This is an optimization exercise on Yosys and OpenROAD, whose aim is small area and a short achievable clock period, not a production implementation.
Only simulation tests tie the RTL to the original design; equivalence was not proved.
The series may have gaps, and a smaller design here may also do less where the tests do not look.
No driver is modelled on the clock port, so clocking that relies on it looks cheaper here than on a real chip.
Power is estimated from default activity; no workload was simulated.

[design/flow/design.v]
module alu (
  input logic [31:0] i_operand_a,   
  input logic [31:0] i_operand_b,   
  input logic [3:0] i_alu_op,       
  output logic [31:0] o_alu_data    
);
  logic [32:0] sub_result, add_result;
  logic [31:0] shifted_data;     
  logic [4:0] shift_amount;      
  logic sign_bit;                
  always_comb begin
    o_alu_data = 32'b0;
    sub_result = 33'b0;
    shifted_data = 32'b0;
    shift_amount = 5'b0;
    sign_bit = i_operand_a[31];   
    add_result = i_operand_a + i_operand_b;
    sub_result = {1'b0, i_operand_a} + ({1'b0, ~i_operand_b} + 1);
    case (i_alu_op)
      4'b0000: begin  
        o_alu_data = i_operand_a + i_operand_b;
      end
      4'b0001: begin  
        o_alu_data = sub_result[31:0];
      end
      4'b0010: begin  
        o_alu_data = (i_operand_a[31] ^ i_operand_b[31]) ? i_operand_a[31] : sub_result[31];
      end
      4'b0011: begin  
        o_alu_data = !sub_result[32];
      end
      4'b0100: begin  
        o_alu_data = i_operand_a ^ i_operand_b;
      end
      4'b0101: begin  
        o_alu_data = i_operand_a | i_operand_b;
      end
      4'b0110: begin  
        o_alu_data = i_operand_a & i_operand_b;
      end
      4'b0111: begin
        shifted_data = i_operand_a;
        shift_amount = i_operand_b[4:0];   
        if (shift_amount[0]) shifted_data = {shifted_data[30:0], 1'b0};    
        if (shift_amount[1]) shifted_data = {shifted_data[29:0], 2'b0};    
        if (shift_amount[2]) shifted_data = {shifted_data[27:0], 4'b0};    
        if (shift_amount[3]) shifted_data = {shifted_data[23:0], 8'b0};    
        if (shift_amount[4]) shifted_data = {shifted_data[15:0], 16'b0};   
        o_alu_data = shifted_data;
      end
      4'b1000: begin
        shifted_data = i_operand_a;
        shift_amount = i_operand_b[4:0];   
        if (shift_amount[0]) shifted_data = {1'b0, shifted_data[31:1]};    
        if (shift_amount[1]) shifted_data = {2'b0, shifted_data[31:2]};    
        if (shift_amount[2]) shifted_data = {4'b0, shifted_data[31:4]};    
        if (shift_amount[3]) shifted_data = {8'b0, shifted_data[31:8]};    
        if (shift_amount[4]) shifted_data = {16'b0, shifted_data[31:16]};  
        o_alu_data = shifted_data;
      end
      4'b1001: begin
        shifted_data = i_operand_a;
        shift_amount = i_operand_b[4:0];   
        if (shift_amount[0]) shifted_data = {sign_bit, shifted_data[31:1]};    
        if (shift_amount[1]) shifted_data = {{2{sign_bit}}, shifted_data[31:2]};    
        if (shift_amount[2]) shifted_data = {{4{sign_bit}}, shifted_data[31:4]};    
        if (shift_amount[3]) shifted_data = {{8{sign_bit}}, shifted_data[31:8]};    
        if (shift_amount[4]) shifted_data = {{16{sign_bit}}, shifted_data[31:16]};  
        o_alu_data = shifted_data;
      end
      4'b1010: begin
        o_alu_data = {add_result[31:1],1'b0};
      end
      4'b1111: begin
        o_alu_data = i_operand_b;
      end
      default: begin  
        o_alu_data = 32'b0;
      end
    endcase
  end
endmodule
module brc (
  input logic [31:0] i_rs1_data,    
  input logic [31:0] i_rs2_data,    
  input logic i_br_un,              
  output logic o_br_less,           
  output logic o_br_equal           
);
  logic [31:0] eq_bits;             
  logic [32:0] sub_result;          
  assign eq_bits = ~(i_rs1_data ^ i_rs2_data);
  assign o_br_equal = &eq_bits;
  always_comb begin
    sub_result = {1'b0, i_rs1_data} + ({1'b0, ~i_rs2_data} + 1);
    if (i_br_un) begin
      o_br_less = !sub_result[32];
    end else begin
      o_br_less = (i_rs1_data[31] ^ i_rs2_data[31]) ? i_rs1_data[31] : sub_result[31];
    end
  end
endmodule
module br_ctr_unit(
    input logic [31:0] instr_E,
    input logic br_less,
    input logic br_equal,
    output logic ctr_opa_sel_E,
    output logic opa_sel,
    output logic pc_sel
);
  logic [6:0] opcode;
  logic [2:0] funct3;
  logic [6:0] funct7;
  assign opcode = instr_E[6:0];
  assign funct3 = instr_E[14:12];
  assign funct7 = instr_E[31:25];
    always_comb begin
	 ctr_opa_sel_E = 0;
	 opa_sel = 0;
	 pc_sel = 0;
    if (opcode == 7'b1100011) begin  
      ctr_opa_sel_E = 1;
      case (funct3)
        3'b000: begin
          if (br_equal) begin
            opa_sel = 1'b1;
            pc_sel = 1'b1;
          end else begin
            pc_sel = 1'b0;
          end
        end
        3'b001: begin
          if (br_equal) begin
            pc_sel = 1'b0;
          end else begin
            opa_sel = 1'b1;
            pc_sel = 1'b1;
          end
        end
        3'b100: begin
          if (br_less) begin
            opa_sel = 1'b1;
            pc_sel = 1'b1;
          end else begin
            pc_sel = 1'b0;
          end
        end
        3'b101: begin
          if (br_equal || (!br_equal && !br_less)) begin
            opa_sel = 1'b1;
            pc_sel = 1'b1;
          end else begin
            pc_sel = 1'b0;
          end
        end
        3'b110: begin
          if (br_less) begin
            opa_sel = 1'b1;
            pc_sel = 1'b1;
          end else begin
            pc_sel = 1'b0;
          end
        end
        3'b111: begin
          if (br_equal || (!br_equal && !br_less)) begin
            opa_sel = 1'b1;
            pc_sel = 1'b1;
          end else begin
            pc_sel = 1'b0;
          end
        end
      endcase
    end
    else ctr_opa_sel_E = 0;
    end
endmodule
module ctrl_unit (
  input logic [31:0] instr,
  output logic rd_wren,
  output logic insn_vld,
  output logic br_un,
  output logic pc_sel,
  output logic opa_sel,
  output logic opb_sel,
  output logic [3:0] alu_op,
  output logic [1:0] mem_wren,
  output logic [1:0]i_data_type,
  output logic i_unsigned,
  output logic [1:0] wb_sel
);
  logic [6:0] opcode;
  logic [2:0] funct3;
  logic [6:0] funct7;
  assign opcode = instr[6:0];
  assign funct3 = instr[14:12];
  assign funct7 = instr[31:25];
  always_comb begin
  i_unsigned = 1'b0;
  i_data_type = 2'b11;
  rd_wren = 0;
  insn_vld = 0;
  br_un = 0;
  pc_sel = 0;
  opa_sel = 0;
  opb_sel = 0;
  alu_op = 4'b0000;
  mem_wren = 0;
  wb_sel = 2'b00;
  case (opcode)
    7'b0110011: begin   
      rd_wren = 1;
      insn_vld = 1;
      opb_sel = 1;
      wb_sel = 2'b01;
      case (funct3) 
        3'b000: alu_op = (funct7 == 7'b0000000) ? 4'b0000 : 4'b0001; 
        3'b001: alu_op = 4'b0111;
        3'b010: alu_op = 4'b0010;
        3'b011: alu_op = 4'b0011;
        3'b100: alu_op = 4'b0100;
        3'b101: alu_op = (funct7 == 7'b0000000) ? 4'b1000 : 4'b1001;
        3'b110: alu_op = 4'b0101;
        3'b111: alu_op = 4'b0110;
        default: alu_op = 4'b0000;
      endcase
    end
    7'b0010011: begin   
      rd_wren = 1;
      insn_vld = 1;
      wb_sel = 2'b01;
      case (funct3)
        3'b000: alu_op = 4'b0000;
        3'b001: alu_op = 4'b0111;
        3'b010: alu_op = 4'b0010;
        3'b011: alu_op = 4'b0011;
        3'b100: alu_op = 4'b0100;
        3'b101: alu_op = (funct7 == 7'b0000000) ? 4'b1000 : 4'b1001;
        3'b110: alu_op = 4'b0101;
        3'b111: alu_op = 4'b0110;
        default: alu_op = 4'b0000;
      endcase
    end
    7'b0110111: begin
      rd_wren = 1;
      insn_vld = 1;
      alu_op = 4'b1111;
      wb_sel = 2'b01;
    end
    7'b0000011: begin  
      mem_wren = 2'b10;
      rd_wren = 1;
      insn_vld = 1;
      wb_sel = 2'b00;
      alu_op = 4'b0000;
      case (funct3)
        3'b000: begin
          i_data_type = 2'b10;
        end
        3'b001: begin
          i_data_type = 2'b01;
        end
        3'b010: begin
          i_data_type = 2'b00;
        end
        3'b100: begin
          i_data_type = 2'b10;
          i_unsigned = 1'b1;
        end
        3'b101: begin
          i_data_type = 2'b01;
          i_unsigned = 1'b1;
        end
        default: begin
          i_data_type = 2'b00;
          i_unsigned = 1'b0;
        end
      endcase
    end
    7'b0100011: begin   
      insn_vld = 1;
      alu_op = 4'b0000;  
      mem_wren = 2'b01;
      case (funct3)
        3'b000: begin
          i_data_type = 2'b10;
        end
        3'b001: begin
          i_data_type = 2'b01;
        end
        3'b010: begin
          i_data_type = 2'b00;
        end
        default: begin
          i_data_type = 2'b00;
          i_unsigned = 1'b0;
        end
      endcase
    end
    7'b1100011: begin  
      insn_vld = 1;
      br_un = funct3[1];
      alu_op = 4'b0000;
    end
    7'b1101111: begin
      insn_vld = 1;
      rd_wren = 1;
      pc_sel = 1'b1;
      opa_sel = 1'b1;
      wb_sel = 2'b10;
    end
    7'b0010111: begin
      insn_vld = 1;
      rd_wren = 1;
      opa_sel = 1;
      wb_sel = 2'b01;
    end
    7'b1100111: begin
      insn_vld = 1;
      rd_wren = 1;
      pc_sel = 1;
      wb_sel = 2'b10;
    end
  endcase
  end
endmodule
module ImmGen (
  input logic [31:0] instr,
  output logic [31:0] imm
);
  always_comb begin
    case (instr[6:0])
      7'b0010011, 7'b0000011, 7'b1100111:
        imm = {{20{instr[31]}}, instr[31:20]};  
      7'b0100011:
        imm = {{20{instr[31]}}, instr[31:25], instr[11:7]};  
      7'b1100011:
        imm = {{19{instr[31]}}, instr[31], instr[7], instr[30:25], instr[11:8], 1'b0};  
      7'b0110111, 7'b0010111:
        imm = {instr[31:12], 12'b0};  
      7'b1101111:
        imm = {{11{instr[31]}}, instr[31], instr[19:12], instr[20], instr[30:21], 1'b0};  
      default:
        imm = 32'b0;
    endcase
  end
endmodule
module mux_2to1 (
  input logic [31:0] a,
  input logic [31:0] b,
  input logic sel,
  output logic [31:0] y
);
  assign y = sel ? b : a;
endmodule
module mux_3to1 (
  input logic [31:0] a,
  input logic [31:0] b,
  input logic [31:0] c,
  input logic [1:0] sel,
  output logic [31:0] y
);
  always_comb begin 
    case (sel) 
      2'b00: y = a;
      2'b01: y = b;
      2'b10: y = c;
      default: y = 32'b0;
    endcase
  end
endmodule
module pc (
  input logic i_clk,
  input logic i_rst_n, en,
  input logic StallF,
  input logic [31:0] PC_i,
  output logic [31:0] PC_o
);
  always_ff @(posedge i_clk or negedge i_rst_n) begin
    if (!i_rst_n) begin
      PC_o <= 0;
    end else if (StallF) begin
    end else begin
      PC_o <= PC_i;
    end
  end
endmodule
module pc_adder (
  input logic [31:0] pc,
  output logic [31:0] pcp
);
  assign pcp = pc + 4;
endmodule
module regfile (
  input logic i_clk,               
  input logic i_rst_n,               
  input logic [4:0] i_rs1_addr,    
  input logic [4:0] i_rs2_addr,    
  input logic [4:0] i_rd_addr,     
  input logic [31:0] i_rd_data,    
  input logic i_rd_wren,           
  output logic [31:0] o_rs1_data,  
  output logic [31:0] o_rs2_data,  
  output logic [31:0] checker1,
  output logic [31:0] checker2,
  output logic [31:0] checker3,
  output logic [31:0] checker4,
  output logic [31:0] checker10
);
  logic [31:0] regfile [31:0];
  assign o_rs1_data = (i_rs1_addr == 5'b0) ? 32'b0 : regfile[i_rs1_addr];
  assign o_rs2_data = (i_rs2_addr == 5'b0) ? 32'b0 : regfile[i_rs2_addr];
  assign checker1 = regfile[1];
  assign checker2 = regfile[2];
  assign checker3 = regfile[3];
  assign checker4 = regfile[4];
  assign checker10 = regfile[10];
  always_ff @(negedge i_clk or negedge i_rst_n) begin
    if (!i_rst_n) begin
      regfile[0] <= 32'b0;
		  regfile[1] <= 32'b0;
		  regfile[2] <= 32'b0;
		  regfile[3] <= 32'b0;
		  regfile[4] <= 32'b0;
		  regfile[5] <= 32'b0;
		  regfile[6] <= 32'b0;
		  regfile[7] <= 32'b0;
		  regfile[8] <= 32'b0;
		  regfile[9] <= 32'b0;
		  regfile[10] <= 32'b0;
		  regfile[11] <= 32'b0;
		  regfile[12] <= 32'b0;
		  regfile[13] <= 32'b0;
		  regfile[14] <= 32'b0;
		  regfile[15] <= 32'b0;
		  regfile[16] <= 32'b0;
		  regfile[17] <= 32'b0;
		  regfile[18] <= 32'b0;
		  regfile[19] <= 32'b0;
		  regfile[20] <= 32'b0;
		  regfile[21] <= 32'b0;
		  regfile[22] <= 32'b0;
		  regfile[23] <= 32'b0;
		  regfile[24] <= 32'b0;
		  regfile[25] <= 32'b0;
		  regfile[26] <= 32'b0;
		  regfile[27] <= 32'b0;
		  regfile[28] <= 32'b0;
		  regfile[29] <= 32'b0;
		  regfile[30] <= 32'b0;
		  regfile[31] <= 32'b0;
    end else if (i_rd_wren && (i_rd_addr != 5'b0)) begin
      regfile[i_rd_addr] <= i_rd_data;
    end
  end
endmodule
module lsu (
    input  logic        i_clk,
    input  logic        i_rst_n,
    input  logic [31:0] i_lsu_addr,
    input  logic [31:0] i_st_data,
    input  logic [1:0]  i_lsu_wren,
    input  logic [31:0] i_io_sw,
    input  logic [3:0]  i_io_btn,
    input  logic [1:0]  i_data_type,
    input  logic 		   i_unsigned,
    output logic [31:0] o_ld_data,
    output logic [31:0] o_io_ledr,
    output logic [31:0] o_io_ledg,
    output logic [6:0]  o_io_hex0,
    output logic [6:0]  o_io_hex1,
    output logic [6:0]  o_io_hex2,
    output logic [6:0]  o_io_hex3,
    output logic [6:0]  o_io_hex4,
    output logic [6:0]  o_io_hex5,
    output logic [6:0]  o_io_hex6,
    output logic [6:0]  o_io_hex7,
    output logic [31:0] o_io_lcd
    );
    parameter w = 2'b00, hw = 2'b01, b = 2'b10;
    parameter is_input_peripheral = 2'd0, is_output_peripheral = 2'd1, is_data_memory = 2'd2;
    logic [1:0] map; 
    logic [7:0] lcd_control [3:0];
    logic [7:0] seven_segment [7:0];
    logic [7:0] green_leds [3:0];
    logic [7:0] red_leds [3:0];
    logic [7:0] bank0 [31:0];
    logic [7:0] bank1 [31:0];
    logic [7:0] bank2 [31:0];
    logic [7:0] bank3 [31:0];
    logic [1:0] a_lo;
    logic [4:0] a_row;
    logic [4:0] row [3:0];
    logic [7:0] bank_q [3:0];
    logic [7:0] dm_byte [3:0];
    assign a_lo  = i_lsu_addr[1:0];
    assign a_row = i_lsu_addr[6:2];
    always_comb begin : bank_rows
      for (int j = 0; j < 4; j++) row[j] = a_row + {4'b0, (2'(j) < a_lo)};
    end
    assign bank_q[0] = bank0[row[0]];
    assign bank_q[1] = bank1[row[1]];
    assign bank_q[2] = bank2[row[2]];
    assign bank_q[3] = bank3[row[3]];
    always_comb begin : byte_rotate
      for (int k = 0; k < 4; k++) dm_byte[k] = bank_q[2'(a_lo + 2'(k))];
    end
    logic [7:0] switches [15:0];
    logic [7:0] buttons  [15:0];
	  logic [3:0] data_be;
    assign o_io_ledr = {red_leds[3],red_leds[2],red_leds[1],red_leds[0]};
    assign o_io_ledg = {green_leds[3],green_leds[2],green_leds[1],green_leds[0]};
    assign o_io_lcd = {lcd_control[3],lcd_control[2],lcd_control[1],lcd_control[0]};
    assign o_io_hex0 = seven_segment[0][6:0];
    assign o_io_hex1 = seven_segment[1][6:0];
    assign o_io_hex2 = seven_segment[2][6:0];
    assign o_io_hex3 = seven_segment[3][6:0];
    assign o_io_hex4 = seven_segment[4][6:0];
    assign o_io_hex5 = seven_segment[5][6:0];
    assign o_io_hex6 = seven_segment[6][6:0];
    assign o_io_hex7 = seven_segment[7][6:0];
    always_comb begin: byte_address_enable
	    data_be = '0;
      if(i_lsu_wren[1] || i_lsu_wren[0]) begin
        case(i_data_type)
            w: data_be = 4'b1111;
            hw: data_be = 4'b0011;
            b: data_be = 4'b0001;
            default: data_be = 4'b0000;
        endcase
      end
    end
    logic [3:0] i_bmask;
    always_comb begin : memory_mapping
        map = 2'b11;  
        if (i_lsu_addr >= 32'h02000 && i_lsu_addr <= 32'h03FFF) begin
            map = is_data_memory;
        end if (i_lsu_addr >= 32'h07000 && i_lsu_addr <= 32'h0703F)
            map = is_output_peripheral;
        if (i_lsu_addr >= 32'h07800 && i_lsu_addr <= 32'h0781F)
            map = is_input_peripheral;
    end
    logic [12:0] lsu_addr[3:0];
    assign lsu_addr[0]= i_lsu_addr[12:0];
    assign lsu_addr[1]= i_lsu_addr[12:0] + 13'd1;
    assign lsu_addr[2]= i_lsu_addr[12:0] + 13'd2;
    assign lsu_addr[3]= i_lsu_addr[12:0] + 13'd3;
    logic [31:0] ld_data;
    always_comb begin : load_data
      ld_data = '0;
        case(map)
            is_data_memory: begin
                ld_data = {dm_byte[3], dm_byte[2], dm_byte[1], dm_byte[0]};
            end
            is_input_peripheral: begin
                case (i_lsu_addr[31:4]) 
                    24'h0780:  ld_data = {switches[lsu_addr[3][3:0]], switches[lsu_addr[2][3:0]], switches[lsu_addr[1][3:0]], switches[lsu_addr[0][3:0]]};
                    24'h0781:  ld_data = {buttons[lsu_addr[3][3:0]], buttons[lsu_addr[2][3:0]], buttons[lsu_addr[1][3:0]], buttons[lsu_addr[0][3:0]]};
                    default:   ld_data = 32'b0;
                endcase
            end
            is_output_peripheral: begin
                case (i_lsu_addr[31:4]) 
                    28'h0700: ld_data = {((lsu_addr[3][3:2] == 2'b00) ? red_leds[lsu_addr[3][1:0]] : 8'b0),((lsu_addr[2][3:2] == 2'b00) ? red_leds[lsu_addr[2][1:0]] : 8'b0),((lsu_addr[1][3:2] == 2'b00) ? red_leds[lsu_addr[1][1:0]] : 8'b0),((lsu_addr[0][3:2] == 2'b00) ? red_leds[lsu_addr[0][1:0]] : 8'b0)};
                    28'h0701: ld_data = {((lsu_addr[3][3:2] == 2'b00) ? green_leds[lsu_addr[3][1:0]] : 8'b0),((lsu_addr[2][3:2] == 2'b00) ? green_leds[lsu_addr[2][1:0]] : 8'b0),((lsu_addr[1][3:2] == 2'b00) ? green_leds[lsu_addr[1][1:0]] : 8'b0),((lsu_addr[0][3:2] == 2'b00) ? green_leds[lsu_addr[0][1:0]] : 8'b0)};
                    28'h0703: ld_data = {((lsu_addr[3][3:2] == 2'b00) ? lcd_control[lsu_addr[3][1:0]] : 8'b0), ((lsu_addr[2][3:2] == 2'b00) ? lcd_control[lsu_addr[2][1:0]] : 8'b0), ((lsu_addr[1][3:2] == 2'b00) ? lcd_control[lsu_addr[1][1:0]] : 8'b0), ((lsu_addr[0][3:2] == 2'b00) ? lcd_control[lsu_addr[0][1:0]] : 8'b0)};
                    28'h0702: ld_data = {seven_segment[lsu_addr[3][2:0]], seven_segment[lsu_addr[2][2:0]], seven_segment[lsu_addr[1][2:0]], seven_segment[lsu_addr[0][2:0]]};
                    default:  ld_data = 32'b0;
                endcase
            end
        endcase
    end
    always_comb begin: load_unit
      o_ld_data = ld_data;
      if (i_unsigned) begin
        if (i_data_type == hw) 
            o_ld_data = {16'b0, ld_data[15:0]};
        else if (i_data_type == b) 
            o_ld_data = {24'b0, ld_data[7:0]};
        else if (i_data_type == w)
            o_ld_data = ld_data;
      end else begin 
        if (i_data_type == hw) 
            o_ld_data = {{16{ld_data[15]}}, ld_data[15:0]};
        else if (i_data_type == b) 
            o_ld_data = {{24{ld_data[7]}}, ld_data[7:0]};
        else if (i_data_type == w)
            o_ld_data = ld_data;
      end
    end
    always_ff @(posedge i_clk or negedge i_rst_n) begin :output_buffer_store_unit
        if (!i_rst_n) begin
            red_leds[0] <= 0;
            red_leds[1] <= 0;
            red_leds[2] <= 0;
            red_leds[3] <= 0;
            green_leds[0] <= 0;
            green_leds[1] <= 0;
            green_leds[2] <= 0;
            green_leds[3] <= 0;
            lcd_control[0] <= 0;
            lcd_control[1] <= 0;
            lcd_control[2] <= 0;
            lcd_control[3] <= 0;
            seven_segment[0] <= 0;
            seven_segment[1] <= 0;
            seven_segment[2] <= 0;
            seven_segment[3] <= 0;
            seven_segment[4] <= 0;
            seven_segment[5] <= 0;
            seven_segment[6] <= 0;
            seven_segment[7] <= 0;
        end else if (i_lsu_wren[0]) begin
          if ((map == is_output_peripheral)) begin
              case (i_lsu_addr[31:4])
                  28'h0700: begin
                      if (data_be[0]) 
                          red_leds[0] <= i_st_data[7:0];
                      if (data_be[1]) 
                          red_leds[1] <= i_st_data[15:8];
                      if (data_be[2]) 
                          red_leds[2] <= i_st_data[23:16];
                      if (data_be[3]) 
                          red_leds[3] <= i_st_data[31:24];
                  end
                  28'h0701: begin
                      if (data_be[0]) 
                          green_leds[0] <= i_st_data[7:0];
                      if (data_be[1]) 
                          green_leds[1] <= i_st_data[15:8];
                      if (data_be[2]) 
                          green_leds[2] <= i_st_data[23:16];
                      if (data_be[3]) 
                          green_leds[3] <= i_st_data[31:24];
                  end
                  28'h0702: begin
                      if (data_be[0]) 
                          seven_segment[lsu_addr[0][2:0]] <= i_st_data[7:0];
                      if (data_be[1]) 
                          seven_segment[lsu_addr[1][2:0]] <= i_st_data[15:8];
                      if (data_be[2]) 
                          seven_segment[lsu_addr[2][2:0]] <= i_st_data[23:16];
                      if (data_be[3]) 
                          seven_segment[lsu_addr[3][2:0]] <= i_st_data[31:24];
                  end
                  28'h0703: begin
                      if (data_be[0]) 
                          lcd_control[0] <= i_st_data[7:0];
                      if (data_be[1]) 
                          lcd_control[1] <= i_st_data[15:8];
                      if (data_be[2]) 
                          lcd_control[2] <= i_st_data[23:16];
                      if (data_be[3]) 
                          lcd_control[3] <= i_st_data[31:24];
                  end
              endcase
          end
        end
    end
    logic dm_we;
    logic [3:0] bank_we;
    logic [7:0] bank_d [3:0];
    assign dm_we = i_rst_n && i_lsu_wren[0] && (map != is_output_peripheral)
                   && (i_lsu_addr >= 32'h02000 && i_lsu_addr <= 32'h03FFF);
    always_comb begin : bank_write
      for (int j = 0; j < 4; j++) begin
        bank_we[j] = dm_we && data_be[2'(2'(j) - a_lo)];
        bank_d[j]  = i_st_data[8*(2'(2'(j) - a_lo)) +: 8];
      end
    end
    always_ff @(posedge i_clk) begin : data_memory
      if (bank_we[0]) bank0[row[0]] <= bank_d[0];
      if (bank_we[1]) bank1[row[1]] <= bank_d[1];
      if (bank_we[2]) bank2[row[2]] <= bank_d[2];
      if (bank_we[3]) bank3[row[3]] <= bank_d[3];
    end
    always_comb begin : input_buffer_store_unit
            switches[0] = i_io_sw[7:0];
            switches[1] = i_io_sw[15:8];
            switches[2] = i_io_sw[23:16];
            switches[3] = i_io_sw[31:24];
            buttons[0]  = {4'b0, i_io_btn};
            for (int k = 4; k < 16; k++) switches[k] = 8'b0;
            for (int k = 1; k < 16; k++) buttons[k] = 8'b0;
    end
endmodule
module insn_vld (
  input logic i_clk,
  input logic i_rst_n,
  input logic insn_vld,
  output logic o_insn_vld
);
  always_ff @(posedge i_clk or negedge i_rst_n) begin
    if (!i_rst_n) begin
      o_insn_vld <= 1'b0;
    end else begin
      o_insn_vld <= insn_vld;
    end
  end
endmodule
module hazard_unit (
    input logic [31:0] instr_D,
    input logic [31:0] instr_E,
    input logic [31:0] instr_M,
    input logic [31:0] instr_W,
    input logic [1:0] wb_sel_E,
    input logic rd_wren_D,
    input logic rd_wren_E,
    input logic rd_wren_M,
    input logic rd_wren_W,
	input logic pc_sel_E,
    output logic StallF,
    output logic StallD,
    output logic FlushD,
    output logic StallE,
    output logic FlushE,
    output logic StallM,
    output logic FlushM,
    output logic StallW,
    output logic FlushW,
    output logic [1:0] ForwardAE,
    output logic [1:0] ForwardBE,
    output logic ldStall_check
);
logic [4:0] rs1_addr_D, rs2_addr_D, rs1_addr_E, rs2_addr_E, rd_addr_E, rd_addr_M, rd_addr_W;
logic ldStall, brFlush;
assign ldStall_check = ldStall;
assign rs1_addr_D = instr_D [19:15];
assign rs2_addr_D = instr_D [24:20];
assign rs1_addr_E = instr_E [19:15];
assign rs2_addr_E = instr_E [24:20];
assign rd_addr_E = instr_E [11:7];
assign rd_addr_M = instr_M [11:7];
assign rd_addr_W = instr_W [11:7];
always_comb begin
    if  (((rs1_addr_E == rd_addr_M) && rd_wren_M) && (rs1_addr_E != 0)) begin
        ForwardAE = 2'b10;
    end else if (((rs1_addr_E == rd_addr_W) && rd_wren_W) && (rs1_addr_E != 0)) begin
        ForwardAE = 2'b01;
    end else begin
		ForwardAE = 2'b00;
	end
    if (((rs2_addr_E == rd_addr_M) && rd_wren_M) && (rs2_addr_E != 0))begin
        ForwardBE = 2'b10;
    end else if   (((rs2_addr_E == rd_addr_W) && rd_wren_W) && (rs2_addr_E != 0)) begin
        ForwardBE = 2'b01;
    end else begin
	    ForwardBE = 2'b00;
	end
    brFlush = pc_sel_E;
    ldStall = ((instr_E[6:0] == 7'b0000011) & ((rs1_addr_D == rd_addr_E) | (rs2_addr_D == rd_addr_E)));    
    StallD = ldStall;
    StallF = ldStall;
    FlushD = brFlush;
    FlushE = ldStall | brFlush;
    StallE = 1'b0;
    FlushM = 1'b0;
    StallM = 1'b0;
    StallW = 1'b0;
    FlushW = 1'b0;
end
endmodule
module first_register (
    input logic i_clk,
    input logic i_rst_n,
    input logic StallD,
    input logic FlushD,
    input logic [31:0] instrF,
    input logic [31:0] PCF,
    input logic [31:0] PCPlus4F,
    output logic [31:0] instrD, 
    output logic [31:0] PCD,
    output logic [31:0] PCPlus4D
);
    always_ff @(posedge i_clk or negedge i_rst_n) begin
        if (!i_rst_n) begin
            instrD <= 32'd0;
            PCD <= 32'd0;
            PCPlus4D <= 32'd0;
        end
        else if (StallD) begin
        end
        else if (FlushD) begin
            instrD <= 32'd0;
            PCD <= 32'd0;
            PCPlus4D <= 32'd0;
        end
        else begin
            instrD <= instrF;
            PCD <= PCF;
            PCPlus4D <= PCPlus4F;
        end
    end
endmodule
module second_register (
    input logic i_clk,
    input logic i_rst_n,
    input logic StallE,
    input logic FlushE,
    input logic br_un_D,
    input logic [31:0] PCD,
    input logic [31:0] PCPlus4D,
    input logic [31:0] instrD,
    input logic [31:0] rs1_dataD,
    input logic [31:0] rs2_dataD,
    input logic [4:0] rd_addrD,
    input logic [31:0] immD,
    input logic pc_selD,
    input logic rd_wrenD,
    input logic opa_selD,
    input logic opb_selD,
    input logic [3:0] alu_opD,
    input logic [1:0] mem_wrenD,
    input logic [1:0] wb_selD,
    input logic i_unsignedD,
    input logic [1:0] i_data_typeD,
    output logic [31:0] PCE,
    output logic [31:0] PCPlus4E,
    output logic [31:0] instrE,
    output logic [31:0] rs1_dataE,
    output logic [31:0] rs2_dataE,
    output logic [4:0] rd_addrE,
    output logic [31:0] immE,
    output logic pc_selE,
    output logic rd_wrenE,
    output logic opa_selE,
    output logic opb_selE,
    output logic [3:0] alu_opE,
    output logic [1:0] mem_wrenE,
    output logic [1:0] wb_selE,
    output logic i_unsignedE,
    output logic br_un_E,
    output logic [1:0] i_data_typeE
);
    always_ff @(posedge i_clk or negedge i_rst_n) begin
        if (!i_rst_n) begin
            PCE <= 32'd0;
            PCPlus4E <= 32'd0;
            instrE <= 32'd0;
            rs1_dataE <= 32'd0;
            rs2_dataE <= 32'd0;
            rd_addrE <= 5'd0;
            immE <= 32'd0;
            pc_selE <= 1'b0;
            rd_wrenE <= 1'b0;
            opa_selE <= 1'b0;
            opb_selE <= 1'b0;
            alu_opE <= 4'd0;
            mem_wrenE <= 2'b0;
            wb_selE <= 2'd0;
            i_unsignedE <= 1'b0;
            i_data_typeE <= 2'b0;
            br_un_E <= 0;
        end else if (StallE) begin
        end else if (FlushE) begin
            PCE <= 32'd0;
            PCPlus4E <= 32'd0;
            instrE <= 32'd0;
            rs1_dataE <= 32'd0;
            rs2_dataE <= 32'd0;
            rd_addrE <= 5'd0;
            immE <= 32'd0;
            pc_selE <= 1'b0;
            rd_wrenE <= 1'b0;
            opa_selE <= 1'b0;
            opb_selE <= 1'b0;
            alu_opE <= 4'd0;
            mem_wrenE <= 2'b0;
            wb_selE <= 2'd0;
            i_unsignedE <= 1'b0;
            i_data_typeE <= 2'b0;
            br_un_E <= 0;
        end else begin
            PCE <= PCD;
            PCPlus4E <= PCPlus4D;
            instrE <= instrD;
            rs1_dataE <= rs1_dataD;
            rs2_dataE <= rs2_dataD;
            rd_addrE <= rd_addrD;
            immE <= immD;
            pc_selE <= pc_selD;
            rd_wrenE <= rd_wrenD;
            opa_selE <= opa_selD;
            opb_selE <= opb_selD;
            alu_opE <= alu_opD;
            mem_wrenE <= mem_wrenD;
            wb_selE <= wb_selD;
            i_unsignedE <= i_unsignedD;
            i_data_typeE <= i_data_typeD;
            br_un_E <= br_un_D;
        end
    end
endmodule
module third_register (
    input logic i_clk,
    input logic i_rst_n,
    input logic StallM,
    input logic FlushM,
    input logic [31:0] instrE,
    input logic [31:0] alu_dataE,
    input logic [31:0] rs2_dataHE,
    input logic [4:0] rd_addrE,
    input logic [31:0] PCE,
    input logic [31:0] PCPlus4E,
    input logic rd_wrenE,
    input logic [1:0] mem_wrenE,
    input logic [1:0] wb_selE,
    input logic i_unsignedE,
    input logic [1:0] i_data_typeE,
    output logic [31:0] instrM,
    output logic [31:0] alu_dataM,
    output logic [31:0] rs2_dataHM,
    output logic [4:0] rd_addrM,
    output logic [31:0] PCM,
    output logic [31:0] PCPlus4M,
    output logic rd_wrenM,
    output logic [1:0] mem_wrenM,
    output logic [1:0] wb_selM,
    output logic i_unsignedM,
    output logic [1:0] i_data_typeM
);
    always_ff @(posedge i_clk or negedge i_rst_n) begin
        if (!i_rst_n) begin
            instrM <= 32'd0;
            alu_dataM <= 32'd0;
            rs2_dataHM <= 32'd0;
            rd_addrM <= 5'd0;
            PCPlus4M <= 32'd0;
            rd_wrenM <= 1'b0;
            mem_wrenM <= 2'b0;
            wb_selM <= 2'd0;
            i_unsignedM <= 1'b0;
            i_data_typeM <= 2'b0;
            PCM <= 0;
        end else if (StallM) begin
        end else if (FlushM) begin
            instrM <= 32'd0;
            alu_dataM <= 32'd0;
            rs2_dataHM <= 32'd0;
            rd_addrM <= 5'd0;
            PCPlus4M <= 32'd0;
            rd_wrenM <= 1'b0;
            mem_wrenM <= 2'b0;
            wb_selM <= 2'd0;
            i_unsignedM <= 1'b0;
            i_data_typeM <= 2'b0;
            PCM <= 0;
        end else begin
            instrM <= instrE;
            alu_dataM <= alu_dataE;
            rs2_dataHM <= rs2_dataHE;
            rd_addrM <= rd_addrE;
            PCPlus4M <= PCPlus4E;
            rd_wrenM <= rd_wrenE;
            mem_wrenM <= mem_wrenE;
            wb_selM <= wb_selE;
            i_unsignedM <= i_unsignedE;
            i_data_typeM <= i_data_typeE;
            PCM <= PCE;
        end
    end
endmodule
module fourth_register (
    input logic i_clk,
    input logic i_rst_n,
    input logic StallW,
    input logic FlushW,
    input logic [31:0] instrM,
    input logic [31:0] alu_dataM,
    input logic [31:0] ld_dataM,
    input logic [4:0] rd_addrM,
    input logic [31:0] PCM,
    input logic [31:0] PCPlus4M,
    input logic rd_wrenM,
    input logic [1:0] wb_selM,
    output logic [31:0] instrW,
    output logic [31:0] alu_dataW,
    output logic [31:0] ld_dataW,
    output logic [4:0] rd_addrW,
    output logic [31:0] PCW,
    output logic [31:0] PCPlus4W,
    output logic rd_wrenW,
    output logic [1:0] wb_selW
);
    always_ff @(posedge i_clk or negedge i_rst_n) begin
        if (!i_rst_n) begin
            instrW <= 32'd0;
            alu_dataW <= 32'd0;
            ld_dataW <= 32'd0;
            rd_addrW <= 5'd0;
            PCPlus4W <= 32'd0;
            rd_wrenW <= 1'b0;
            wb_selW <= 2'd0;
            PCW <= 0;
        end else if (StallW) begin
        end else if (FlushW) begin
            instrW <= 32'd0;
            alu_dataW <= 32'd0;
            ld_dataW <= 32'd0;
            rd_addrW <= 5'd0;
            PCPlus4W <= 32'd0;
            rd_wrenW <= 1'b0;
            wb_selW <= 2'd0;
            PCW <= 0;
        end else begin
            instrW <= instrM;
            alu_dataW <= alu_dataM;
            ld_dataW <= ld_dataM;
            rd_addrW <= rd_addrM;
            PCPlus4W <= PCPlus4M;
            rd_wrenW <= rd_wrenM;
            wb_selW <= wb_selM;
            PCW <= PCM;
        end
    end
endmodule
module pipeline (
  input logic i_clk,          
  input logic i_rst_n,        
  input logic [31:0] i_io_sw,      
  input logic [3:0] i_io_btn,       
  output logic [31:0] o_imem_addr,  
  input logic [31:0] i_imem_data,   
  output logic [31:0] checker1, checker2, checker3, checker4, checker10,
  output logic [31:0] o_pc_debug,   
  output logic o_insn_vld,         
  output logic [31:0] o_io_ledr,   
  output logic [31:0] o_io_ledg,   
  output logic [6:0] o_io_hex0,    
  output logic [6:0] o_io_hex1,    
  output logic [6:0] o_io_hex2,    
  output logic [6:0] o_io_hex3,    
  output logic [6:0] o_io_hex4,    
  output logic [6:0] o_io_hex5,    
  output logic [6:0] o_io_hex6,    
  output logic [6:0] o_io_hex7,    
  output logic [31:0] o_io_lcd    
);
logic [31:0] PC_M, PCPlus4_F, alu_data_E, PCnext_F, PC_F, instr_F, instr_D, PC_D, PCPlus4_D, wb_data_W, rs1_data_D, rs2_data_D, imm_D, PC_E, PCPlus4_E, instr_E, rs1_data_E, rs2_data_E, imm_E, operand_a_E, operand_b_E, instr_M, alu_data_M, rs2_data_M, PCPlus4_M, ld_data_M, instr_W, alu_data_W, ld_data_W, PCPlus4_W, rs1_data_HE, rs2_data_HE, rs2_data_HM;
logic [4:0] rd_addr_W, rd_addr_E, rd_addr_M;
logic [3:0] alu_op_D, alu_op_E;
logic [1:0] mem_wren_D, data_type_D, wb_sel_D, mem_wren_E, wb_sel_E, data_type_E, mem_wren_M, wb_sel_M, data_type_M, wb_sel_W, ForwardAE, ForwardBE, ForwardaE, ForwardbE;
logic br_un_D, ldStall_check;
logic opa_sel_final, pc_sel_final, br_opa_sel, br_pc_sel, ctr_opa_sel_E, pc_sel_E, rd_wren_W, br_un_E, br_less_E, br_equal_E, rd_wren_D, ins_vld_D, pc_sel_D, opa_sel_D, opb_sel_D, unsigned_D, rd_wren_E, opa_sel_E, opb_sel_E, unsigned_E, rd_wren_M, unsigned_M, StallF, StallD, FlushD, StallE, FlushE, StallM, FlushM, StallW, FlushW;
mux_2to1 muxPCsel (
  .a(PCPlus4_F),
  .b(alu_data_E),
  .sel(pc_sel_final),
  .y(PCnext_F)
);
pc Pc (
  .i_clk(i_clk),
  .i_rst_n(i_rst_n),
  .en(1),
  .StallF(StallF),
  .PC_i(PCnext_F),
  .PC_o(PC_F)
);
pc_adder adder (
  .pc(PC_F),
  .pcp(PCPlus4_F)
);
assign o_imem_addr = PC_F;
assign instr_F = i_imem_data;
first_register firstDff (
  .i_clk(i_clk),
  .i_rst_n(i_rst_n),
  .StallD(StallD),
  .FlushD(FlushD),
  .instrF(instr_F),
  .PCF(PC_F),
  .PCPlus4F(PCPlus4_F),
  .instrD(instr_D),
  .PCD(PC_D),
  .PCPlus4D(PCPlus4_D)
);
regfile regf(
  .i_clk(i_clk),
  .i_rst_n(i_rst_n),
  .i_rs1_addr(instr_D[19:15]),
  .i_rs2_addr(instr_D[24:20]),
  .i_rd_addr(rd_addr_W),
  .i_rd_data(wb_data_W),
  .i_rd_wren(rd_wren_W),
  .o_rs1_data(rs1_data_D),
  .o_rs2_data(rs2_data_D),
  .checker1(checker1),
  .checker2(checker2),
  .checker3(checker3),
  .checker4(checker4),
  .checker10(checker10)
);
ImmGen immgen (
  .instr(instr_D),
  .imm(imm_D)
);
ctrl_unit ctrl (
  .instr(instr_D),
  .rd_wren(rd_wren_D),
  .insn_vld(ins_vld_D),
  .br_un(br_un_D),
  .pc_sel(pc_sel_D),
  .opa_sel(opa_sel_D),
  .opb_sel(opb_sel_D),
  .alu_op(alu_op_D),
  .mem_wren(mem_wren_D),
  .i_data_type(data_type_D),
  .i_unsigned(unsigned_D),
  .wb_sel(wb_sel_D)
);
second_register secondDff (
  .i_clk(i_clk),
  .i_rst_n(i_rst_n),
  .StallE(StallE),
  .FlushE(FlushE),
  .PCD(PC_D),
  .br_un_D(br_un_D),
  .br_un_E(br_un_E),
  .PCPlus4D(PCPlus4_D),
  .instrD(instr_D),
  .rs1_dataD(rs1_data_D),
  .rs2_dataD(rs2_data_D),
  .rd_addrD(instr_D[11:7]),
  .immD(imm_D),
  .pc_selD(pc_sel_D),
  .rd_wrenD(rd_wren_D),
  .opa_selD(opa_sel_D),
  .opb_selD(opb_sel_D),
  .alu_opD(alu_op_D),
  .mem_wrenD(mem_wren_D),
  .wb_selD(wb_sel_D),
  .i_unsignedD(unsigned_D),
  .i_data_typeD(data_type_D),
  .PCE(PC_E),
  .PCPlus4E(PCPlus4_E),
  .instrE(instr_E),
  .rs1_dataE(rs1_data_E),
  .rs2_dataE(rs2_data_E),
  .rd_addrE(rd_addr_E),
  .immE(imm_E),
  .pc_selE(pc_sel_E),
  .rd_wrenE(rd_wren_E),
  .opa_selE(opa_sel_E),
  .opb_selE(opb_sel_E),
  .alu_opE(alu_op_E),
  .mem_wrenE(mem_wren_E),
  .wb_selE(wb_sel_E),
  .i_unsignedE(unsigned_E),
  .i_data_typeE(data_type_E)
);
brc Brc (
  .i_rs1_data(rs1_data_HE),
  .i_rs2_data(rs2_data_HE),
  .i_br_un(br_un_E),
  .o_br_less(br_less_E),
  .o_br_equal(br_equal_E)
);
br_ctr_unit brctr (
  .instr_E(instr_E),
  .br_less(br_less_E),
  .br_equal(br_equal_E),
  .ctr_opa_sel_E(ctr_opa_sel_E),
  .opa_sel(br_opa_sel),
  .pc_sel(br_pc_sel)
);
mux_2to1 brctrpcsel (
  .a(pc_sel_E),
  .b(br_pc_sel),
  .sel(ctr_opa_sel_E),
  .y(pc_sel_final)
);
mux_2to1 brctropasel (
  .a(opa_sel_E),
  .b(br_opa_sel),
  .sel(ctr_opa_sel_E),
  .y(opa_sel_final)
);
mux_3to1 data1forwardsel (
  .a(rs1_data_E),
  .b(wb_data_W),
  .c(alu_data_M),
  .sel(ForwardAE),
  .y(rs1_data_HE)
);
mux_2to1 muxOperandasel (
  .a(rs1_data_HE),
  .b(PC_E),
  .sel(opa_sel_final),
  .y(operand_a_E)  
);
mux_3to1 data2forwardsel (
  .a(rs2_data_E),
  .b(wb_data_W),
  .c(alu_data_M),
  .sel(ForwardBE),
  .y(rs2_data_HE)
);
mux_2to1 muxOperandbsel (
  .a(imm_E),
  .b(rs2_data_HE),
  .sel(opb_sel_E),
  .y(operand_b_E)  
);
alu Alu (
 .i_operand_a(operand_a_E),
 .i_operand_b(operand_b_E),
 .i_alu_op(alu_op_E),
 .o_alu_data(alu_data_E)
);
third_register thirdDff (
  .i_clk(i_clk),
  .i_rst_n(i_rst_n),
  .StallM(StallM),
  .FlushM(FlushM),
  .instrE(instr_E),
  .alu_dataE(alu_data_E),
  .rs2_dataHE(rs2_data_HE),
  .rd_addrE(rd_addr_E),
  .PCE(PC_E),
  .PCPlus4E(PCPlus4_E),
  .rd_wrenE(rd_wren_E),
  .mem_wrenE(mem_wren_E),
  .wb_selE(wb_sel_E),
  .i_unsignedE(unsigned_E),
  .i_data_typeE(data_type_E),
  .instrM(instr_M),
  .alu_dataM(alu_data_M),
  .rs2_dataHM(rs2_data_HM),
  .rd_addrM(rd_addr_M),
  .PCPlus4M(PCPlus4_M),
  .rd_wrenM(rd_wren_M),
  .mem_wrenM(mem_wren_M),
  .wb_selM(wb_sel_M),
  .PCM(PC_M),
  .i_unsignedM(unsigned_M),
  .i_data_typeM(data_type_M)
);
lsu Lsu (
  .i_clk(i_clk),
  .i_rst_n(i_rst_n),
  .i_lsu_addr(alu_data_M),
  .i_st_data(rs2_data_HM),
  .i_lsu_wren(mem_wren_M),
  .i_io_sw(i_io_sw),
  .i_data_type(data_type_M),
  .i_unsigned(unsigned_M),
  .i_io_btn(i_io_btn),
  .o_ld_data(ld_data_M),
  .o_io_ledr(o_io_ledr),
  .o_io_ledg(o_io_ledg),
  .o_io_hex0(o_io_hex0),
  .o_io_hex1(o_io_hex1),
  .o_io_hex2(o_io_hex2),
  .o_io_hex3(o_io_hex3),
  .o_io_hex4(o_io_hex4),
  .o_io_hex5(o_io_hex5),
  .o_io_hex6(o_io_hex6),
  .o_io_hex7(o_io_hex7),
  .o_io_lcd(o_io_lcd)
);
fourth_register fourthDff (
  .i_clk(i_clk),
  .i_rst_n(i_rst_n),
  .StallW(StallW),
  .FlushW(FlushW),
  .instrM(instr_M),
  .alu_dataM(alu_data_M),
  .ld_dataM(ld_data_M),
  .rd_addrM(rd_addr_M),
  .PCM(PC_M),
  .PCPlus4M(PCPlus4_M),
  .rd_wrenM(rd_wren_M),
  .wb_selM(wb_sel_M),
  .instrW(instr_W),
  .alu_dataW(alu_data_W),
  .ld_dataW(ld_data_W),
  .rd_addrW(rd_addr_W),
  .PCW(o_pc_debug),
  .PCPlus4W(PCPlus4_W),
  .rd_wrenW(rd_wren_W),
  .wb_selW(wb_sel_W)
);
mux_3to1 muxWBsel (
  .a(ld_data_W),
  .b(alu_data_W),
  .c(PCPlus4_W),
  .sel(wb_sel_W),
  .y(wb_data_W)
);
insn_vld ins_vld (
  .i_clk(i_clk),
  .i_rst_n(i_rst_n),
  .insn_vld(ins_vld_D),
  .o_insn_vld(o_insn_vld)
);
hazard_unit hazard (
  .instr_D(instr_D),
  .instr_E(instr_E),
  .instr_M(instr_M),
  .instr_W(instr_W),
  .wb_sel_E(wb_sel_E),
  .rd_wren_D(),
  .rd_wren_E(rd_wren_E),
  .rd_wren_M(rd_wren_M),
  .rd_wren_W(rd_wren_W),
  .pc_sel_E(pc_sel_final),
  .StallF(StallF),
  .StallD(StallD),
  .FlushD(FlushD),
  .StallE(StallE),
  .FlushE(FlushE),
  .StallM(StallM),
  .FlushM(FlushM),
  .StallW(StallW),
  .FlushW(FlushW),
  .ForwardAE(ForwardAE),
  .ForwardBE(ForwardBE),
  .ldStall_check(ldStall_check)
);
endmodule
[design/flow/run.sh]
#!/bin/bash
# synth_recipe.tcl (not shown) runs the flow's synth.tcl, then flattens the netlist and writes it again
# the make line also repeats each setting of config.mk as NAME=value (left out here)
make -C /OpenROAD-flow-scripts/flow DESIGN_CONFIG=/design/flow/config.mk WORK_HOME=/design/flow/orfs CLKGATE_MAP_FILE= SYNTH_SCRIPT=/design/flow/synth_recipe.tcl finish
[design/flow/config.mk]
export PLATFORM = sky130hd
export DESIGN_NAME = pipeline
export DESIGN_NICKNAME = pipeline
export VERILOG_FILES = /design/flow/design.v
export SDC_FILE = /design/flow/constraint.sdc
export NUM_CORES = 8
export LEC_CHECK = 0
export CAP_MARGIN = 40
export CORE_MARGIN = 2
export CORE_UTILIZATION = 25
export SLEW_MARGIN = 40
[design/flow/constraint.sdc]
create_clock -name core_clock -period 12.0 [get_ports {i_clk}]
set_input_delay 2.4000 -clock core_clock [delete_from_list [all_inputs] [get_ports {i_clk}]]
set_output_delay 2.4000 -clock core_clock [all_outputs]
set_load 0.01 [all_outputs]
==> impl_results.md, run 1 <==
* Run status: complete, no violations
* Critical path data required time at between 10 and 15 ns
* Register Area at around 75,000 sq um
* Worst-path clk slew at roughly 0.060 ns
* HPWL after detailed placement at 444,000 um
* PD cells at about 150 nW/um^2
* Signal buffers share of area at 0.0553
* Commonest cells post-synth: 1,308 x nand2_1, 1,280 x nor2_1, 1,118 x a21oi_1
* Layout cells sized above 1 at 0.143
* Syn. warnings at 34
* GRT overflow at 0
* Post-synthesis sequential area ratio at 0.549
* H-Tree Depth at 5
* Multi-input combinational area share at 0.359
* Initial Util at 0.251
* Synth area leader: edfxtp_1
* Fin crit period at approximately 11 ns
* Biggest area consumer among cell classes: flip-flops and latches
* PortBufs at between 400 and 500
* Simple-gate share of the synthesized area at 0.111
* Combinational family with the most area after synthesis: compound AO/OA/AOI/OAI gates
* Layout area overhead at 18.8%
* CTS tree: built
* Xor-xnor portion of the synthesized cell area at 0.00496
* DR iter-0 viols at 20,600
* Share of synthesized registers carrying an async set or reset at 0.631
* Critical path class: reg2reg
* Synth Area in Adders at 0.0142
* Clock-cell share at 0.0628
* CP max FO at 25
* Seq area share at 0.462
* Worst-case vdd ir drop at ~110 uV
* Largest net degree at the start of global routing at ~180
* Tapcell count at slightly above 7,000
* Vias in the first global route at between 100k and 150k
* First-pass GRT wire length at slightly above 900,000 um
* Main synth FF type: edfxtp_1
* Max-slew violation count at 0
* Count leader, synth: nand2_1
* Seq cells post-synth at around 2,800
* Later-pin clock latency in the skew report at 1.00 ns
* Inverters at roughly 160
* Setup crit end kind: register
* Sink Count at approximately 2,800
* Crit share post-route at 0.939
* Hold Fails Final Rpt at 0
* Synthesized area per cell at between 10 and 15 sq um
* Reg2reg start: secondDff.instrE[16]
* Drc violations at 0
* Via count at 119,000
* Final net count at 12,900
* Chip Height at around 740 um
* Footprint of the multi-input gates at approximately 58,000 sq um
* Final Setup Violations at 0
* Clock skew at around 0.13 ns
* Die ar. at ~550,000 sq um
* Setup TNS at 0 ns
* F_max at 88.8 MHz
* Unique masters post-synth at between 90 and 100
* Row count at 270
* Worst slew pin tran at between 1 and 1.5 ns
* Final ANT Viol Nets at 0
* RSZ-0062 raised after global routing: no
* WL final at between 600,000 and 700,000 um
* Most frequent CP cell: o21ai_0
* Synthesized Nets at between 10,000 and 15,000
* Die X at approximately 740 um
* CTS root buf: clkbuf_16
* Routability Congestion at about 1.0
* Max Cap Viol at 0
* Nature of the critical path startpoint: register
* 1st-pass router iterations at 13
* Max reg flops at a little under 1,000
* Hold_buf cts at 0
* Drt via density at a little under 6
* Post-synth EDFFs at 1,024
* Cells after Synth at around 13,000
* FF+latch count at 2,775
* Clock buffer count from CTS at between 300 and 400
* Initial antenna violation count at between 50 and 60
* Antenna fix cells at 59
* Area fraction of the dominant cell type after synthesis at 0.226
## run 1: final timing paths
check | endpoint | slack (ns) | depth (start not counted)
worst min register to register | thirdDff.PCPlus4M[23] | 0.32 | 0
worst min-delay path | thirdDff.PCPlus4M[23] | 0.32 | 0
max in group asynchronous | regf.regfile[6][6] | 3.29 | 3
min in group asynchronous | secondDff.rs2_dataE[28] | 2.05 | 2
worst max-delay path | Pc.PC_o[25] | 0.73 | 52
worst max register to register | Pc.PC_o[25] | 0.73 | 52
## run 1: layer usage
metal,GRT usage,wire [um],up-vias
met5,0.00646,478,-
met4,0.164,59300,24
met3,0.0905,87800,2667
met2,0.335,277000,9578
met1,0.283,243000,58600
li1,-,-,47800
## run 1: worst max-delay path, delay by kind of cell (launching register included)
kind / cells / cell delay, ns
compound gates: 33 / 6.46
flops: 1 / 0.43
buf+inv: 7 / 1.14
mux: 1 / 0.18
simple gates: 7 / 1.64
fa+ha+maj: 4 / 1.29
## run 1: metrics by stage
step                hold slack (ns)  area, sq um  power, mW  cells  setup slack, ns
floorplan                     0.331       136000       12.8  12600            0.846
global placement              0.331       150000       14.8  19600            0.344
detailed placement            0.335       151000       14.9  19600            0.436
CTS                           0.323       161000       24.5  20100            0.403
global route                  0.340       161000       25.1  20200           0.0404
finish                        0.320       161000       24.5  20200            0.734
## run 1: power breakdown
group	total, mW	internal, mW	switching [mW]
Clock	9.70	5.49	4.21
Combinational	3.71	1.28	2.43
Sequential	11.1	10.5	0.654
Total	24.5	17.2	7.29
## run 1: placed cells by master, fill, tap and decap left out, drive strengths merged, types with 25 or more instances in the layout
cell,instances
nand2,1308
o21bai,29
clkdlybuf4s50,445
or3,39
xnor2,55
o21a,33
mux2,141
o211ai,46
nor4,28
mux2i,237
a22oi,392
a221o,32
a222oi,208
dfrtp,759
mux4,352
o22ai,141
o21ai,957
ha,146
clkinv,96
and2,27
inv,177
clkbuf,403
nor3,222
a22o,285
dfrtn,992
o31ai,55
a221oi,335
a21o,50
edfxtp,1024
nand2b,25
a21oi,1120
buf,510
nand4,152
a31oi,40
and3,117
a211oi,125
nor2,1281
diode,59
nand3,214
o221ai,36
## run 1: repair_timing
item | 4_1_cts | 5_1_grt
endpoints found under the setup margin | 0 | 9
gates resized for setup | 0 | 6
buffers inserted | 0 | 0
hold endpoints to repair | 0 | 0
Figure 1. Sequential cells grouped by signal name (run 1).
Bar = 200 um. Other sequential cells in the stronger gray, the rest of the logic in the fainter gray.
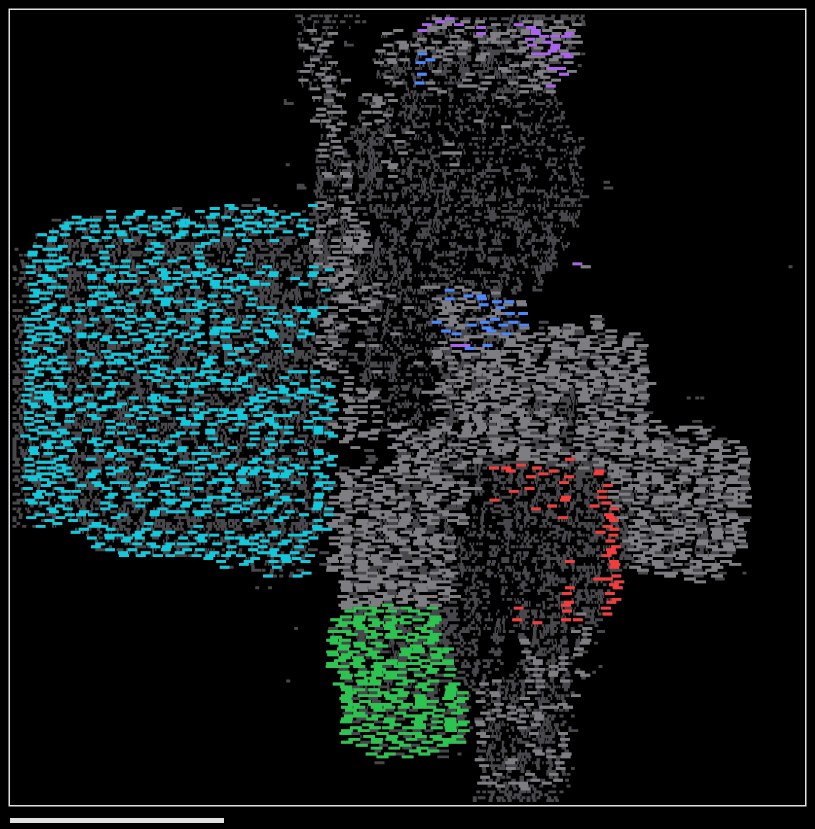
| color | name in the netlist | placed flops |
|---|---|---|
| purple | thirdDff.PCM | 32 |
| cyan | regf.regfile | 992 |
| red | Lsu.seven_segment | 64 |
| green | Lsu.bank0 | 256 |
| blue | firstDff.PCPlus4D | 30 |

Figure 2. Hierarchy map of the flops (run 1).
Bar = 200 um. Other sequential cells in the stronger gray, the rest of the logic in the fainter gray.
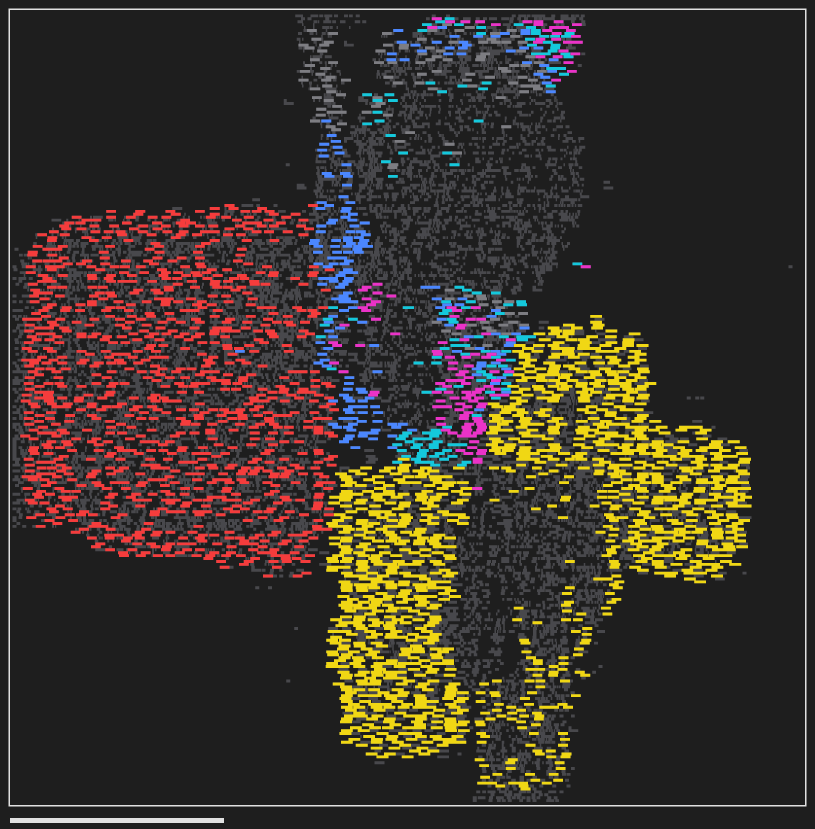
| color | scope | placed flops |
|---|---|---|
| cyan | thirdDff | 139 |
| red | regf | 992 |
| magenta | fourthDff | 134 |
| yellow | Lsu | 1,184 |
| blue | secondDff | 199 |
not colored: 127

Figure 3. Congestion heat map (run 1).
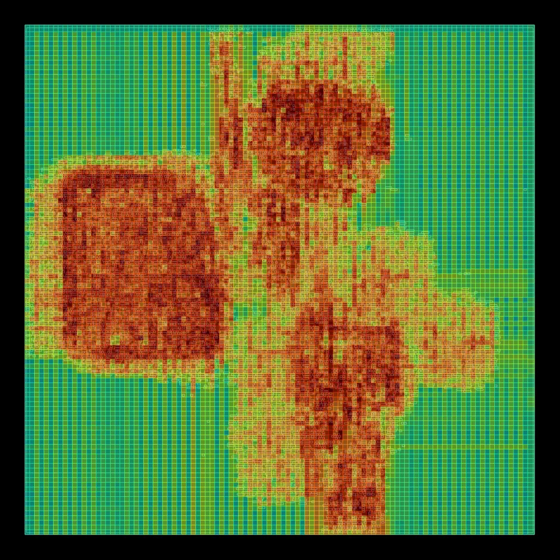
global-route usage over all layers: 0.232
wire per inst: 33.0 um
final core occ: 0.298

Figure 4. Clock distribution (run 1).
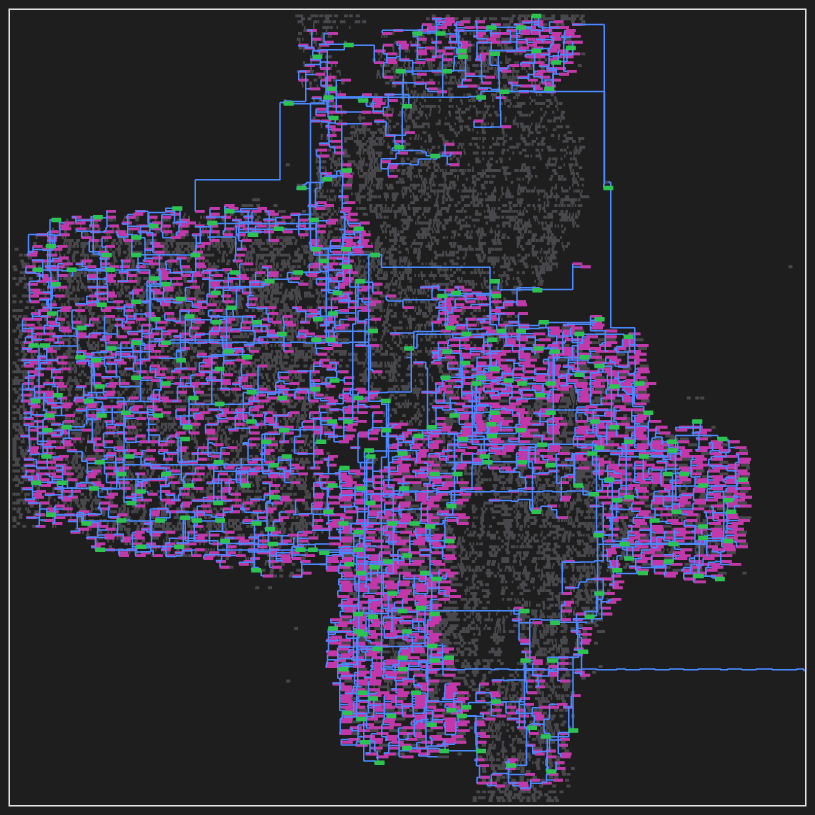

==> run 2: a larger rewrite; changed files in full <==
==> design/flow/design.v <==
module alu (
  input  logic [31:0] i_a,         
  input  logic [31:0] i_b,         
  input  logic        i_sub,       
  input  logic        i_sra,       
  input  logic        i_r_add, i_r_slt, i_r_sltu, i_r_xor, i_r_or, i_r_and,
  input  logic        i_r_sll, i_r_srl,
  input  logic        i_r_ext,     
  input  logic [31:0] i_ext,
  output logic [31:0] o_sum,
  output logic        o_lt,        
  output logic        o_ltu,       
  output logic [31:0] o_res
);
  logic [32:0] s33;
  assign s33   = {1'b0, i_a} + {1'b0, i_b ^ {32{i_sub}}} + {32'b0, i_sub};
  assign o_sum = s33[31:0];
  assign o_ltu = !s33[32];
  assign o_lt  = (i_a[31] ^ i_b[31]) ? i_a[31] : s33[31];
  logic [31:0] sh_in, sh_out, a_rev, sh_rev;
  logic [63:0] sh_wide;
  logic [4:0]  shamt;
  logic        fill;
  assign shamt = i_b[4:0];
  assign fill  = i_sra & i_a[31];
  always_comb begin
    for (int i = 0; i < 32; i++) a_rev[i] = i_a[31-i];
  end
  assign sh_in  = i_r_sll ? a_rev : i_a;
  assign sh_wide = {{32{fill}}, sh_in} >> shamt;
  assign sh_out  = sh_wide[31:0];
  always_comb begin
    for (int i = 0; i < 32; i++) sh_rev[i] = sh_out[31-i];
  end
  always_comb begin
    o_res = ({32{i_r_add}}  & o_sum)
          | ({32{i_r_slt}}  & {31'b0, o_lt})
          | ({32{i_r_sltu}} & {31'b0, o_ltu})
          | ({32{i_r_xor}}  & (i_a ^ i_b))
          | ({32{i_r_or}}   & (i_a | i_b))
          | ({32{i_r_and}}  & (i_a & i_b))
          | ({32{i_r_sll}}  & sh_rev)
          | ({32{i_r_srl}}  & sh_out)
          | ({32{i_r_ext}}  & i_ext);
  end
endmodule
module regfile (
  input  logic        i_clk,
  input  logic        i_rst_n,
  input  logic [4:0]  i_rs1_addr,
  input  logic [4:0]  i_rs2_addr,
  input  logic [4:0]  i_rd_addr,
  input  logic [31:0] i_rd_data,
  input  logic        i_rd_wren,    
  output logic [31:0] o_rs1_data,
  output logic [31:0] o_rs2_data,
  output logic [31:0] checker1,
  output logic [31:0] checker2,
  output logic [31:0] checker3,
  output logic [31:0] checker4,
  output logic [31:0] checker10
);
  wire  [31:0] rf [0:31];
  logic [31:0] vld;
  logic [31:0] we;
  assign rf[0]  = '0;
  assign vld[0] = 1'b0;
  assign we[0]  = 1'b0;
  for (genvar i = 1; i < 32; i++) begin : g_ent
    logic [31:0] q;
    assign we[i] = i_rd_wren && (i_rd_addr == 5'(i));
    assign rf[i] = q;
    if (i == 1 || i == 2 || i == 3 || i == 4 || i == 10) begin : g_rst
      always_ff @(posedge i_clk or negedge i_rst_n) begin
        if (!i_rst_n)   q <= '0;
        else if (we[i]) q <= i_rd_data;
      end
      assign vld[i] = 1'b1;
    end else begin : g_vld
      logic v;
      always_ff @(posedge i_clk) begin
        if (we[i]) q <= i_rd_data;
      end
      always_ff @(posedge i_clk or negedge i_rst_n) begin
        if (!i_rst_n)   v <= 1'b0;
        else if (we[i]) v <= 1'b1;
      end
      assign vld[i] = v;
    end
  end
  logic [31:0] sel1, sel2;
  always_comb begin
    for (int i = 0; i < 32; i++) begin
      sel1[i] = (i_rs1_addr == 5'(i)) && vld[i];
      sel2[i] = (i_rs2_addr == 5'(i)) && vld[i];
    end
  end
  always_comb begin
    o_rs1_data = '0;
    o_rs2_data = '0;
    for (int i = 1; i < 32; i++) begin
      o_rs1_data = o_rs1_data | ({32{sel1[i]}} & rf[i]);
      o_rs2_data = o_rs2_data | ({32{sel2[i]}} & rf[i]);
    end
  end
  assign checker1  = rf[1];
  assign checker2  = rf[2];
  assign checker3  = rf[3];
  assign checker4  = rf[4];
  assign checker10 = rf[10];
endmodule
module lsu (
  input  logic        i_clk,
  input  logic        i_rst_n,
  input  logic [31:0] i_lsu_addr,
  input  logic [31:0] i_st_data,
  input  logic        i_store,
  input  logic        i_sz_b,       
  input  logic        i_sz_h,       
  input  logic        i_unsigned,
  input  logic [31:0] i_io_sw,
  input  logic [3:0]  i_io_btn,
  output logic [31:0] o_ld_data,
  output logic [31:0] o_io_ledr,
  output logic [31:0] o_io_ledg,
  output logic [6:0]  o_io_hex0,
  output logic [6:0]  o_io_hex1,
  output logic [6:0]  o_io_hex2,
  output logic [6:0]  o_io_hex3,
  output logic [6:0]  o_io_hex4,
  output logic [6:0]  o_io_hex5,
  output logic [6:0]  o_io_hex6,
  output logic [6:0]  o_io_hex7,
  output logic [31:0] o_io_lcd
);
  logic [1:0] lo;
  logic [4:0] r;
  logic       is_dm, is_out, is_in;
  logic [3:0] be;
  assign lo     = i_lsu_addr[1:0];
  assign r      = i_lsu_addr[6:2];
  assign is_dm  = (i_lsu_addr[31:13] == 19'd1);
  assign is_out = (i_lsu_addr[31:6]  == 26'h1C0);
  assign is_in  = (i_lsu_addr[31:5]  == 27'h3C0);
  assign be     = i_sz_b ? 4'b0001 : (i_sz_h ? 4'b0011 : 4'b1111);
  logic [31:0] oh_r, oh_r1;
  always_comb begin
    for (int i = 0; i < 32; i++) oh_r[i] = (r == 5'(i));
  end
  assign oh_r1 = {oh_r[30:0], oh_r[31]};
  logic       dm_we;
  assign dm_we = i_rst_n && i_store && is_dm;
  wire [7:0] bank_q [0:3];
  for (genvar j = 0; j < 4; j++) begin : g_bank
    logic [31:0] rsel;
    logic [1:0]  kk;             
    logic        bwe;
    logic [7:0]  bd, q;
    logic [7:0]  mem [0:31];
    assign rsel = (2'(j) < lo) ? oh_r1 : oh_r;
    assign kk   = 2'(2'(j) - lo);
    assign bwe  = dm_we && be[kk];
    assign bd   = i_st_data[8*kk +: 8];
    for (genvar i = 0; i < 32; i++) begin : g_row
      always_ff @(posedge i_clk) begin
        if (bwe && rsel[i]) mem[i] <= bd;
      end
    end
    always_comb begin
      q = '0;
      for (int i = 0; i < 32; i++) q = q | ({8{rsel[i]}} & mem[i]);
    end
    assign bank_q[j] = q;
  end
  logic [7:0] red_leds [0:3];
  logic [7:0] green_leds [0:3];
  logic [7:0] lcd_regs [0:3];
  logic [7:0] seg [0:7];
  logic       out_we;
  assign out_we = i_store && is_out;
  for (genvar k = 0; k < 4; k++) begin : g_w4
    always_ff @(posedge i_clk or negedge i_rst_n) begin
      if (!i_rst_n) begin
        red_leds[k]   <= '0;
        green_leds[k] <= '0;
        lcd_regs[k]   <= '0;
      end else begin
        if (out_we && i_lsu_addr[5:4] == 2'd0 && be[k]) red_leds[k]   <= i_st_data[8*k +: 8];
        if (out_we && i_lsu_addr[5:4] == 2'd1 && be[k]) green_leds[k] <= i_st_data[8*k +: 8];
        if (out_we && i_lsu_addr[5:4] == 2'd3 && be[k]) lcd_regs[k]   <= i_st_data[8*k +: 8];
      end
    end
  end
  for (genvar d = 0; d < 8; d++) begin : g_seg
    logic [2:0] k;               
    logic       we;
    assign k  = 3'(3'(d) - i_lsu_addr[2:0]);
    assign we = out_we && (i_lsu_addr[5:4] == 2'd2) && !k[2] && be[k[1:0]];
    always_ff @(posedge i_clk or negedge i_rst_n) begin
      if (!i_rst_n) seg[d] <= '0;
      else if (we)  seg[d] <= i_st_data[8*k[1:0] +: 8];
    end
  end
  assign o_io_ledr = {red_leds[3], red_leds[2], red_leds[1], red_leds[0]};
  assign o_io_ledg = {green_leds[3], green_leds[2], green_leds[1], green_leds[0]};
  assign o_io_lcd  = {lcd_regs[3], lcd_regs[2], lcd_regs[1], lcd_regs[0]};
  assign o_io_hex0 = seg[0][6:0];
  assign o_io_hex1 = seg[1][6:0];
  assign o_io_hex2 = seg[2][6:0];
  assign o_io_hex3 = seg[3][6:0];
  assign o_io_hex4 = seg[4][6:0];
  assign o_io_hex5 = seg[5][6:0];
  assign o_io_hex6 = seg[6][6:0];
  assign o_io_hex7 = seg[7][6:0];
  wire [7:0] lane [0:3];
  for (genvar k = 0; k < 4; k++) begin : g_lane
    logic [3:0] s;               
    logic [7:0] dm_b, w4, out_b, in_b;
    assign s    = i_lsu_addr[3:0] + 4'(k);
    assign dm_b = bank_q[2'(lo + 2'(k))];
    always_comb begin
      case (i_lsu_addr[5:4])
        2'd0:    w4 = red_leds[s[1:0]];
        2'd1:    w4 = green_leds[s[1:0]];
        2'd3:    w4 = lcd_regs[s[1:0]];
        default: w4 = '0;
      endcase
      if (i_lsu_addr[5:4] == 2'd2) out_b = seg[3'(i_lsu_addr[2:0] + 3'(k))];
      else                         out_b = (s[3:2] == 2'd0) ? w4 : 8'd0;
      if (i_lsu_addr[4]) in_b = (s == 4'd0) ? {4'b0, i_io_btn} : 8'd0;
      else               in_b = (s[3:2] == 2'd0) ? i_io_sw[8*s[1:0] +: 8] : 8'd0;
    end
    assign lane[k] = ({8{is_dm}} & dm_b) | ({8{is_out}} & out_b) | ({8{is_in}} & in_b);
  end
  logic sb, sh;
  assign sb = !i_unsigned && lane[0][7];
  assign sh = !i_unsigned && lane[1][7];
  always_comb begin
    if (i_sz_b)      o_ld_data = {{24{sb}}, lane[0]};
    else if (i_sz_h) o_ld_data = {{16{sh}}, lane[1], lane[0]};
    else             o_ld_data = {lane[3], lane[2], lane[1], lane[0]};
  end
endmodule
module pipeline (
  input  logic        i_clk,
  input  logic        i_rst_n,
  input  logic [31:0] i_io_sw,
  input  logic [3:0]  i_io_btn,
  output logic [31:0] o_imem_addr,
  input  logic [31:0] i_imem_data,
  output logic [31:0] checker1, checker2, checker3, checker4, checker10,
  output logic [31:0] o_pc_debug,
  output logic        o_insn_vld,
  output logic [31:0] o_io_ledr,
  output logic [31:0] o_io_ledg,
  output logic [6:0]  o_io_hex0,
  output logic [6:0]  o_io_hex1,
  output logic [6:0]  o_io_hex2,
  output logic [6:0]  o_io_hex3,
  output logic [6:0]  o_io_hex4,
  output logic [6:0]  o_io_hex5,
  output logic [6:0]  o_io_hex6,
  output logic [6:0]  o_io_hex7,
  output logic [31:0] o_io_lcd
);
  logic [31:0] f_pc;
  logic        d_valid;
  logic [31:0] d_instr;
  logic        e_valid, e_wren, e_load, e_store, e_br, e_jal, e_jalr;
  logic [4:0]  e_rd;
  logic        e_fa, e_fb;                  
  logic        e_use_imm, e_sub, e_sra;
  logic        e_r_add, e_r_slt, e_r_sltu, e_r_xor, e_r_or, e_r_and, e_r_sll, e_r_srl;
  logic        e_x_link, e_x_tgt, e_x_imm;
  logic        e_bc_eq, e_bc_ne, e_bc_lt, e_bc_ge, e_bu;
  logic        e_sz_b, e_sz_h, e_uns;
  logic [31:0] e_pc, e_rs1v, e_rs2v, e_imm;
  logic        m_valid, m_wren, m_load, m_store;
  logic [4:0]  m_rd;
  logic        m_sz_b, m_sz_h, m_uns;
  logic [31:0] m_res, m_st, m_pc;
  logic [31:0] w_pc;
  logic        ld_stall, redirect;
  logic [31:0] redirect_pc;
  assign o_imem_addr = f_pc;
  always_ff @(posedge i_clk or negedge i_rst_n) begin
    if (!i_rst_n)       f_pc <= '0;
    else if (!ld_stall) f_pc <= redirect ? redirect_pc : f_pc + 32'd4;
  end
  always_ff @(posedge i_clk or negedge i_rst_n) begin
    if (!i_rst_n)       d_valid <= 1'b0;
    else if (!ld_stall) d_valid <= !redirect;
  end
  always_ff @(posedge i_clk) begin
    if (!ld_stall) d_instr <= i_imem_data;
  end
  logic [6:0] opc;
  logic [2:0] f3;
  logic [4:0] rs1, rs2, rd;
  logic       f7nz;
  assign opc  = d_instr[6:0];
  assign f3   = d_instr[14:12];
  assign rs1  = d_instr[19:15];
  assign rs2  = d_instr[24:20];
  assign rd   = d_instr[11:7];
  assign f7nz = |d_instr[31:25];
  logic is_op, is_opi, is_lui, is_auipc, is_load, is_store, is_br, is_jal, is_jalr;
  assign is_op    = (opc == 7'b0110011);
  assign is_opi   = (opc == 7'b0010011);
  assign is_lui   = (opc == 7'b0110111);
  assign is_auipc = (opc == 7'b0010111);
  assign is_load  = (opc == 7'b0000011);
  assign is_store = (opc == 7'b0100011);
  assign is_br    = (opc == 7'b1100011);
  assign is_jal   = (opc == 7'b1101111);
  assign is_jalr  = (opc == 7'b1100111);
  logic recognized, wr_rd;
  assign recognized = is_op | is_opi | is_lui | is_auipc | is_load | is_store | is_br | is_jal | is_jalr;
  assign wr_rd      = (is_op | is_opi | is_lui | is_auipc | is_load | is_jal | is_jalr) && (rd != 5'd0);
  logic [31:0] imm;
  always_comb begin
    if (is_opi | is_load | is_jalr) imm = {{20{d_instr[31]}}, d_instr[31:20]};
    else if (is_store)              imm = {{20{d_instr[31]}}, d_instr[31:25], d_instr[11:7]};
    else if (is_br)                 imm = {{20{d_instr[31]}}, d_instr[7], d_instr[30:25], d_instr[11:8], 1'b0};
    else if (is_lui | is_auipc)     imm = {d_instr[31:12], 12'b0};
    else if (is_jal)                imm = {{12{d_instr[31]}}, d_instr[19:12], d_instr[20], d_instr[30:21], 1'b0};
    else                            imm = '0;
  end
  logic alu_rr, alu_ri;
  assign alu_rr = is_op;
  assign alu_ri = is_op | is_opi;
  logic [31:0] wb_m;             
  logic [31:0] rf_rs1, rf_rs2;
  regfile regf (
    .i_clk      (i_clk),
    .i_rst_n    (i_rst_n),
    .i_rs1_addr (rs1),
    .i_rs2_addr (rs2),
    .i_rd_addr  (m_rd),
    .i_rd_data  (wb_m),
    .i_rd_wren  (m_wren),
    .o_rs1_data (rf_rs1),
    .o_rs2_data (rf_rs2),
    .checker1   (checker1),
    .checker2   (checker2),
    .checker3   (checker3),
    .checker4   (checker4),
    .checker10  (checker10)
  );
  logic [31:0] rs1v, rs2v;
  logic        byp1, byp2;
  assign byp1 = m_wren && (m_rd == rs1);
  assign byp2 = m_wren && (m_rd == rs2);
  assign rs1v = byp1 ? wb_m : rf_rs1;
  assign rs2v = (is_jal | is_jalr) ? f_pc : (byp2 ? wb_m : rf_rs2);    
  logic [4:0] rs1_h, rs2_h;
  assign rs1_h    = d_valid ? rs1 : 5'd0;
  assign rs2_h    = d_valid ? rs2 : 5'd0;
  assign ld_stall = e_load && ((rs1_h == e_rd) || (rs2_h == e_rd));
  logic go;    
  assign go = d_valid && !ld_stall && !redirect;
  always_ff @(posedge i_clk or negedge i_rst_n) begin
    if (!i_rst_n) begin
      e_valid <= 1'b0;
      e_wren  <= 1'b0;
      e_load  <= 1'b0;
      e_store <= 1'b0;
      e_br    <= 1'b0;
      e_jal   <= 1'b0;
      e_jalr  <= 1'b0;
    end else begin
      e_valid <= go;
      e_wren  <= go && wr_rd;
      e_load  <= go && is_load;
      e_store <= go && is_store;
      e_br    <= go && is_br;
      e_jal   <= go && is_jal;
      e_jalr  <= go && is_jalr;
    end
  end
  always_ff @(posedge i_clk) begin
    e_rd      <= rd;
    e_fa      <= e_wren && (e_rd == rs1);
    e_fb      <= e_wren && (e_rd == rs2);
    e_use_imm <= !is_op && !is_br;
    e_sub     <= (is_op && f3 == 3'b000 && f7nz) || is_br || (alu_ri && f3[2:1] == 2'b01);
    e_sra     <= f7nz && (f3 == 3'b101);
    e_r_add   <= alu_ri ? (f3 == 3'b000) : !(is_jal | is_jalr | is_lui | is_auipc);
    e_r_slt   <= alu_ri && (f3 == 3'b010);
    e_r_sltu  <= alu_ri && (f3 == 3'b011);
    e_r_xor   <= alu_ri && (f3 == 3'b100);
    e_r_or    <= alu_ri && (f3 == 3'b110);
    e_r_and   <= alu_ri && (f3 == 3'b111);
    e_r_sll   <= alu_ri && (f3 == 3'b001);
    e_r_srl   <= alu_ri && (f3 == 3'b101);
    e_x_link  <= is_jal | is_jalr;
    e_x_tgt   <= is_auipc;
    e_x_imm   <= is_lui;
    e_bc_eq   <= (f3 == 3'b000);
    e_bc_ne   <= (f3 == 3'b001);
    e_bc_lt   <= (f3 == 3'b100) || (f3 == 3'b110);
    e_bc_ge   <= (f3 == 3'b101) || (f3 == 3'b111);
    e_bu      <= f3[1];
    e_sz_b    <= is_load ? (f3[1:0] == 2'b00) : (f3 == 3'b000);
    e_sz_h    <= is_load ? (f3[1:0] == 2'b01) : (f3 == 3'b001);
    e_uns     <= f3[2];
    e_pc      <= f_pc - 32'd4;
    e_rs1v    <= rs1v;
    e_rs2v    <= rs2v;
    e_imm     <= imm;
  end
  always_ff @(posedge i_clk or negedge i_rst_n) begin
    if (!i_rst_n) o_insn_vld <= 1'b0;
    else          o_insn_vld <= d_valid && recognized;
  end
  logic [31:0] op_a, fw_b, op_b, tgt, sum, res, ext;
  logic        lt, ltu, eq, cond, taken;
  assign op_a = e_fa ? m_res : e_rs1v;
  assign fw_b = e_fb ? m_res : e_rs2v;
  assign op_b = e_use_imm ? e_imm : fw_b;
  assign tgt  = e_pc + e_imm;
  assign ext  = ({32{e_x_link}} & e_rs2v) | ({32{e_x_tgt}} & tgt) | ({32{e_x_imm}} & e_imm);
  alu Alu (
    .i_a     (op_a),
    .i_b     (op_b),
    .i_sub   (e_sub),
    .i_sra   (e_sra),
    .i_r_add (e_r_add),
    .i_r_slt (e_r_slt),
    .i_r_sltu(e_r_sltu),
    .i_r_xor (e_r_xor),
    .i_r_or  (e_r_or),
    .i_r_and (e_r_and),
    .i_r_sll (e_r_sll),
    .i_r_srl (e_r_srl),
    .i_r_ext (e_x_link | e_x_tgt | e_x_imm),
    .i_ext   (ext),
    .o_sum   (sum),
    .o_lt    (lt),
    .o_ltu   (ltu),
    .o_res   (res)
  );
  assign eq    = (op_a == fw_b);
  assign cond  = (e_bc_eq & eq) | (e_bc_ne & !eq) | (e_bc_lt & (e_bu ? ltu : lt)) | (e_bc_ge & !(e_bu ? ltu : lt));
  assign taken = e_br & cond;
  assign redirect    = e_jal | e_jalr | taken;
  assign redirect_pc = e_jalr ? sum : tgt;
  always_ff @(posedge i_clk or negedge i_rst_n) begin
    if (!i_rst_n) begin
      m_valid <= 1'b0;
      m_wren  <= 1'b0;
      m_load  <= 1'b0;
      m_store <= 1'b0;
    end else begin
      m_valid <= e_valid;
      m_wren  <= e_wren;
      m_load  <= e_load;
      m_store <= e_store;
    end
  end
  always_ff @(posedge i_clk) begin
    m_rd   <= e_rd;
    m_sz_b <= e_sz_b;
    m_sz_h <= e_sz_h;
    m_uns  <= e_uns;
    m_res  <= res;
    m_st   <= fw_b;
    m_pc   <= e_pc;
  end
  logic [31:0] ld_data;
  lsu Lsu (
    .i_clk      (i_clk),
    .i_rst_n    (i_rst_n),
    .i_lsu_addr (m_res),
    .i_st_data  (m_st),
    .i_store    (m_store),
    .i_sz_b     (m_sz_b),
    .i_sz_h     (m_sz_h),
    .i_unsigned (m_uns),
    .i_io_sw    (i_io_sw),
    .i_io_btn   (i_io_btn),
    .o_ld_data  (ld_data),
    .o_io_ledr  (o_io_ledr),
    .o_io_ledg  (o_io_ledg),
    .o_io_hex0  (o_io_hex0),
    .o_io_hex1  (o_io_hex1),
    .o_io_hex2  (o_io_hex2),
    .o_io_hex3  (o_io_hex3),
    .o_io_hex4  (o_io_hex4),
    .o_io_hex5  (o_io_hex5),
    .o_io_hex6  (o_io_hex6),
    .o_io_hex7  (o_io_hex7),
    .o_io_lcd   (o_io_lcd)
  );
  assign wb_m = m_load ? ld_data : m_res;
  always_ff @(posedge i_clk or negedge i_rst_n) begin
    if (!i_rst_n) w_pc <= '0;
    else          w_pc <= m_valid ? m_pc : 32'd0;
  end
  assign o_pc_debug = w_pc;
endmodule
Figure 5. Clock distribution (run 2).
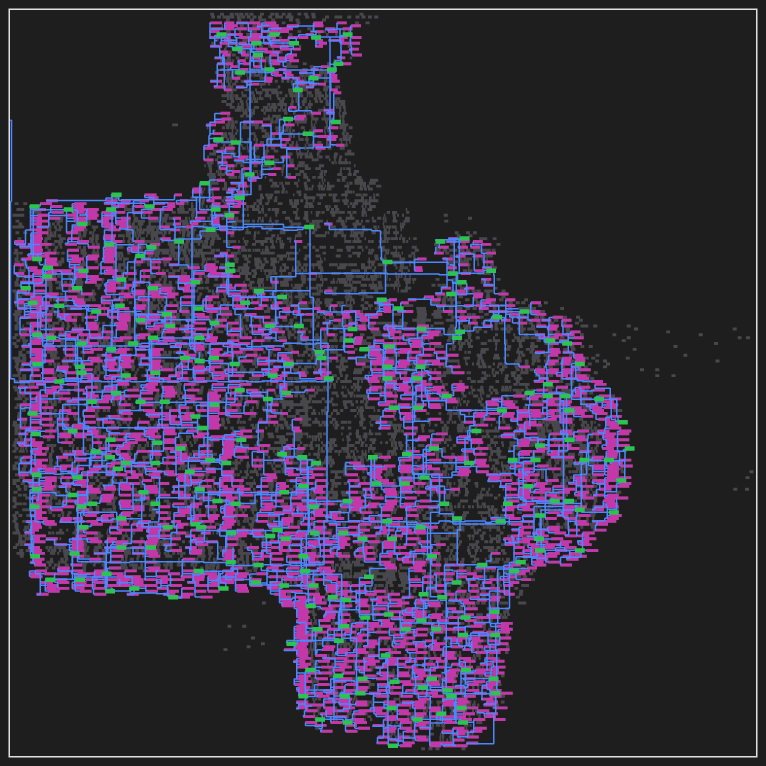
[magenta] flip-flops | count: 2,572
[green] clock-net drivers | count: 274
[blue] clock wires | length: 33.3 mm
routed clock nets: 275

Figure 6. Sequential cells grouped by signal name (run 2).
Bar = 200 um. Other sequential cells in the stronger gray, the rest of the logic in the fainter gray.
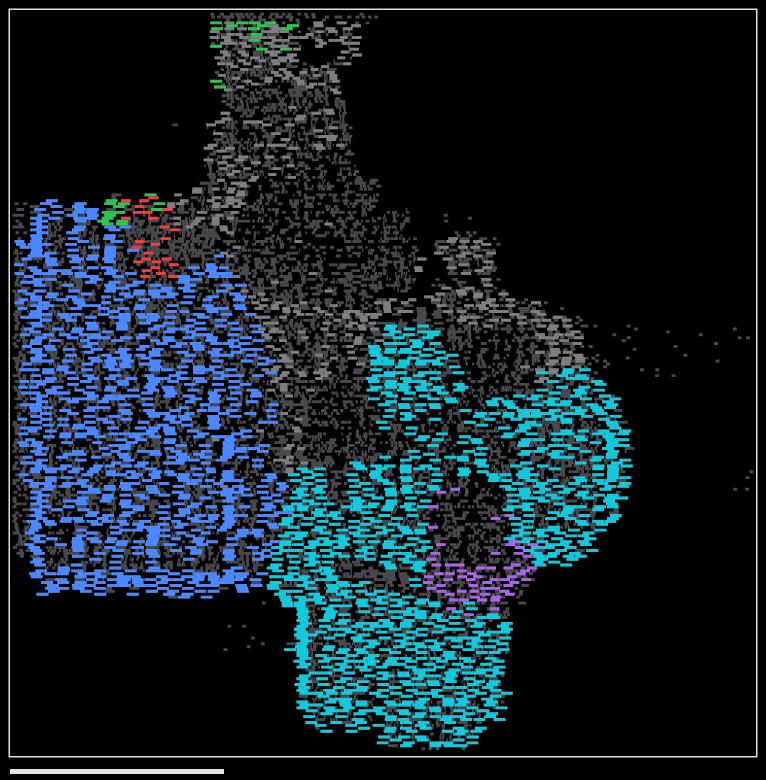
sequential power: 10.4 mW
Register Area: 72,500 sq um

==> run 2 against run 1 <==
Setup slack better by 4.3 ns. Largest power group unchanged. Largest cell class unchanged. Final cell count down 18%. Synthesized cell count down 24%. Fmax up 61%. Clock skew down 0.040 ns. Sequential share of layout area up 4.8 points.
==> impl_results.md, run 2 <==
* Run status: complete, no violations
* Cells after Synth at 9,574 (-24%)
* Gate power share at 0.143 (-0.008)
* PortBufs at 446 (unchanged)
* Synth area leaders: edfxtp_1 47%, dfrtp_1 8.8%, dfxtp_1 4.4%, a22oi_1 3.4%, a221oi_1 2.7%
* Static leakage at about 50 nW
* Drt via density at 6.17 (+5.1%)
* Main synth FF type: edfxtp_1
* Max incr delay on CP at approximately 0.86 ns
* Wire per inst at 37.6 um (+14%)
* CTS root buf: clkbuf_16
* Hold Fails Final Rpt at 0 (unchanged)
* GRT overflow at 0 (unchanged)
* Drc violations at 0 (unchanged)
* Unique masters post-synth at 105 (+6.1%)
* Most common cell after layout, fill and taps aside: edfxtp_1
* Sink Count at 2,572 (-7.3%)
* Hold_buf cts at 0 (unchanged)
* Max reg flops at 1,024 (+3.2%)
* Syn. warnings at 12 (-65%)
* Critical path class: reg2reg
* Worst hold path type: reg2reg
* Mapped cell area at about 120,000 sq um
* Synthesized area per cell at 12.5 sq um (+16%)
* Switching pwr at 6.62 mW (-9.2%)
* Share of power burned in registers at 0.467 (+0.014)
* Worst slew pin tran at 1.08 ns (+0.0418 ns)
* Post-synth EDFFs at 1,888 (+84%)
* Layout area overhead at 18.7% (about the same)
* Fin crit period at 6.99 ns (-4.27 ns)
* Max Cap Viol at 0 (unchanged)
* Ports at 447
* WL final at 619,000 um (-7.2%)
* Max clock buf depth at 4
* Biggest regs: Lsu.g_bank.mem (1024), regf.g_ent.q (992), Lsu.seg (64)
* PD cells at 158 nW/um^2 (+3.7%)
* Final Setup Violations at 0 (unchanged)
* Largest net degree at the start of global routing at 123 (-32%)
* H-Tree Depth at 5 (unchanged)
* Max-slew violation count at 0 (unchanged)
* Count leader, synth: edfxtp_1
* Nature of the critical path startpoint: register
* Initial antenna violation count at 87 (+55%)
* Share of synthesized registers carrying an async set or reset at 0.164 (-0.467)
* CTS tree: built
* Commonest cells post-synth: 1,888 x edfxtp_1, 590 x nand3_1, 583 x nand2_1
* Area fraction of the dominant cell type after synthesis at 0.473 (+0.247)
* Internal power at 15.8 mW (-8.5%)
* Die X at 696 um (-6.1%)
* Routability Congestion at 1.01 (-3.3%)
* Commonest cells after routing, fill and taps aside: 1,888 x edfxtp_1, 587 x nand3_1, 579 x nand2_1
* Crit share post-route at 0.583 (-0.356)
* Clock skew at 0.0937 ns (-0.0398 ns)
* Biggest register: Lsu.g_bank.mem
* Worst path bufs/invs at 4 (-3)
* RSZ-0062 raised after global routing: no
* Layout cells sized above 1 at 0.143 (-0.000222)
* First-pass GRT wire length at 820,000 um (-10%)
* Clock buffer count from CTS at 274 (-11%)
* Post-synthesis sequential area ratio at 0.605 (+0.0568)
* Final core occ at 0.298 (-0.000685)
* Cts repair resizes at 0 (unchanged)
* Worst path slowest cell: a311oi_1
* Seq cells post-synth at 2,572 (-7.3%)
* Synth area leader: edfxtp_1
* F_max at 143 MHz (+61%)
* Core Area at ~480,000 sq um
* Final net count at 10,000 (-23%)
* Crit-path leading delay family: buffers and inverters
* Layout filler cell count at between 40,000 and 50,000
* DR iter-0 viols at 20,000 (-3.3%)
* Via count at 102,000 (-14%)
* Cell Chain, Critical Path: inv_1, ha_4, buf_4, buf_4, nand2b_1, o22ai_1, nor4_1, a21oi_1, a21oi_1, a311oi_1, nor2_1, a21oi_1, nor2_1, inv_1
* Worst-case vdd ir drop at 122 uV (+12%)
* 1st-pass router iterations at 13 (unchanged)
* Switching Share at 0.296 (-0.00149)
* Critical path data required time at 12.69 ns (-0.13 ns)
* Synthesized Nets at 9,787 (-24%)
* HPWL after detailed placement at 417,000 um (-6.1%)
* Later-pin clock latency in the skew report at 1.03 ns (+0.03 ns)
* Chip Height at 696 um (-6.1%)
* Row count at 254 (-5.9%)
* CP max FO at 67 (+170%)
* Footprint of the multi-input gates at 44,500 sq um (-23%)
* Die ar. at 485,000 sq um (-12%)
* Vias in the first global route at 93,800 (-15%)
* Setup crit end kind: register
* Worst-path clk slew at 0.06 ns (about the same)
* Global-route usage over all layers at 0.244 (+0.0113)
* Most frequent CP cell: a21oi_1
* Final ANT Viol Nets at 0 (unchanged)
* Initial Util at 0.251 (-0.000405)
* Postcts setup bufs at 0 (unchanged)
* Worst Path Arrival at 7.68 ns
* Design Power at 22.4 mW (-8.7%)
* Power share of the clock group at 0.390 (-0.006)
* Slew headroom at 0.272
Figure 7. The worst timing path (run 2).
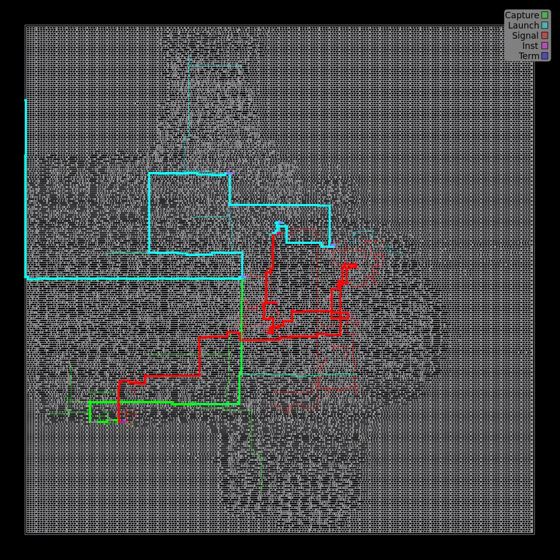
Setup TNS: 0 ns
final cell count without fillers: 16,500

Figure 8. Hierarchy map of the flops (run 2).
Bar = 200 um. Other sequential cells in the stronger gray, the rest of the logic in the fainter gray.
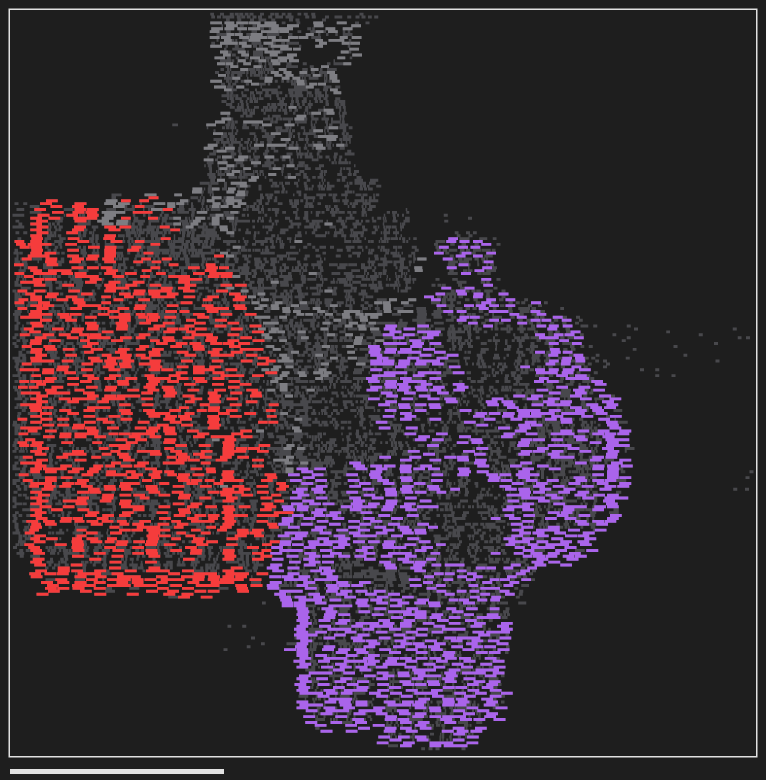
| color | scope | placed flops |
|---|---|---|
| red | regf | 1,018 |
| purple | Lsu | 1,184 |
not colored: 370

-- run 2: path summary, 6_finish.rpt --
path / start / end / slack, ns / cells after the start
setup / recovery: m_res[1] / regf.g_ent[8].q[17] / 5.01 / 14
hold / removal: e_sz_h / m_sz_h / 0.33 / 0
setup reg to reg: m_res[1] / regf.g_ent[8].q[17] / 5.01 / 14
max in group asynchronous: i_rst_n / Lsu.seg[2][4] / 8.28 / 4
hold reg to reg: e_sz_h / m_sz_h / 0.33 / 0
min in group asynchronous: i_rst_n / f_pc[15] / 1.32 / 1
-- run 2: logic make-up after synthesis --
kind of cell / count (synthesis) / share of synthesized area
muxes: 521 / 0.0566
AOI/OAI and AO/OA: 2618 / 0.166
xor gates and xnor gates: 204 / 0.0149
DFF: 2572 / 0.605
and+or+nand+nor: 2519 / 0.108
adders and majority gates: 143 / 0.0151
buffers and inverters: 997 / 0.0344
-- run 2: per-layer routing --
metal | vias to the layer above | GRT usage | wire (um)
met5 | - | 0.00940 | 941
met4 | 68 | 0.172 | 55600
met3 | 2661 | 0.106 | 93700
met2 | 9776 | 0.359 | 260000
met1 | 50300 | 0.282 | 209000
li1 | 38800 | - | -
-- run 2: layout make-up --
cell class,count,area share
Clock inverter,143,0.0104
Multi-Input combinational cell,6005,0.313
Tap cell,6400,0.0563
Sequential cell,2572,0.510
Clock buffer,359,0.0527
Antenna cell,50,0.000880
Timing Repair Buffer,777,0.0514
Inverter,172,0.00454
-- run 2: power by group through the flow --
| stage | registers (mW) | clock network (mW) | logic, mW |
|---|---|---|---|
| 2_1_floorplan | 10.3 | 0 | 1.55 |
| 3_3_place_gp | 10.6 | 0 | 3.01 |
| 3_5_place_dp | 10.6 | 0 | 3.06 |
| 4_1_cts | 10.4 | 8.68 | 3.07 |
| 5_1_grt | 10.4 | 9.03 | 3.28 |
| 6_report | 10.4 | 8.73 | 3.21 |
-- run 2: stage by stage --
stage          setup WS (ns)  cells  hold slack, ns  instance area (sq um)
6_report                5.01  16500           0.333                 142000
3_5_place_dp            5.39  15900           0.330                 133000
5_1_grt                 4.87  16400           0.347                 142000
4_1_cts                 5.38  16400           0.342                 142000
3_3_place_gp            5.10  15900           0.323                 132000
2_1_floorplan           5.74   9574           0.310                 120000
Figure 9. Supply network (run 2).
Pins as bars on the die edge.
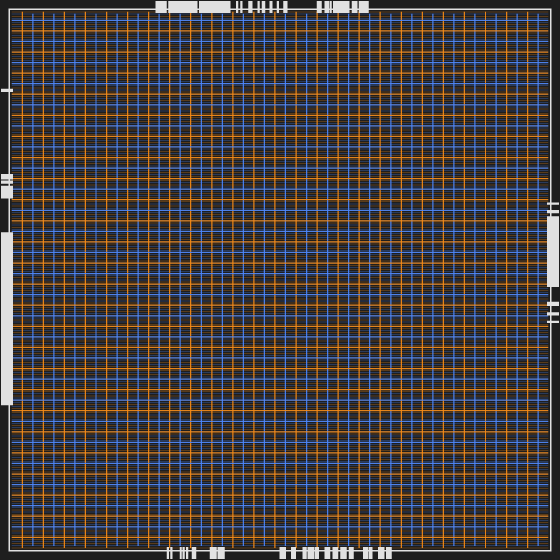

--- run 3: outline of the changes from run 2 ---
design/flow/design.v: 501 -> 603 lines; modules unchanged: 0
  alu: edited, 46 -> 39 lines
  regfile: edited, 65 -> 70 lines
  rf_read: new, 10 lines
  lsu: edited, 132 -> 157 lines
  dm_read: new, 10 lines
  pipeline: edited, 258 -> 317 lines
==> module dm_read as of run 3 <==
module dm_read (
  input  logic [31:0]  i_sel,
  input  logic [255:0] i_data,
  output logic [7:0]   o_data
);
  always_comb begin
    o_data = '0;
    for (int i = 0; i < 32; i++) o_data = o_data | ({8{i_sel[i]}} & i_data[8*i +: 8]);
  end
endmodule
==> module rf_read as of run 3 <==
module rf_read (
  input  logic [31:0]   i_sel,
  input  logic [1023:0] i_data,
  output logic [31:0]   o_data
);
  always_comb begin
    o_data = '0;
    for (int i = 1; i < 32; i++) o_data = o_data | ({32{i_sel[i]}} & i_data[32*i +: 32]);
  end
endmodule
==> module regfile as of run 3 <==
module regfile (
  input  logic        i_clk,
  input  logic        i_rst_n,
  input  logic [4:0]  i_rs1_addr,
  input  logic [4:0]  i_rs2_addr,
  input  logic [4:0]  i_rd_addr,    
  input  logic [31:0] i_rd_data,
  input  logic        i_rd_wren,    
  input  logic [4:0]  i_wb_addr,    
  input  logic [31:0] i_wb_data,
  input  logic        i_wb_wren,
  output logic [31:0] o_rs1_data,
  output logic [31:0] o_rs2_data,
  output logic [31:0] checker1,
  output logic [31:0] checker2,
  output logic [31:0] checker3,
  output logic [31:0] checker4,
  output logic [31:0] checker10
);
  wire  [31:0] rf [0:31];
  logic [31:0] vld;
  logic [31:0] we;
  assign rf[0]  = '0;
  assign vld[0] = 1'b0;
  assign we[0]  = 1'b0;
  for (genvar i = 1; i < 32; i++) begin : g_ent
    logic [31:0] q;
    assign rf[i] = q;
    if (i == 1 || i == 2 || i == 3 || i == 4 || i == 10) begin : g_rst
      assign we[i] = i_rd_wren && (i_rd_addr == 5'(i));
      always_ff @(posedge i_clk or negedge i_rst_n) begin
        if (!i_rst_n)   q <= '0;
        else if (we[i]) q <= i_rd_data;
      end
      assign vld[i] = 1'b1;
    end else begin : g_vld
      logic v;
      assign we[i] = i_wb_wren && (i_wb_addr == 5'(i));
      always_ff @(posedge i_clk) begin
        if (we[i]) q <= i_wb_data;
      end
      always_ff @(posedge i_clk or negedge i_rst_n) begin
        if (!i_rst_n)   v <= 1'b0;
        else if (we[i]) v <= 1'b1;
      end
      assign vld[i] = v;
    end
  end
  logic [31:0] sel1, sel2;
  always_comb begin
    for (int i = 0; i < 32; i++) begin
      sel1[i] = (i_rs1_addr == 5'(i)) && vld[i];
      sel2[i] = (i_rs2_addr == 5'(i)) && vld[i];
    end
  end
  logic [1023:0] rf_flat;
  for (genvar i = 0; i < 32; i++) begin : g_flat
    assign rf_flat[32*i +: 32] = rf[i];
  end
  logic [31:0] rd1_q, rd2_q;
  rf_read rd1 (.i_sel(sel1), .i_data(rf_flat), .o_data(rd1_q));
  rf_read rd2 (.i_sel(sel2), .i_data(rf_flat), .o_data(rd2_q));
  assign o_rs1_data = rd1_q;
  assign o_rs2_data = rd2_q;
  assign checker1  = rf[1];
  assign checker2  = rf[2];
  assign checker3  = rf[3];
  assign checker4  = rf[4];
  assign checker10 = rf[10];
endmodule
==> module alu as of run 3 <==
module alu (
  input  logic [31:0] i_a,
  input  logic [31:0] i_b,         
  input  logic        i_sub,       
  input  logic [4:0]  i_shamt,     
  input  logic        i_sra,
  input  logic        i_r_add, i_r_xor, i_r_or, i_r_and, i_r_sll, i_r_srl,
  input  logic        i_r_lt,      
  input  logic        i_lt,
  input  logic        i_r_ext,     
  input  logic [31:0] i_ext,
  output logic [31:0] o_sum,
  output logic [31:0] o_res
);
  assign o_sum = i_a + i_b + {31'b0, i_sub};
  logic [31:0] sh_in, sh_out, a_rev, sh_rev;
  logic [63:0] sh_wide;
  logic        fill;
  assign fill = i_sra & i_a[31];
  always_comb begin
    for (int i = 0; i < 32; i++) a_rev[i] = i_a[31-i];
  end
  assign sh_in   = i_r_sll ? a_rev : i_a;
  assign sh_wide = {{32{fill}}, sh_in} >> i_shamt;
  assign sh_out  = sh_wide[31:0];
  always_comb begin
    for (int i = 0; i < 32; i++) sh_rev[i] = sh_out[31-i];
  end
  always_comb begin
    o_res = ({32{i_r_add}} & o_sum)
          | ({32{i_r_lt}}  & {31'b0, i_lt})
          | ({32{i_r_xor}} & (i_a ^ i_b))
          | ({32{i_r_or}}  & (i_a | i_b))
          | ({32{i_r_and}} & (i_a & i_b))
          | ({32{i_r_sll}} & sh_rev)
          | ({32{i_r_srl}} & sh_out)
          | ({32{i_r_ext}} & i_ext);
  end
endmodule
==> design/flow/flow/run.sh (new file) <==
#!/bin/bash
# Layout flow: the standard ORFS flow (standard.sh: unchanged synthesis,
# same SDC with the 12 ns clock, I/O delays and loads), with changes only to
# how the layout is optimised:
#  - timing repair (floorplan, CTS and global-route steps) is given a setup
#    margin, so it keeps improving the worst paths well below the 12 ns clock;
#    TNS_END_PERCENT limits it to the worst endpoints;
#  - the buffer buffer_ports puts on every input and output port is a
#    sky130_fd_sc_hd__buf_4 rather than the default delay-cell buffer;
#  - after CTS, flow/post_cts.tcl upsizes the flip-flops that drive output
#    ports or start the worst paths and runs timing repair once more.
# ORFS writes each step's full log under orfs/logs/; make's own output goes
# to flow_make.log in this folder.
set -euo pipefail
export SETUP_SLACK_MARGIN=7.9
export TNS_END_PERCENT=30
export BUFFER_PORTS_ARGS="-buffer_cell sky130_fd_sc_hd__buf_4"
export POST_CTS_TCL="$PWD/flow/post_cts.tcl"
bash standard.sh > flow_make.log 2>&1
==> design/flow/flow/post_cts.tcl (new file) <==
# Post-CTS hook (sourced by ORFS's cts.tcl after its timing repair, before
# 4_1_cts.odb is written).  repair_timing leaves flip-flops at the drive
# strength synthesis gave them; upsize the ones that drive output ports
# (through the port buffers) and the ones that start the worst paths, then
# legalize and run timing repair once more.
proc upsize_ff { inst } {
  set ref [get_property $inst ref_name]
  if {[regexp {^(sky130_fd_sc_hd__(dfrtp|dfxtp))_[12]$} $ref -> base]} {
    replace_cell $inst ${base}_4
    return 1
  }
  return 0
}
set up 0
foreach buf [get_cells output*] {
  foreach pin [get_pins -of_objects [get_nets -of_objects [get_pins [get_full_name $buf]/A]]] {
    if {[get_property $pin direction] != "output"} { continue }
    incr up [upsize_ff [get_cells -of_objects $pin]]
  }
}
foreach path [find_timing_paths -path_delay max -group_path_count 400 -endpoint_path_count 1 -sort_by_slack] {
  set sp [get_property $path startpoint]
  if {[get_property $sp is_port]} { continue }
  incr up [upsize_ff [get_cells -of_objects $sp]]
}
puts "post_cts: upsized $up flip-flops"
detailed_placement
estimate_parasitics -placement
repair_timing_helper
detailed_placement
check_placement -verbose
estimate_parasitics -placement
report_worst_slack -max
==> design/flow/standard.sh (new file) <==
#!/bin/bash
# synth_recipe.tcl (not shown) runs the flow's synth.tcl, then flattens the netlist and writes it again
# the make line also repeats each setting of config.mk as NAME=value (left out here)
make -C /OpenROAD-flow-scripts/flow DESIGN_CONFIG=/design/flow/config.mk WORK_HOME=/design/flow/orfs CLKGATE_MAP_FILE= SYNTH_SCRIPT=/design/flow/synth_recipe.tcl "${@:-finish}"
--- a/design/flow/config.mk
+++ b/design/flow/config.mk
@@ -6,6 +6,9 @@
 export NUM_CORES = 8
 export LEC_CHECK = 0
-export CAP_MARGIN = 40
+export CAP_MARGIN = 20
 export CORE_MARGIN = 2
-export CORE_UTILIZATION = 25
-export SLEW_MARGIN = 40
+export CORE_UTILIZATION = 45
+export CTS_CLUSTER_DIAMETER = 100
+export CTS_CLUSTER_SIZE = 20
+export SLEW_MARGIN = 20
+export SYNTH_HIERARCHICAL = 1
removed: design/flow/run.sh
Figure 10. Supply network (run 3).
Pins as bars on the die edge.
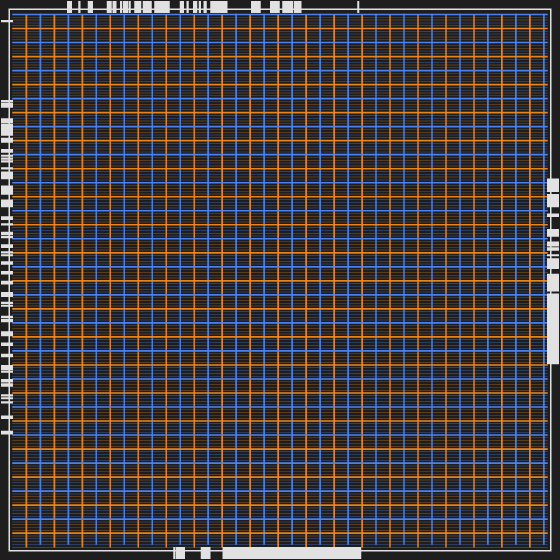
| color | net |
|---|---|
| blue | VDD |
| orange | VSS |
signal pins: 447
rows: 190
met5 straps: 38
met4 straps: 38
met1 rails: 191

Figure 11. Hierarchy map of the flops (run 3).
Bar = 200 um. Other sequential cells in the stronger gray, the rest of the logic in the fainter gray.
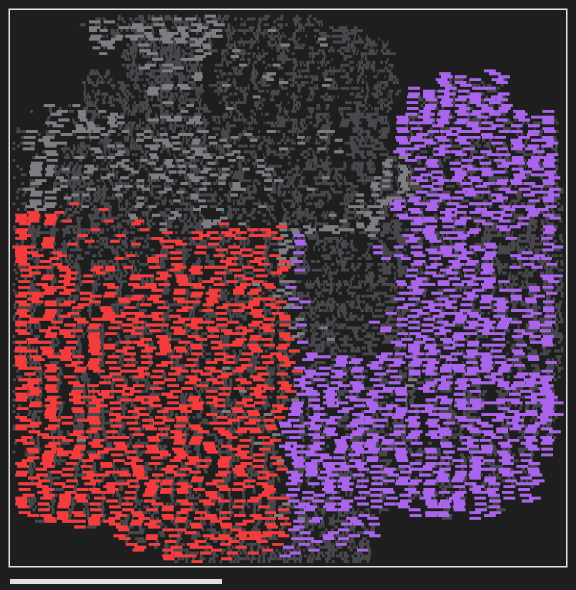
final core occ: 0.508
final cell count without fillers: 13,000
Die ar.: 274,000 sq um

==> run 3 against run 2 <==
Total power down 14%. Clock skew down 0.032 ns. Register-to-register slack better by 2.7 ns. Critical path type unchanged. Largest cell class unchanged.
==> impl_results.md, run 3 <==
* Nature of the critical path startpoint: register
* Worst hold path type: reg2reg
* WL final at 520,000 um (-16%)
* Final net count at 9,529 (-4.9%)
* Vias in the first global route at 84,800 (-9.5%)
* Max Cap Viol at 0 (unchanged)
* Layout filler cell count at 22,800 (-53%)
* Chip Height at 524 um (-25%)
* DR iter-0 viols at 15,400 (-23%)
* Sink Count at 2,656 (+3.3%)
* Synthesized Nets at 9,313 (-4.8%)
* Footprint of the multi-input gates at 44,300 sq um (-0.55%)
* Layout area overhead at 12.2%
* Layout cells sized above 1 at 0.253 (+0.110)
* Worst-case vdd ir drop at 166 uV (+36%)
* Clock skew at 0.0613 ns (-0.0324 ns)
* R2R cell count at 8 (-6)
* Register Area at 75,700 sq um (+4.4%)
* Wire per inst at 40.0 um (+6.3%)
* CTS tree: built
* Worst path slowest cell: edfxtp_1
* Via count at 91,000 (-10%)
* HPWL after detailed placement at 360,000 um (-14%)
* GRT overflow at 0 (unchanged)
* F_max at 233 MHz (+63%)
* CP max FO at 25 (-63%)
* Syn. warnings at 20 (+8)
* Setup crit end kind: register
* Crit share post-route at 0.358 (-0.225)
* PortBufs at 446 (unchanged)
* Max reg flops at 1,024 (unchanged)
* Final Setup Violations at 0 (unchanged)
* Max-slew violation count at 0 (unchanged)
* Die X at 524 um (-25%)
* Initial antenna violation count at 48 (-45%)
* Cell Chain, Critical Path: nor2b_1, and3_1, buf_4, a22oi_1, nand4_1, or4_1, mux2i_1, o21ai_1
* Biggest regs: Lsu.g_bank.mem (1024), regf.g_ent.q (992), Lsu.seg (64)
* Worst slew pin tran at 1.39 ns (+0.309 ns)
* RSZ-0062 raised after global routing: yes
* Cells after Synth at 9,101 (-4.9%)
* Hold Fails Final Rpt at 0 (unchanged)
* Largest net degree at the start of global routing at 153 (+24%)
* Critical path class: reg2reg
* PD cells at 141 nW/um^2 (-11%)
* Initial Util at 0.453 (+0.202)
* Ports at 447 (unchanged)
* Setup TNS at 0 ns (unchanged)
* Max incr delay on CP at 0.70 ns (-0.16 ns)
* Worst-path clk slew at 0.09 ns (+0.03 ns)
* Later-pin clock latency in the skew report at 0.87 ns (-0.16 ns)
* Mapped cell area at 122,000 sq um (+1.6%)
* Global-route usage over all layers at 0.367 (+0.124)
* Biggest register: Lsu.g_bank.mem
* Commonest cells after routing, fill and taps aside: 1,888 x edfxtp_1, 1,357 x a22oi_1, 722 x buf_4
* Slew headroom at 0.0709 (-0.201)
* Final ANT Viol Nets at 0 (unchanged)
* Critical path data required time at 12.69 ns (about the same)
* Drc violations at 0 (unchanged)
* First-pass GRT wire length at 701,000 um (-15%)
* Routability Congestion at 1.07 (+5.6%)
* Most common cell after layout, fill and taps aside: edfxtp_1
* Post-route cell area at 136,000 sq um (-4.0%)
* Worst Path Arrival at 4.98 ns (-2.70 ns)
* Run status: complete, no violations
* Design Power at 19.2 mW (-14%)
* 1st-pass router iterations at 11 (-2)
* Synthesized area per cell at 13.4 sq um (+6.8%)
* Static leakage at 47.6 nW (-4.4%)
* Drt via density at 7.00 (+13%)
* Placed cell areas at 128,000 sq um (-3.7%)
* Worst hold path depth at 0 (unchanged)
* Core Area at 268,000 sq um (-44%)
* Row count at 190 (-25%)
Figure 12. Sequential cells grouped by signal name (run 3).
Bar = 200 um. Other sequential cells in the stronger gray, the rest of the logic in the fainter gray.
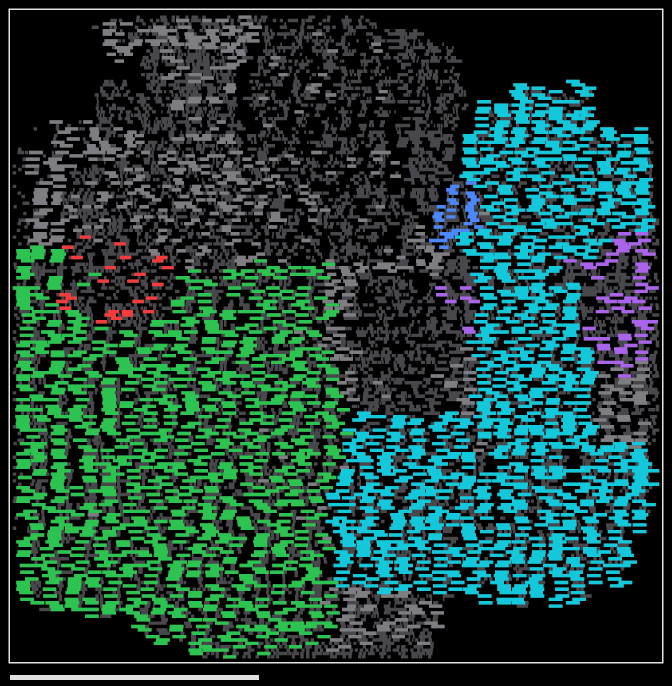
| color | name in the netlist | placed flops |
|---|---|---|
| green | regf.g_ent.q | 992 |
| blue | m_oh | 32 |
| cyan | Lsu.g_bank.mem | 1,024 |
| red | regf.g_ent.g_vld.v | 26 |
| purple | Lsu.seg | 64 |

Figure 13. The worst timing path (run 3).
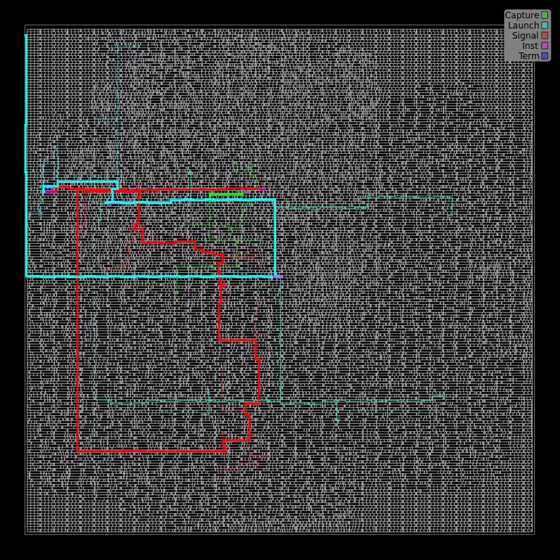
final worst slack: 7.71 ns
fin crit period: 4.29 ns

## run 3: report_power, final
part	internal [mW]	leakage [nW]	switching, mW
combinational	0.841	20.1	1.71
clock	2.58	2.27	3.19
sequential	10.3	25.2	0.573
total	13.7	47.6	5.48
## run 3: critical path: cells and delay by family (launching register included)
| family | cells | cell delay, ns |
|---|---|---|
| compound gates | 2 | 0.70 |
| buf+inv | 1 | 0.49 |
| flops | 1 | 0.70 |
| mux | 1 | 0.15 |
| simple gates | 4 | 2.05 |
## run 3: worst paths after layout
check	from	to	slack, ns
min reg2reg	e_valid	m_valid	0.35
max in group asynchronous	i_rst_n	Lsu.lcd_regs[0][3]	8.18
max	d_instr[16]	e_rs1v[0]	7.71
min in group asynchronous	i_rst_n	w_pc[0]	1.46
max reg2reg	d_instr[16]	e_rs1v[0]	7.71
min	e_valid	m_valid	0.35
## run 3: area by class of cell
cell class | instances | area share
tap | 3552 | 0.0326
inverter | 184 | 0.00513
timing repair buffer | 784 | 0.0478
clock buffer | 251 | 0.0320
clock inverter | 26 | 0.00270
sequential | 2656 | 0.555
multi-input combinational | 5534 | 0.324
antenna | 20 | 0.000367
## run 3: stage by stage
stage	instances	hold slack (ns)	utilization	setup WS [ns]
after floorplan	9101	0.310	-	7.74
after global placement	12600	0.321	0.476	6.95
after detailed placement	12600	0.323	0.476	6.81
after global routing	13000	0.355	0.508	7.75
final	13000	0.349	0.508	7.71
## run 3: metal layers
layer,track usage,routed length [um],vias up
met5,0.00433,416,-
met4,0.248,45600,30
met3,0.107,64100,1355
met2,0.538,221000,6752
met1,0.472,189000,46300
li1,-,-,36600
Figure 14. Clock distribution (run 3).
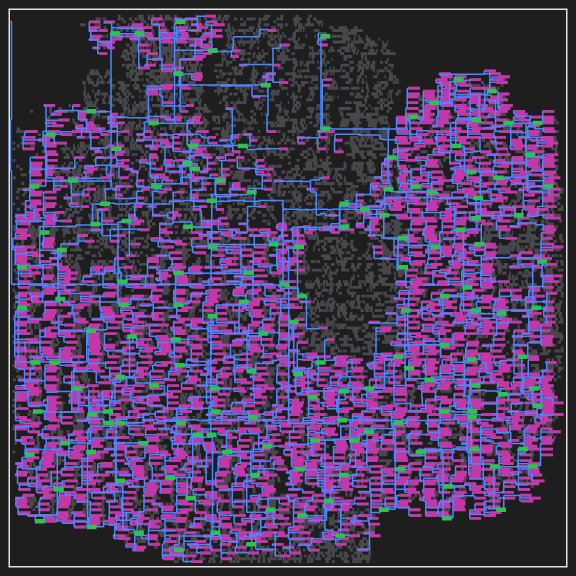

--- run 4: outline of the changes from run 3 ---
design/flow/design.v: 603 -> 694 lines; modules unchanged: 1
  regfile: edited, 70 -> 72 lines
  rf_read: edited, 10 -> 23 lines
  aoi222: new, 6 lines
  aoi21n: new, 6 lines
  nand4m: new, 6 lines
  nand3m: new, 6 lines
  or3m: new, 6 lines
  lsu: edited, 157 -> 159 lines
  dm_read: edited, 10 -> 23 lines
  aoi22n: new, 6 lines
  pipeline: edited, 317 -> 342 lines
==> module aoi222 as of run 4 <==
module aoi222 (
  input  logic a0, a1, b0, b1, c0, c1,
  output logic y
);
  assign y = !((a0 & a1) | (b0 & b1) | (c0 & c1));
endmodule
==> module nand3m as of run 4 <==
module nand3m (
  input  logic a, b, c,
  output logic y
);
  assign y = !(a & b & c);
endmodule
==> module or3m as of run 4 <==
module or3m (
  input  logic a, b, c,
  output logic y
);
  assign y = a | b | c;
endmodule
==> module rf_read as of run 4 <==
module rf_read (
  input  logic [31:0]   i_sel,
  input  logic [1023:0] i_data,
  output logic [31:0]   o_data
);
  for (genvar b = 0; b < 32; b++) begin : g_bit
    logic [10:0] t;
    for (genvar g = 0; g < 11; g++) begin : g_t
      if (g < 10) begin : f
        aoi222 u (.a0(i_sel[3*g+1]), .a1(i_data[32*(3*g+1)+b]),
                  .b0(i_sel[3*g+2]), .b1(i_data[32*(3*g+2)+b]),
                  .c0(i_sel[3*g+3]), .c1(i_data[32*(3*g+3)+b]), .y(t[g]));
      end else begin : p
        aoi21n u (.a0(i_sel[31]), .a1(i_data[32*31+b]), .y(t[g]));
      end
    end
    logic [2:0] u3;
    nand4m n0 (.a(t[0]), .b(t[1]), .c(t[2]),  .d(t[3]), .y(u3[0]));
    nand4m n1 (.a(t[4]), .b(t[5]), .c(t[6]),  .d(t[7]), .y(u3[1]));
    nand3m n2 (.a(t[8]), .b(t[9]), .c(t[10]),            .y(u3[2]));
    or3m   o  (.a(u3[0]), .b(u3[1]), .c(u3[2]), .y(o_data[b]));
  end
endmodule
==> module regfile as of run 4 <==
module regfile (
  input  logic        i_clk,
  input  logic        i_rst_n,
  input  logic [3:0]  i_rs1_hi,     
  input  logic [7:0]  i_rs1_lo,     
  input  logic [3:0]  i_rs2_hi,
  input  logic [7:0]  i_rs2_lo,
  input  logic [4:0]  i_rd_addr,    
  input  logic [31:0] i_rd_data,
  input  logic        i_rd_wren,    
  input  logic [4:0]  i_wb_addr,    
  input  logic [31:0] i_wb_data,
  input  logic        i_wb_wren,
  output logic [31:0] o_rs1_data,
  output logic [31:0] o_rs2_data,
  output logic [31:0] checker1,
  output logic [31:0] checker2,
  output logic [31:0] checker3,
  output logic [31:0] checker4,
  output logic [31:0] checker10
);
  wire  [31:0] rf [0:31];
  logic [31:0] vld;
  logic [31:0] we;
  assign rf[0]  = '0;
  assign vld[0] = 1'b0;
  assign we[0]  = 1'b0;
  for (genvar i = 1; i < 32; i++) begin : g_ent
    logic [31:0] q;
    assign rf[i] = q;
    if (i == 1 || i == 2 || i == 3 || i == 4 || i == 10) begin : g_rst
      assign we[i] = i_rd_wren && (i_rd_addr == 5'(i));
      always_ff @(posedge i_clk or negedge i_rst_n) begin
        if (!i_rst_n)   q <= '0;
        else if (we[i]) q <= i_rd_data;
      end
      assign vld[i] = 1'b1;
    end else begin : g_vld
      logic v;
      assign we[i] = i_wb_wren && (i_wb_addr == 5'(i));
      always_ff @(posedge i_clk) begin
        if (we[i]) q <= i_wb_data;
      end
      always_ff @(posedge i_clk or negedge i_rst_n) begin
        if (!i_rst_n)   v <= 1'b0;
        else if (we[i]) v <= 1'b1;
      end
      assign vld[i] = v;
    end
  end
  logic [31:0] sel1, sel2;
  always_comb begin
    for (int i = 0; i < 32; i++) begin
      sel1[i] = i_rs1_hi[i / 8] && i_rs1_lo[i % 8] && vld[i];
      sel2[i] = i_rs2_hi[i / 8] && i_rs2_lo[i % 8] && vld[i];
    end
  end
  logic [1023:0] rf_flat;
  for (genvar i = 0; i < 32; i++) begin : g_flat
    assign rf_flat[32*i +: 32] = rf[i];
  end
  logic [31:0] rd1_q, rd2_q;
  rf_read rd1 (.i_sel(sel1), .i_data(rf_flat), .o_data(rd1_q));
  rf_read rd2 (.i_sel(sel2), .i_data(rf_flat), .o_data(rd2_q));
  assign o_rs1_data = rd1_q;
  assign o_rs2_data = rd2_q;
  assign checker1  = rf[1];
  assign checker2  = rf[2];
  assign checker3  = rf[3];
  assign checker4  = rf[4];
  assign checker10 = rf[10];
endmodule
==> module aoi22n as of run 4 <==
module aoi22n (
  input  logic a0, a1, b0, b1,
  output logic y
);
  assign y = !((a0 & a1) | (b0 & b1));
endmodule
==> module nand4m as of run 4 <==
module nand4m (
  input  logic a, b, c, d,
  output logic y
);
  assign y = !(a & b & c & d);
endmodule
==> module aoi21n as of run 4 <==
module aoi21n (
  input  logic a0, a1,
  output logic y
);
  assign y = !(a0 & a1);
endmodule
==> module dm_read as of run 4 <==
module dm_read (
  input  logic [31:0]  i_sel,
  input  logic [255:0] i_data,
  output logic [7:0]   o_data
);
  for (genvar b = 0; b < 8; b++) begin : g_bit
    logic [10:0] t;
    for (genvar g = 0; g < 11; g++) begin : g_t
      if (g < 10) begin : f
        aoi222 u (.a0(i_sel[3*g]),   .a1(i_data[8*(3*g)+b]),
                  .b0(i_sel[3*g+1]), .b1(i_data[8*(3*g+1)+b]),
                  .c0(i_sel[3*g+2]), .c1(i_data[8*(3*g+2)+b]), .y(t[g]));
      end else begin : p
        aoi22n u (.a0(i_sel[30]), .a1(i_data[8*30+b]), .b0(i_sel[31]), .b1(i_data[8*31+b]), .y(t[g]));
      end
    end
    logic [2:0] u3;
    nand4m n0 (.a(t[0]), .b(t[1]), .c(t[2]),  .d(t[3]), .y(u3[0]));
    nand4m n1 (.a(t[4]), .b(t[5]), .c(t[6]),  .d(t[7]), .y(u3[1]));
    nand3m n2 (.a(t[8]), .b(t[9]), .c(t[10]),            .y(u3[2]));
    or3m   o  (.a(u3[0]), .b(u3[1]), .c(u3[2]), .y(o_data[b]));
  end
endmodule
--- a/design/flow/flow/run.sh
+++ b/design/flow/flow/run.sh
@@ -7,7 +7,7 @@
 #    TNS_END_PERCENT limits it to the worst endpoints;
 #  - the buffer buffer_ports puts on every input and output port is a
-#    sky130_fd_sc_hd__buf_4 rather than the default delay-cell buffer;
+#    sky130_fd_sc_hd__buf_1 rather than the default delay-cell buffer;
 #  - after CTS, flow/post_cts.tcl upsizes the flip-flops that drive output
-#    ports or start the worst paths and runs timing repair once more.
+#    ports or start the worst paths and runs timing repair once more;
 # ORFS writes each step's full log under orfs/logs/; make's own output goes
 # to flow_make.log in this folder.
@@ -15,5 +15,5 @@
 export SETUP_SLACK_MARGIN=7.9
 export TNS_END_PERCENT=30
-export BUFFER_PORTS_ARGS="-buffer_cell sky130_fd_sc_hd__buf_4"
+export BUFFER_PORTS_ARGS="-buffer_cell sky130_fd_sc_hd__buf_1"
 export POST_CTS_TCL="$PWD/flow/post_cts.tcl"
 bash standard.sh > flow_make.log 2>&1
--- a/design/flow/config.mk
+++ b/design/flow/config.mk
@@ -6,9 +6,9 @@
 export NUM_CORES = 8
 export LEC_CHECK = 0
-export CAP_MARGIN = 20
+export CAP_MARGIN = 10
 export CORE_MARGIN = 2
 export CORE_UTILIZATION = 45
 export CTS_CLUSTER_DIAMETER = 100
 export CTS_CLUSTER_SIZE = 20
-export SLEW_MARGIN = 20
+export SLEW_MARGIN = 10
 export SYNTH_HIERARCHICAL = 1
Figure 15. Clock distribution (run 4).
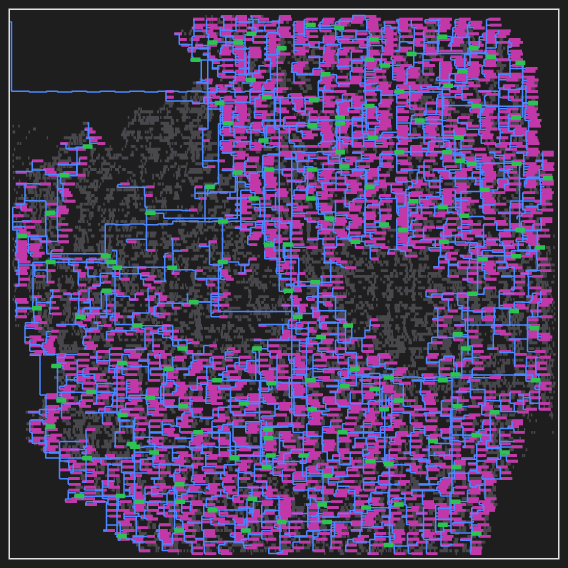
later-pin clock latency in the skew report: 0.89 ns
power share of the clock group: 0.304
clock group total power: 5.82 mW

Figure 16. Supply network (run 4).
Pins as bars on the die edge.
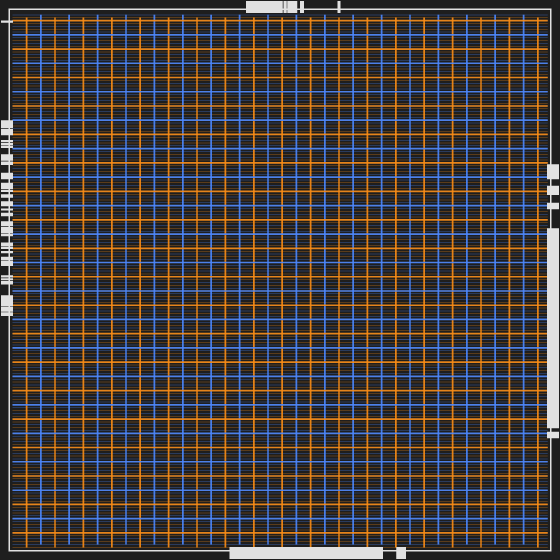
Die X: 516 um
Core Area: 260,000 sq um
Chip Height: 516 um

Figure 17. Congestion heat map (run 4).
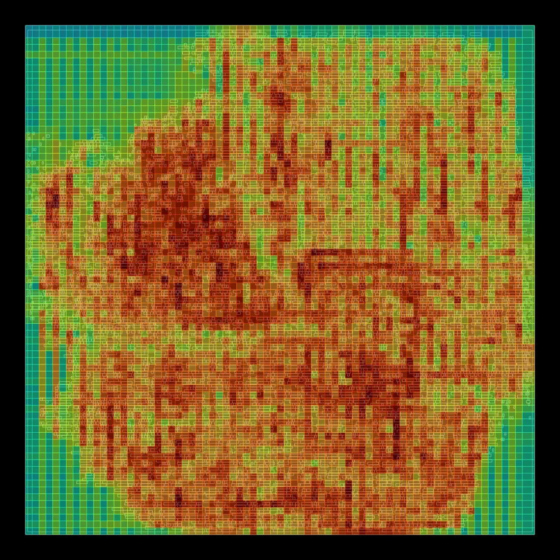
met2 Usage GRT: 0.513
busiest grt layer: met2
GR Util met1: 0.487

Figure 18. The worst timing path (run 4).
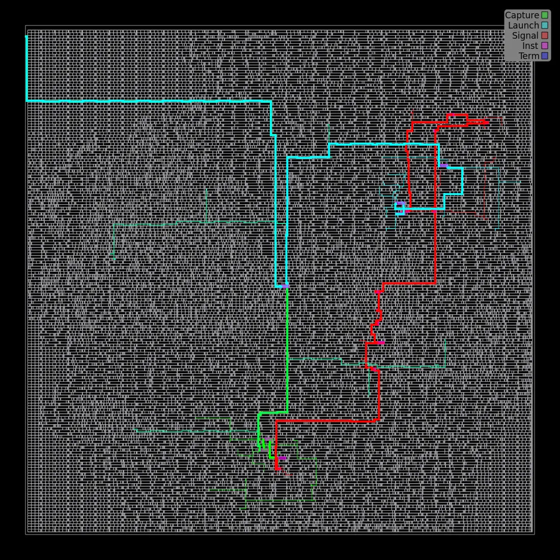
fin crit period: 4.30 ns
final cell count without fillers: 12,300

==> run 4 against run 3 <==
Synthesized cell count shrank 10%. Count of clock-buffer cells in the layout rose by 15. Die area down 3.0%. Sequential cell count increased by 35. Via count is 2.3% lower. Critical endpoint is now regf.g_ent[2].q[10]. Critical path depth rose by 5. Clock skew grew 0.00053 ns. Sequential share of layout area rose by 2.4 points. Design area fell by 2.9%. Utilization is 0.059 points higher. Sequential power about the same. Non-clock buffer count decreased by 16.
==> impl_results.md, run 4 <==
* Run status: complete, no violations
* Final ANT Viol Nets at 0 (unchanged)
* Worst-case vdd ir drop at 158 uV (-4.8%)
* Via count at 88,900 (-2.3%)
* Sink Count at 2,691 (+1.3%)
* Final net count at 8,824 (-7.4%)
* Drt via density at 7.23 (+3.3%)
* Switching pwr at 5.41 mW (-1.2%)
* Critical path class: reg2reg
* Most common cell after layout, fill and taps aside: edfxtp_1
* Internal power at 13.7 mW (+0.20%)
* Worst slew pin tran at 1.28 ns (-0.116 ns)
* PortBufs at 446 (unchanged)
* Initial Util at 0.453 (about the same)
* Layout cells sized above 1 at 0.207 (-0.0463)
* Max Cap Viol at 0 (unchanged)
* Worst-path clk slew at 0.09 ns (about the same)
* Syn. warnings at 18 (-10%)
* Die ar. at 266,000 sq um (-3.0%)
* HPWL after detailed placement at 341,000 um (-5.4%)
* Nature of the critical path startpoint: register
* 1st-pass router iterations at 14 (+3)
* Final hold slack at 0.363 ns (+0.0137 ns)
* Global-route usage over all layers at 0.356 (-0.0110)
* F_max at 232 MHz (-0.32%)
* Mapped cell area at 118,000 sq um (-3.0%)
* Biggest regs: Lsu.g_bank.mem (1024), regf.g_ent.q (992), Lsu.seg (64)
* Worst Path Arrival at 5.08 ns (+0.10 ns)
* Vias in the first global route at 82,500 (-2.8%)
* Max reg flops at 1,024 (unchanged)
* WL final at 491,000 um (-5.6%)
* First-pass GRT wire length at 668,000 um (-4.6%)
* Layout area overhead at 12.2% (about the same)
* Worst hold path type: reg2reg
* Switching Share at 0.283 (-0.00295)
* Largest net degree at the start of global routing at 129 (-16%)
* Max-slew violation count at 0 (unchanged)
* Initial antenna violation count at 45 (-6.3%)
* Wire per inst at 39.9 um (-0.19%)
* Clock skew at 0.0618 ns (+0.000528 ns)
* Crit share post-route at 0.359 (+0.00113)
* Gate power share at 0.129 (-0.004)
* Synthesized area per cell at 14.4 sq um (+8.1%)
* Final Setup Violations at 0 (unchanged)
* Setup TNS at 0 ns (unchanged)
* CP max FO at 8 (-68%)
* RSZ-0062 raised after global routing: yes
* Hold Fails Final Rpt at 0 (unchanged)
* DR iter-0 viols at 20,200 (+31%)
* Ports at 447 (unchanged)
* Commonest cells after routing, fill and taps aside: 1,912 x edfxtp_1, 1,044 x a222oi_1, 435 x buf_1
* CTS tree: built
* Row count at 187 (-1.6%)
* Critical path data required time at 12.77 ns (+0.08 ns)
* Layout filler cell count at 22,100 (-3.0%)
* Share of power burned in registers at 0.567 (about the same)
* Routability Congestion at 1.04 (-2.9%)
* PD cells at 145 nW/um^2 (+2.8%)
* Setup crit end kind: register
* GRT overflow at 0 (unchanged)
* Static leakage at 45.3 nW (-4.7%)
* Cells after Synth at 8,168 (-10%)
* Drc violations at 0 (unchanged)
* Biggest register: Lsu.g_bank.mem
* Synthesized Nets at 8,348 (-10%)
* Slew headroom at 0.145 (+0.0742)
[run 4: power groups by stage]
stage               sequential [mW]  clock [mW]  combinational (mW)
global route                   10.8        6.17                2.52
detailed placement             11.0           0                2.25
finish                         10.9        5.82                2.46
floorplan                      10.7           0                1.12
global placement               11.0           0                2.22
[run 4: layer usage]
metal / vias up / GRT usage / wire length, um
li1: 35200 / - / -
met1: 45200 / 0.487 / 182000
met2: 7292 / 0.513 / 207000
met3: 1240 / 0.107 / 69300
met4: 30 / 0.184 / 31400
met5: - / 0 / 207
[run 4: cell type report]
| type | instances | area (sq um) | area share |
|---|---|---|---|
| diodes | 25 | 62.6 | 0.000473 |
| clock buffers | 266 | 4370 | 0.0330 |
| clock inverters | 28 | 512 | 0.00387 |
| inverters | 179 | 672 | 0.00508 |
| multi-input cells | 4847 | 41200 | 0.311 |
| flip-flops and latches | 2691 | 76600 | 0.579 |
| well taps | 3496 | 4370 | 0.0330 |
| repair buffers | 768 | 4580 | 0.0346 |
[run 4: worst paths after layout]
check | startpoint | end | slack, ns | depth (start not counted)
min in group asynchronous | i_rst_n | f_pc[21] | 1.53 | 1
max in group asynchronous | i_rst_n | Lsu.seg[6][5] | 8.10 | 4
min | e_store | m_store | 0.36 | 0
min reg2reg | e_store | m_store | 0.36 | 0
max reg2reg | m_up[0] | regf.g_ent[2].q[10] | 7.70 | 13
max | m_up[0] | regf.g_ent[2].q[10] | 7.70 | 13
[run 4: worst max-delay path, stage by stage (launching register included)]
cell       delay, ns
dfxtp_4         0.41
buf_12          0.17
mux2_4          0.35
a222oi_1        0.55
nand4_1         0.35
or3_4           0.50
a22oi_2         0.19
nand2_2         0.10
buf_4           0.14
buf_4           0.12
o2bb2ai_1       0.19
a31oi_4         0.38
nand3_2         0.36
mux2_2          0.39
[run 4: per-stage QoR]
stage	utilization	area [sq um]	setup slack [ns]	cells	total power, mW
global placement	0.477	124000	6.76	11900	13.2
floorplan	-	118000	7.80	8168	11.9
finish	0.509	132000	7.70	12300	19.1
detailed placement	0.477	124000	6.73	11900	13.2
global route	0.509	132000	7.72	12300	19.5

## port drivers added, routing unchanged
In the flow no input, the clock included, has a driving cell. The finished layouts below were timed again as built, in two steps. Step 1 (the two cells are an assumption about what drives the block):
set clk [get_ports {i_clk}]
set_driving_cell -lib_cell sky130_fd_sc_hd__clkbuf_16 $clk
set_driving_cell -lib_cell sky130_fd_sc_hd__buf_2 [delete_from_list [all_inputs] $clk]
Step 2 adds t to the input delays and takes it off the output delays; t is the mean of the earliest and latest rising clock arrival at the registers after step 1. Input paths then give back, and output paths get back, about the clock's delay inside the block. Slacks: ideal ports / drivers / drivers and shift; pairs: ideal ports / drivers.
| run | t, ns | slack for setup (ns) | worst setup path after step 2 |
|---|---|---|---|
| run 2 | 1.099 | 5.006 / 5.006 / 5.006 | register to register |
| run 3 | 0.947 | 7.709 / 7.709 / 6.968 | input to register |
| run 4 | 0.960 | 7.696 / 7.634 / 6.859 | input to register |
After both steps setup and hold are still met in every run listed. The setup slack of run 4, which loses most, moves by -0.062 ns with the drivers and by -0.837 ns with both steps.
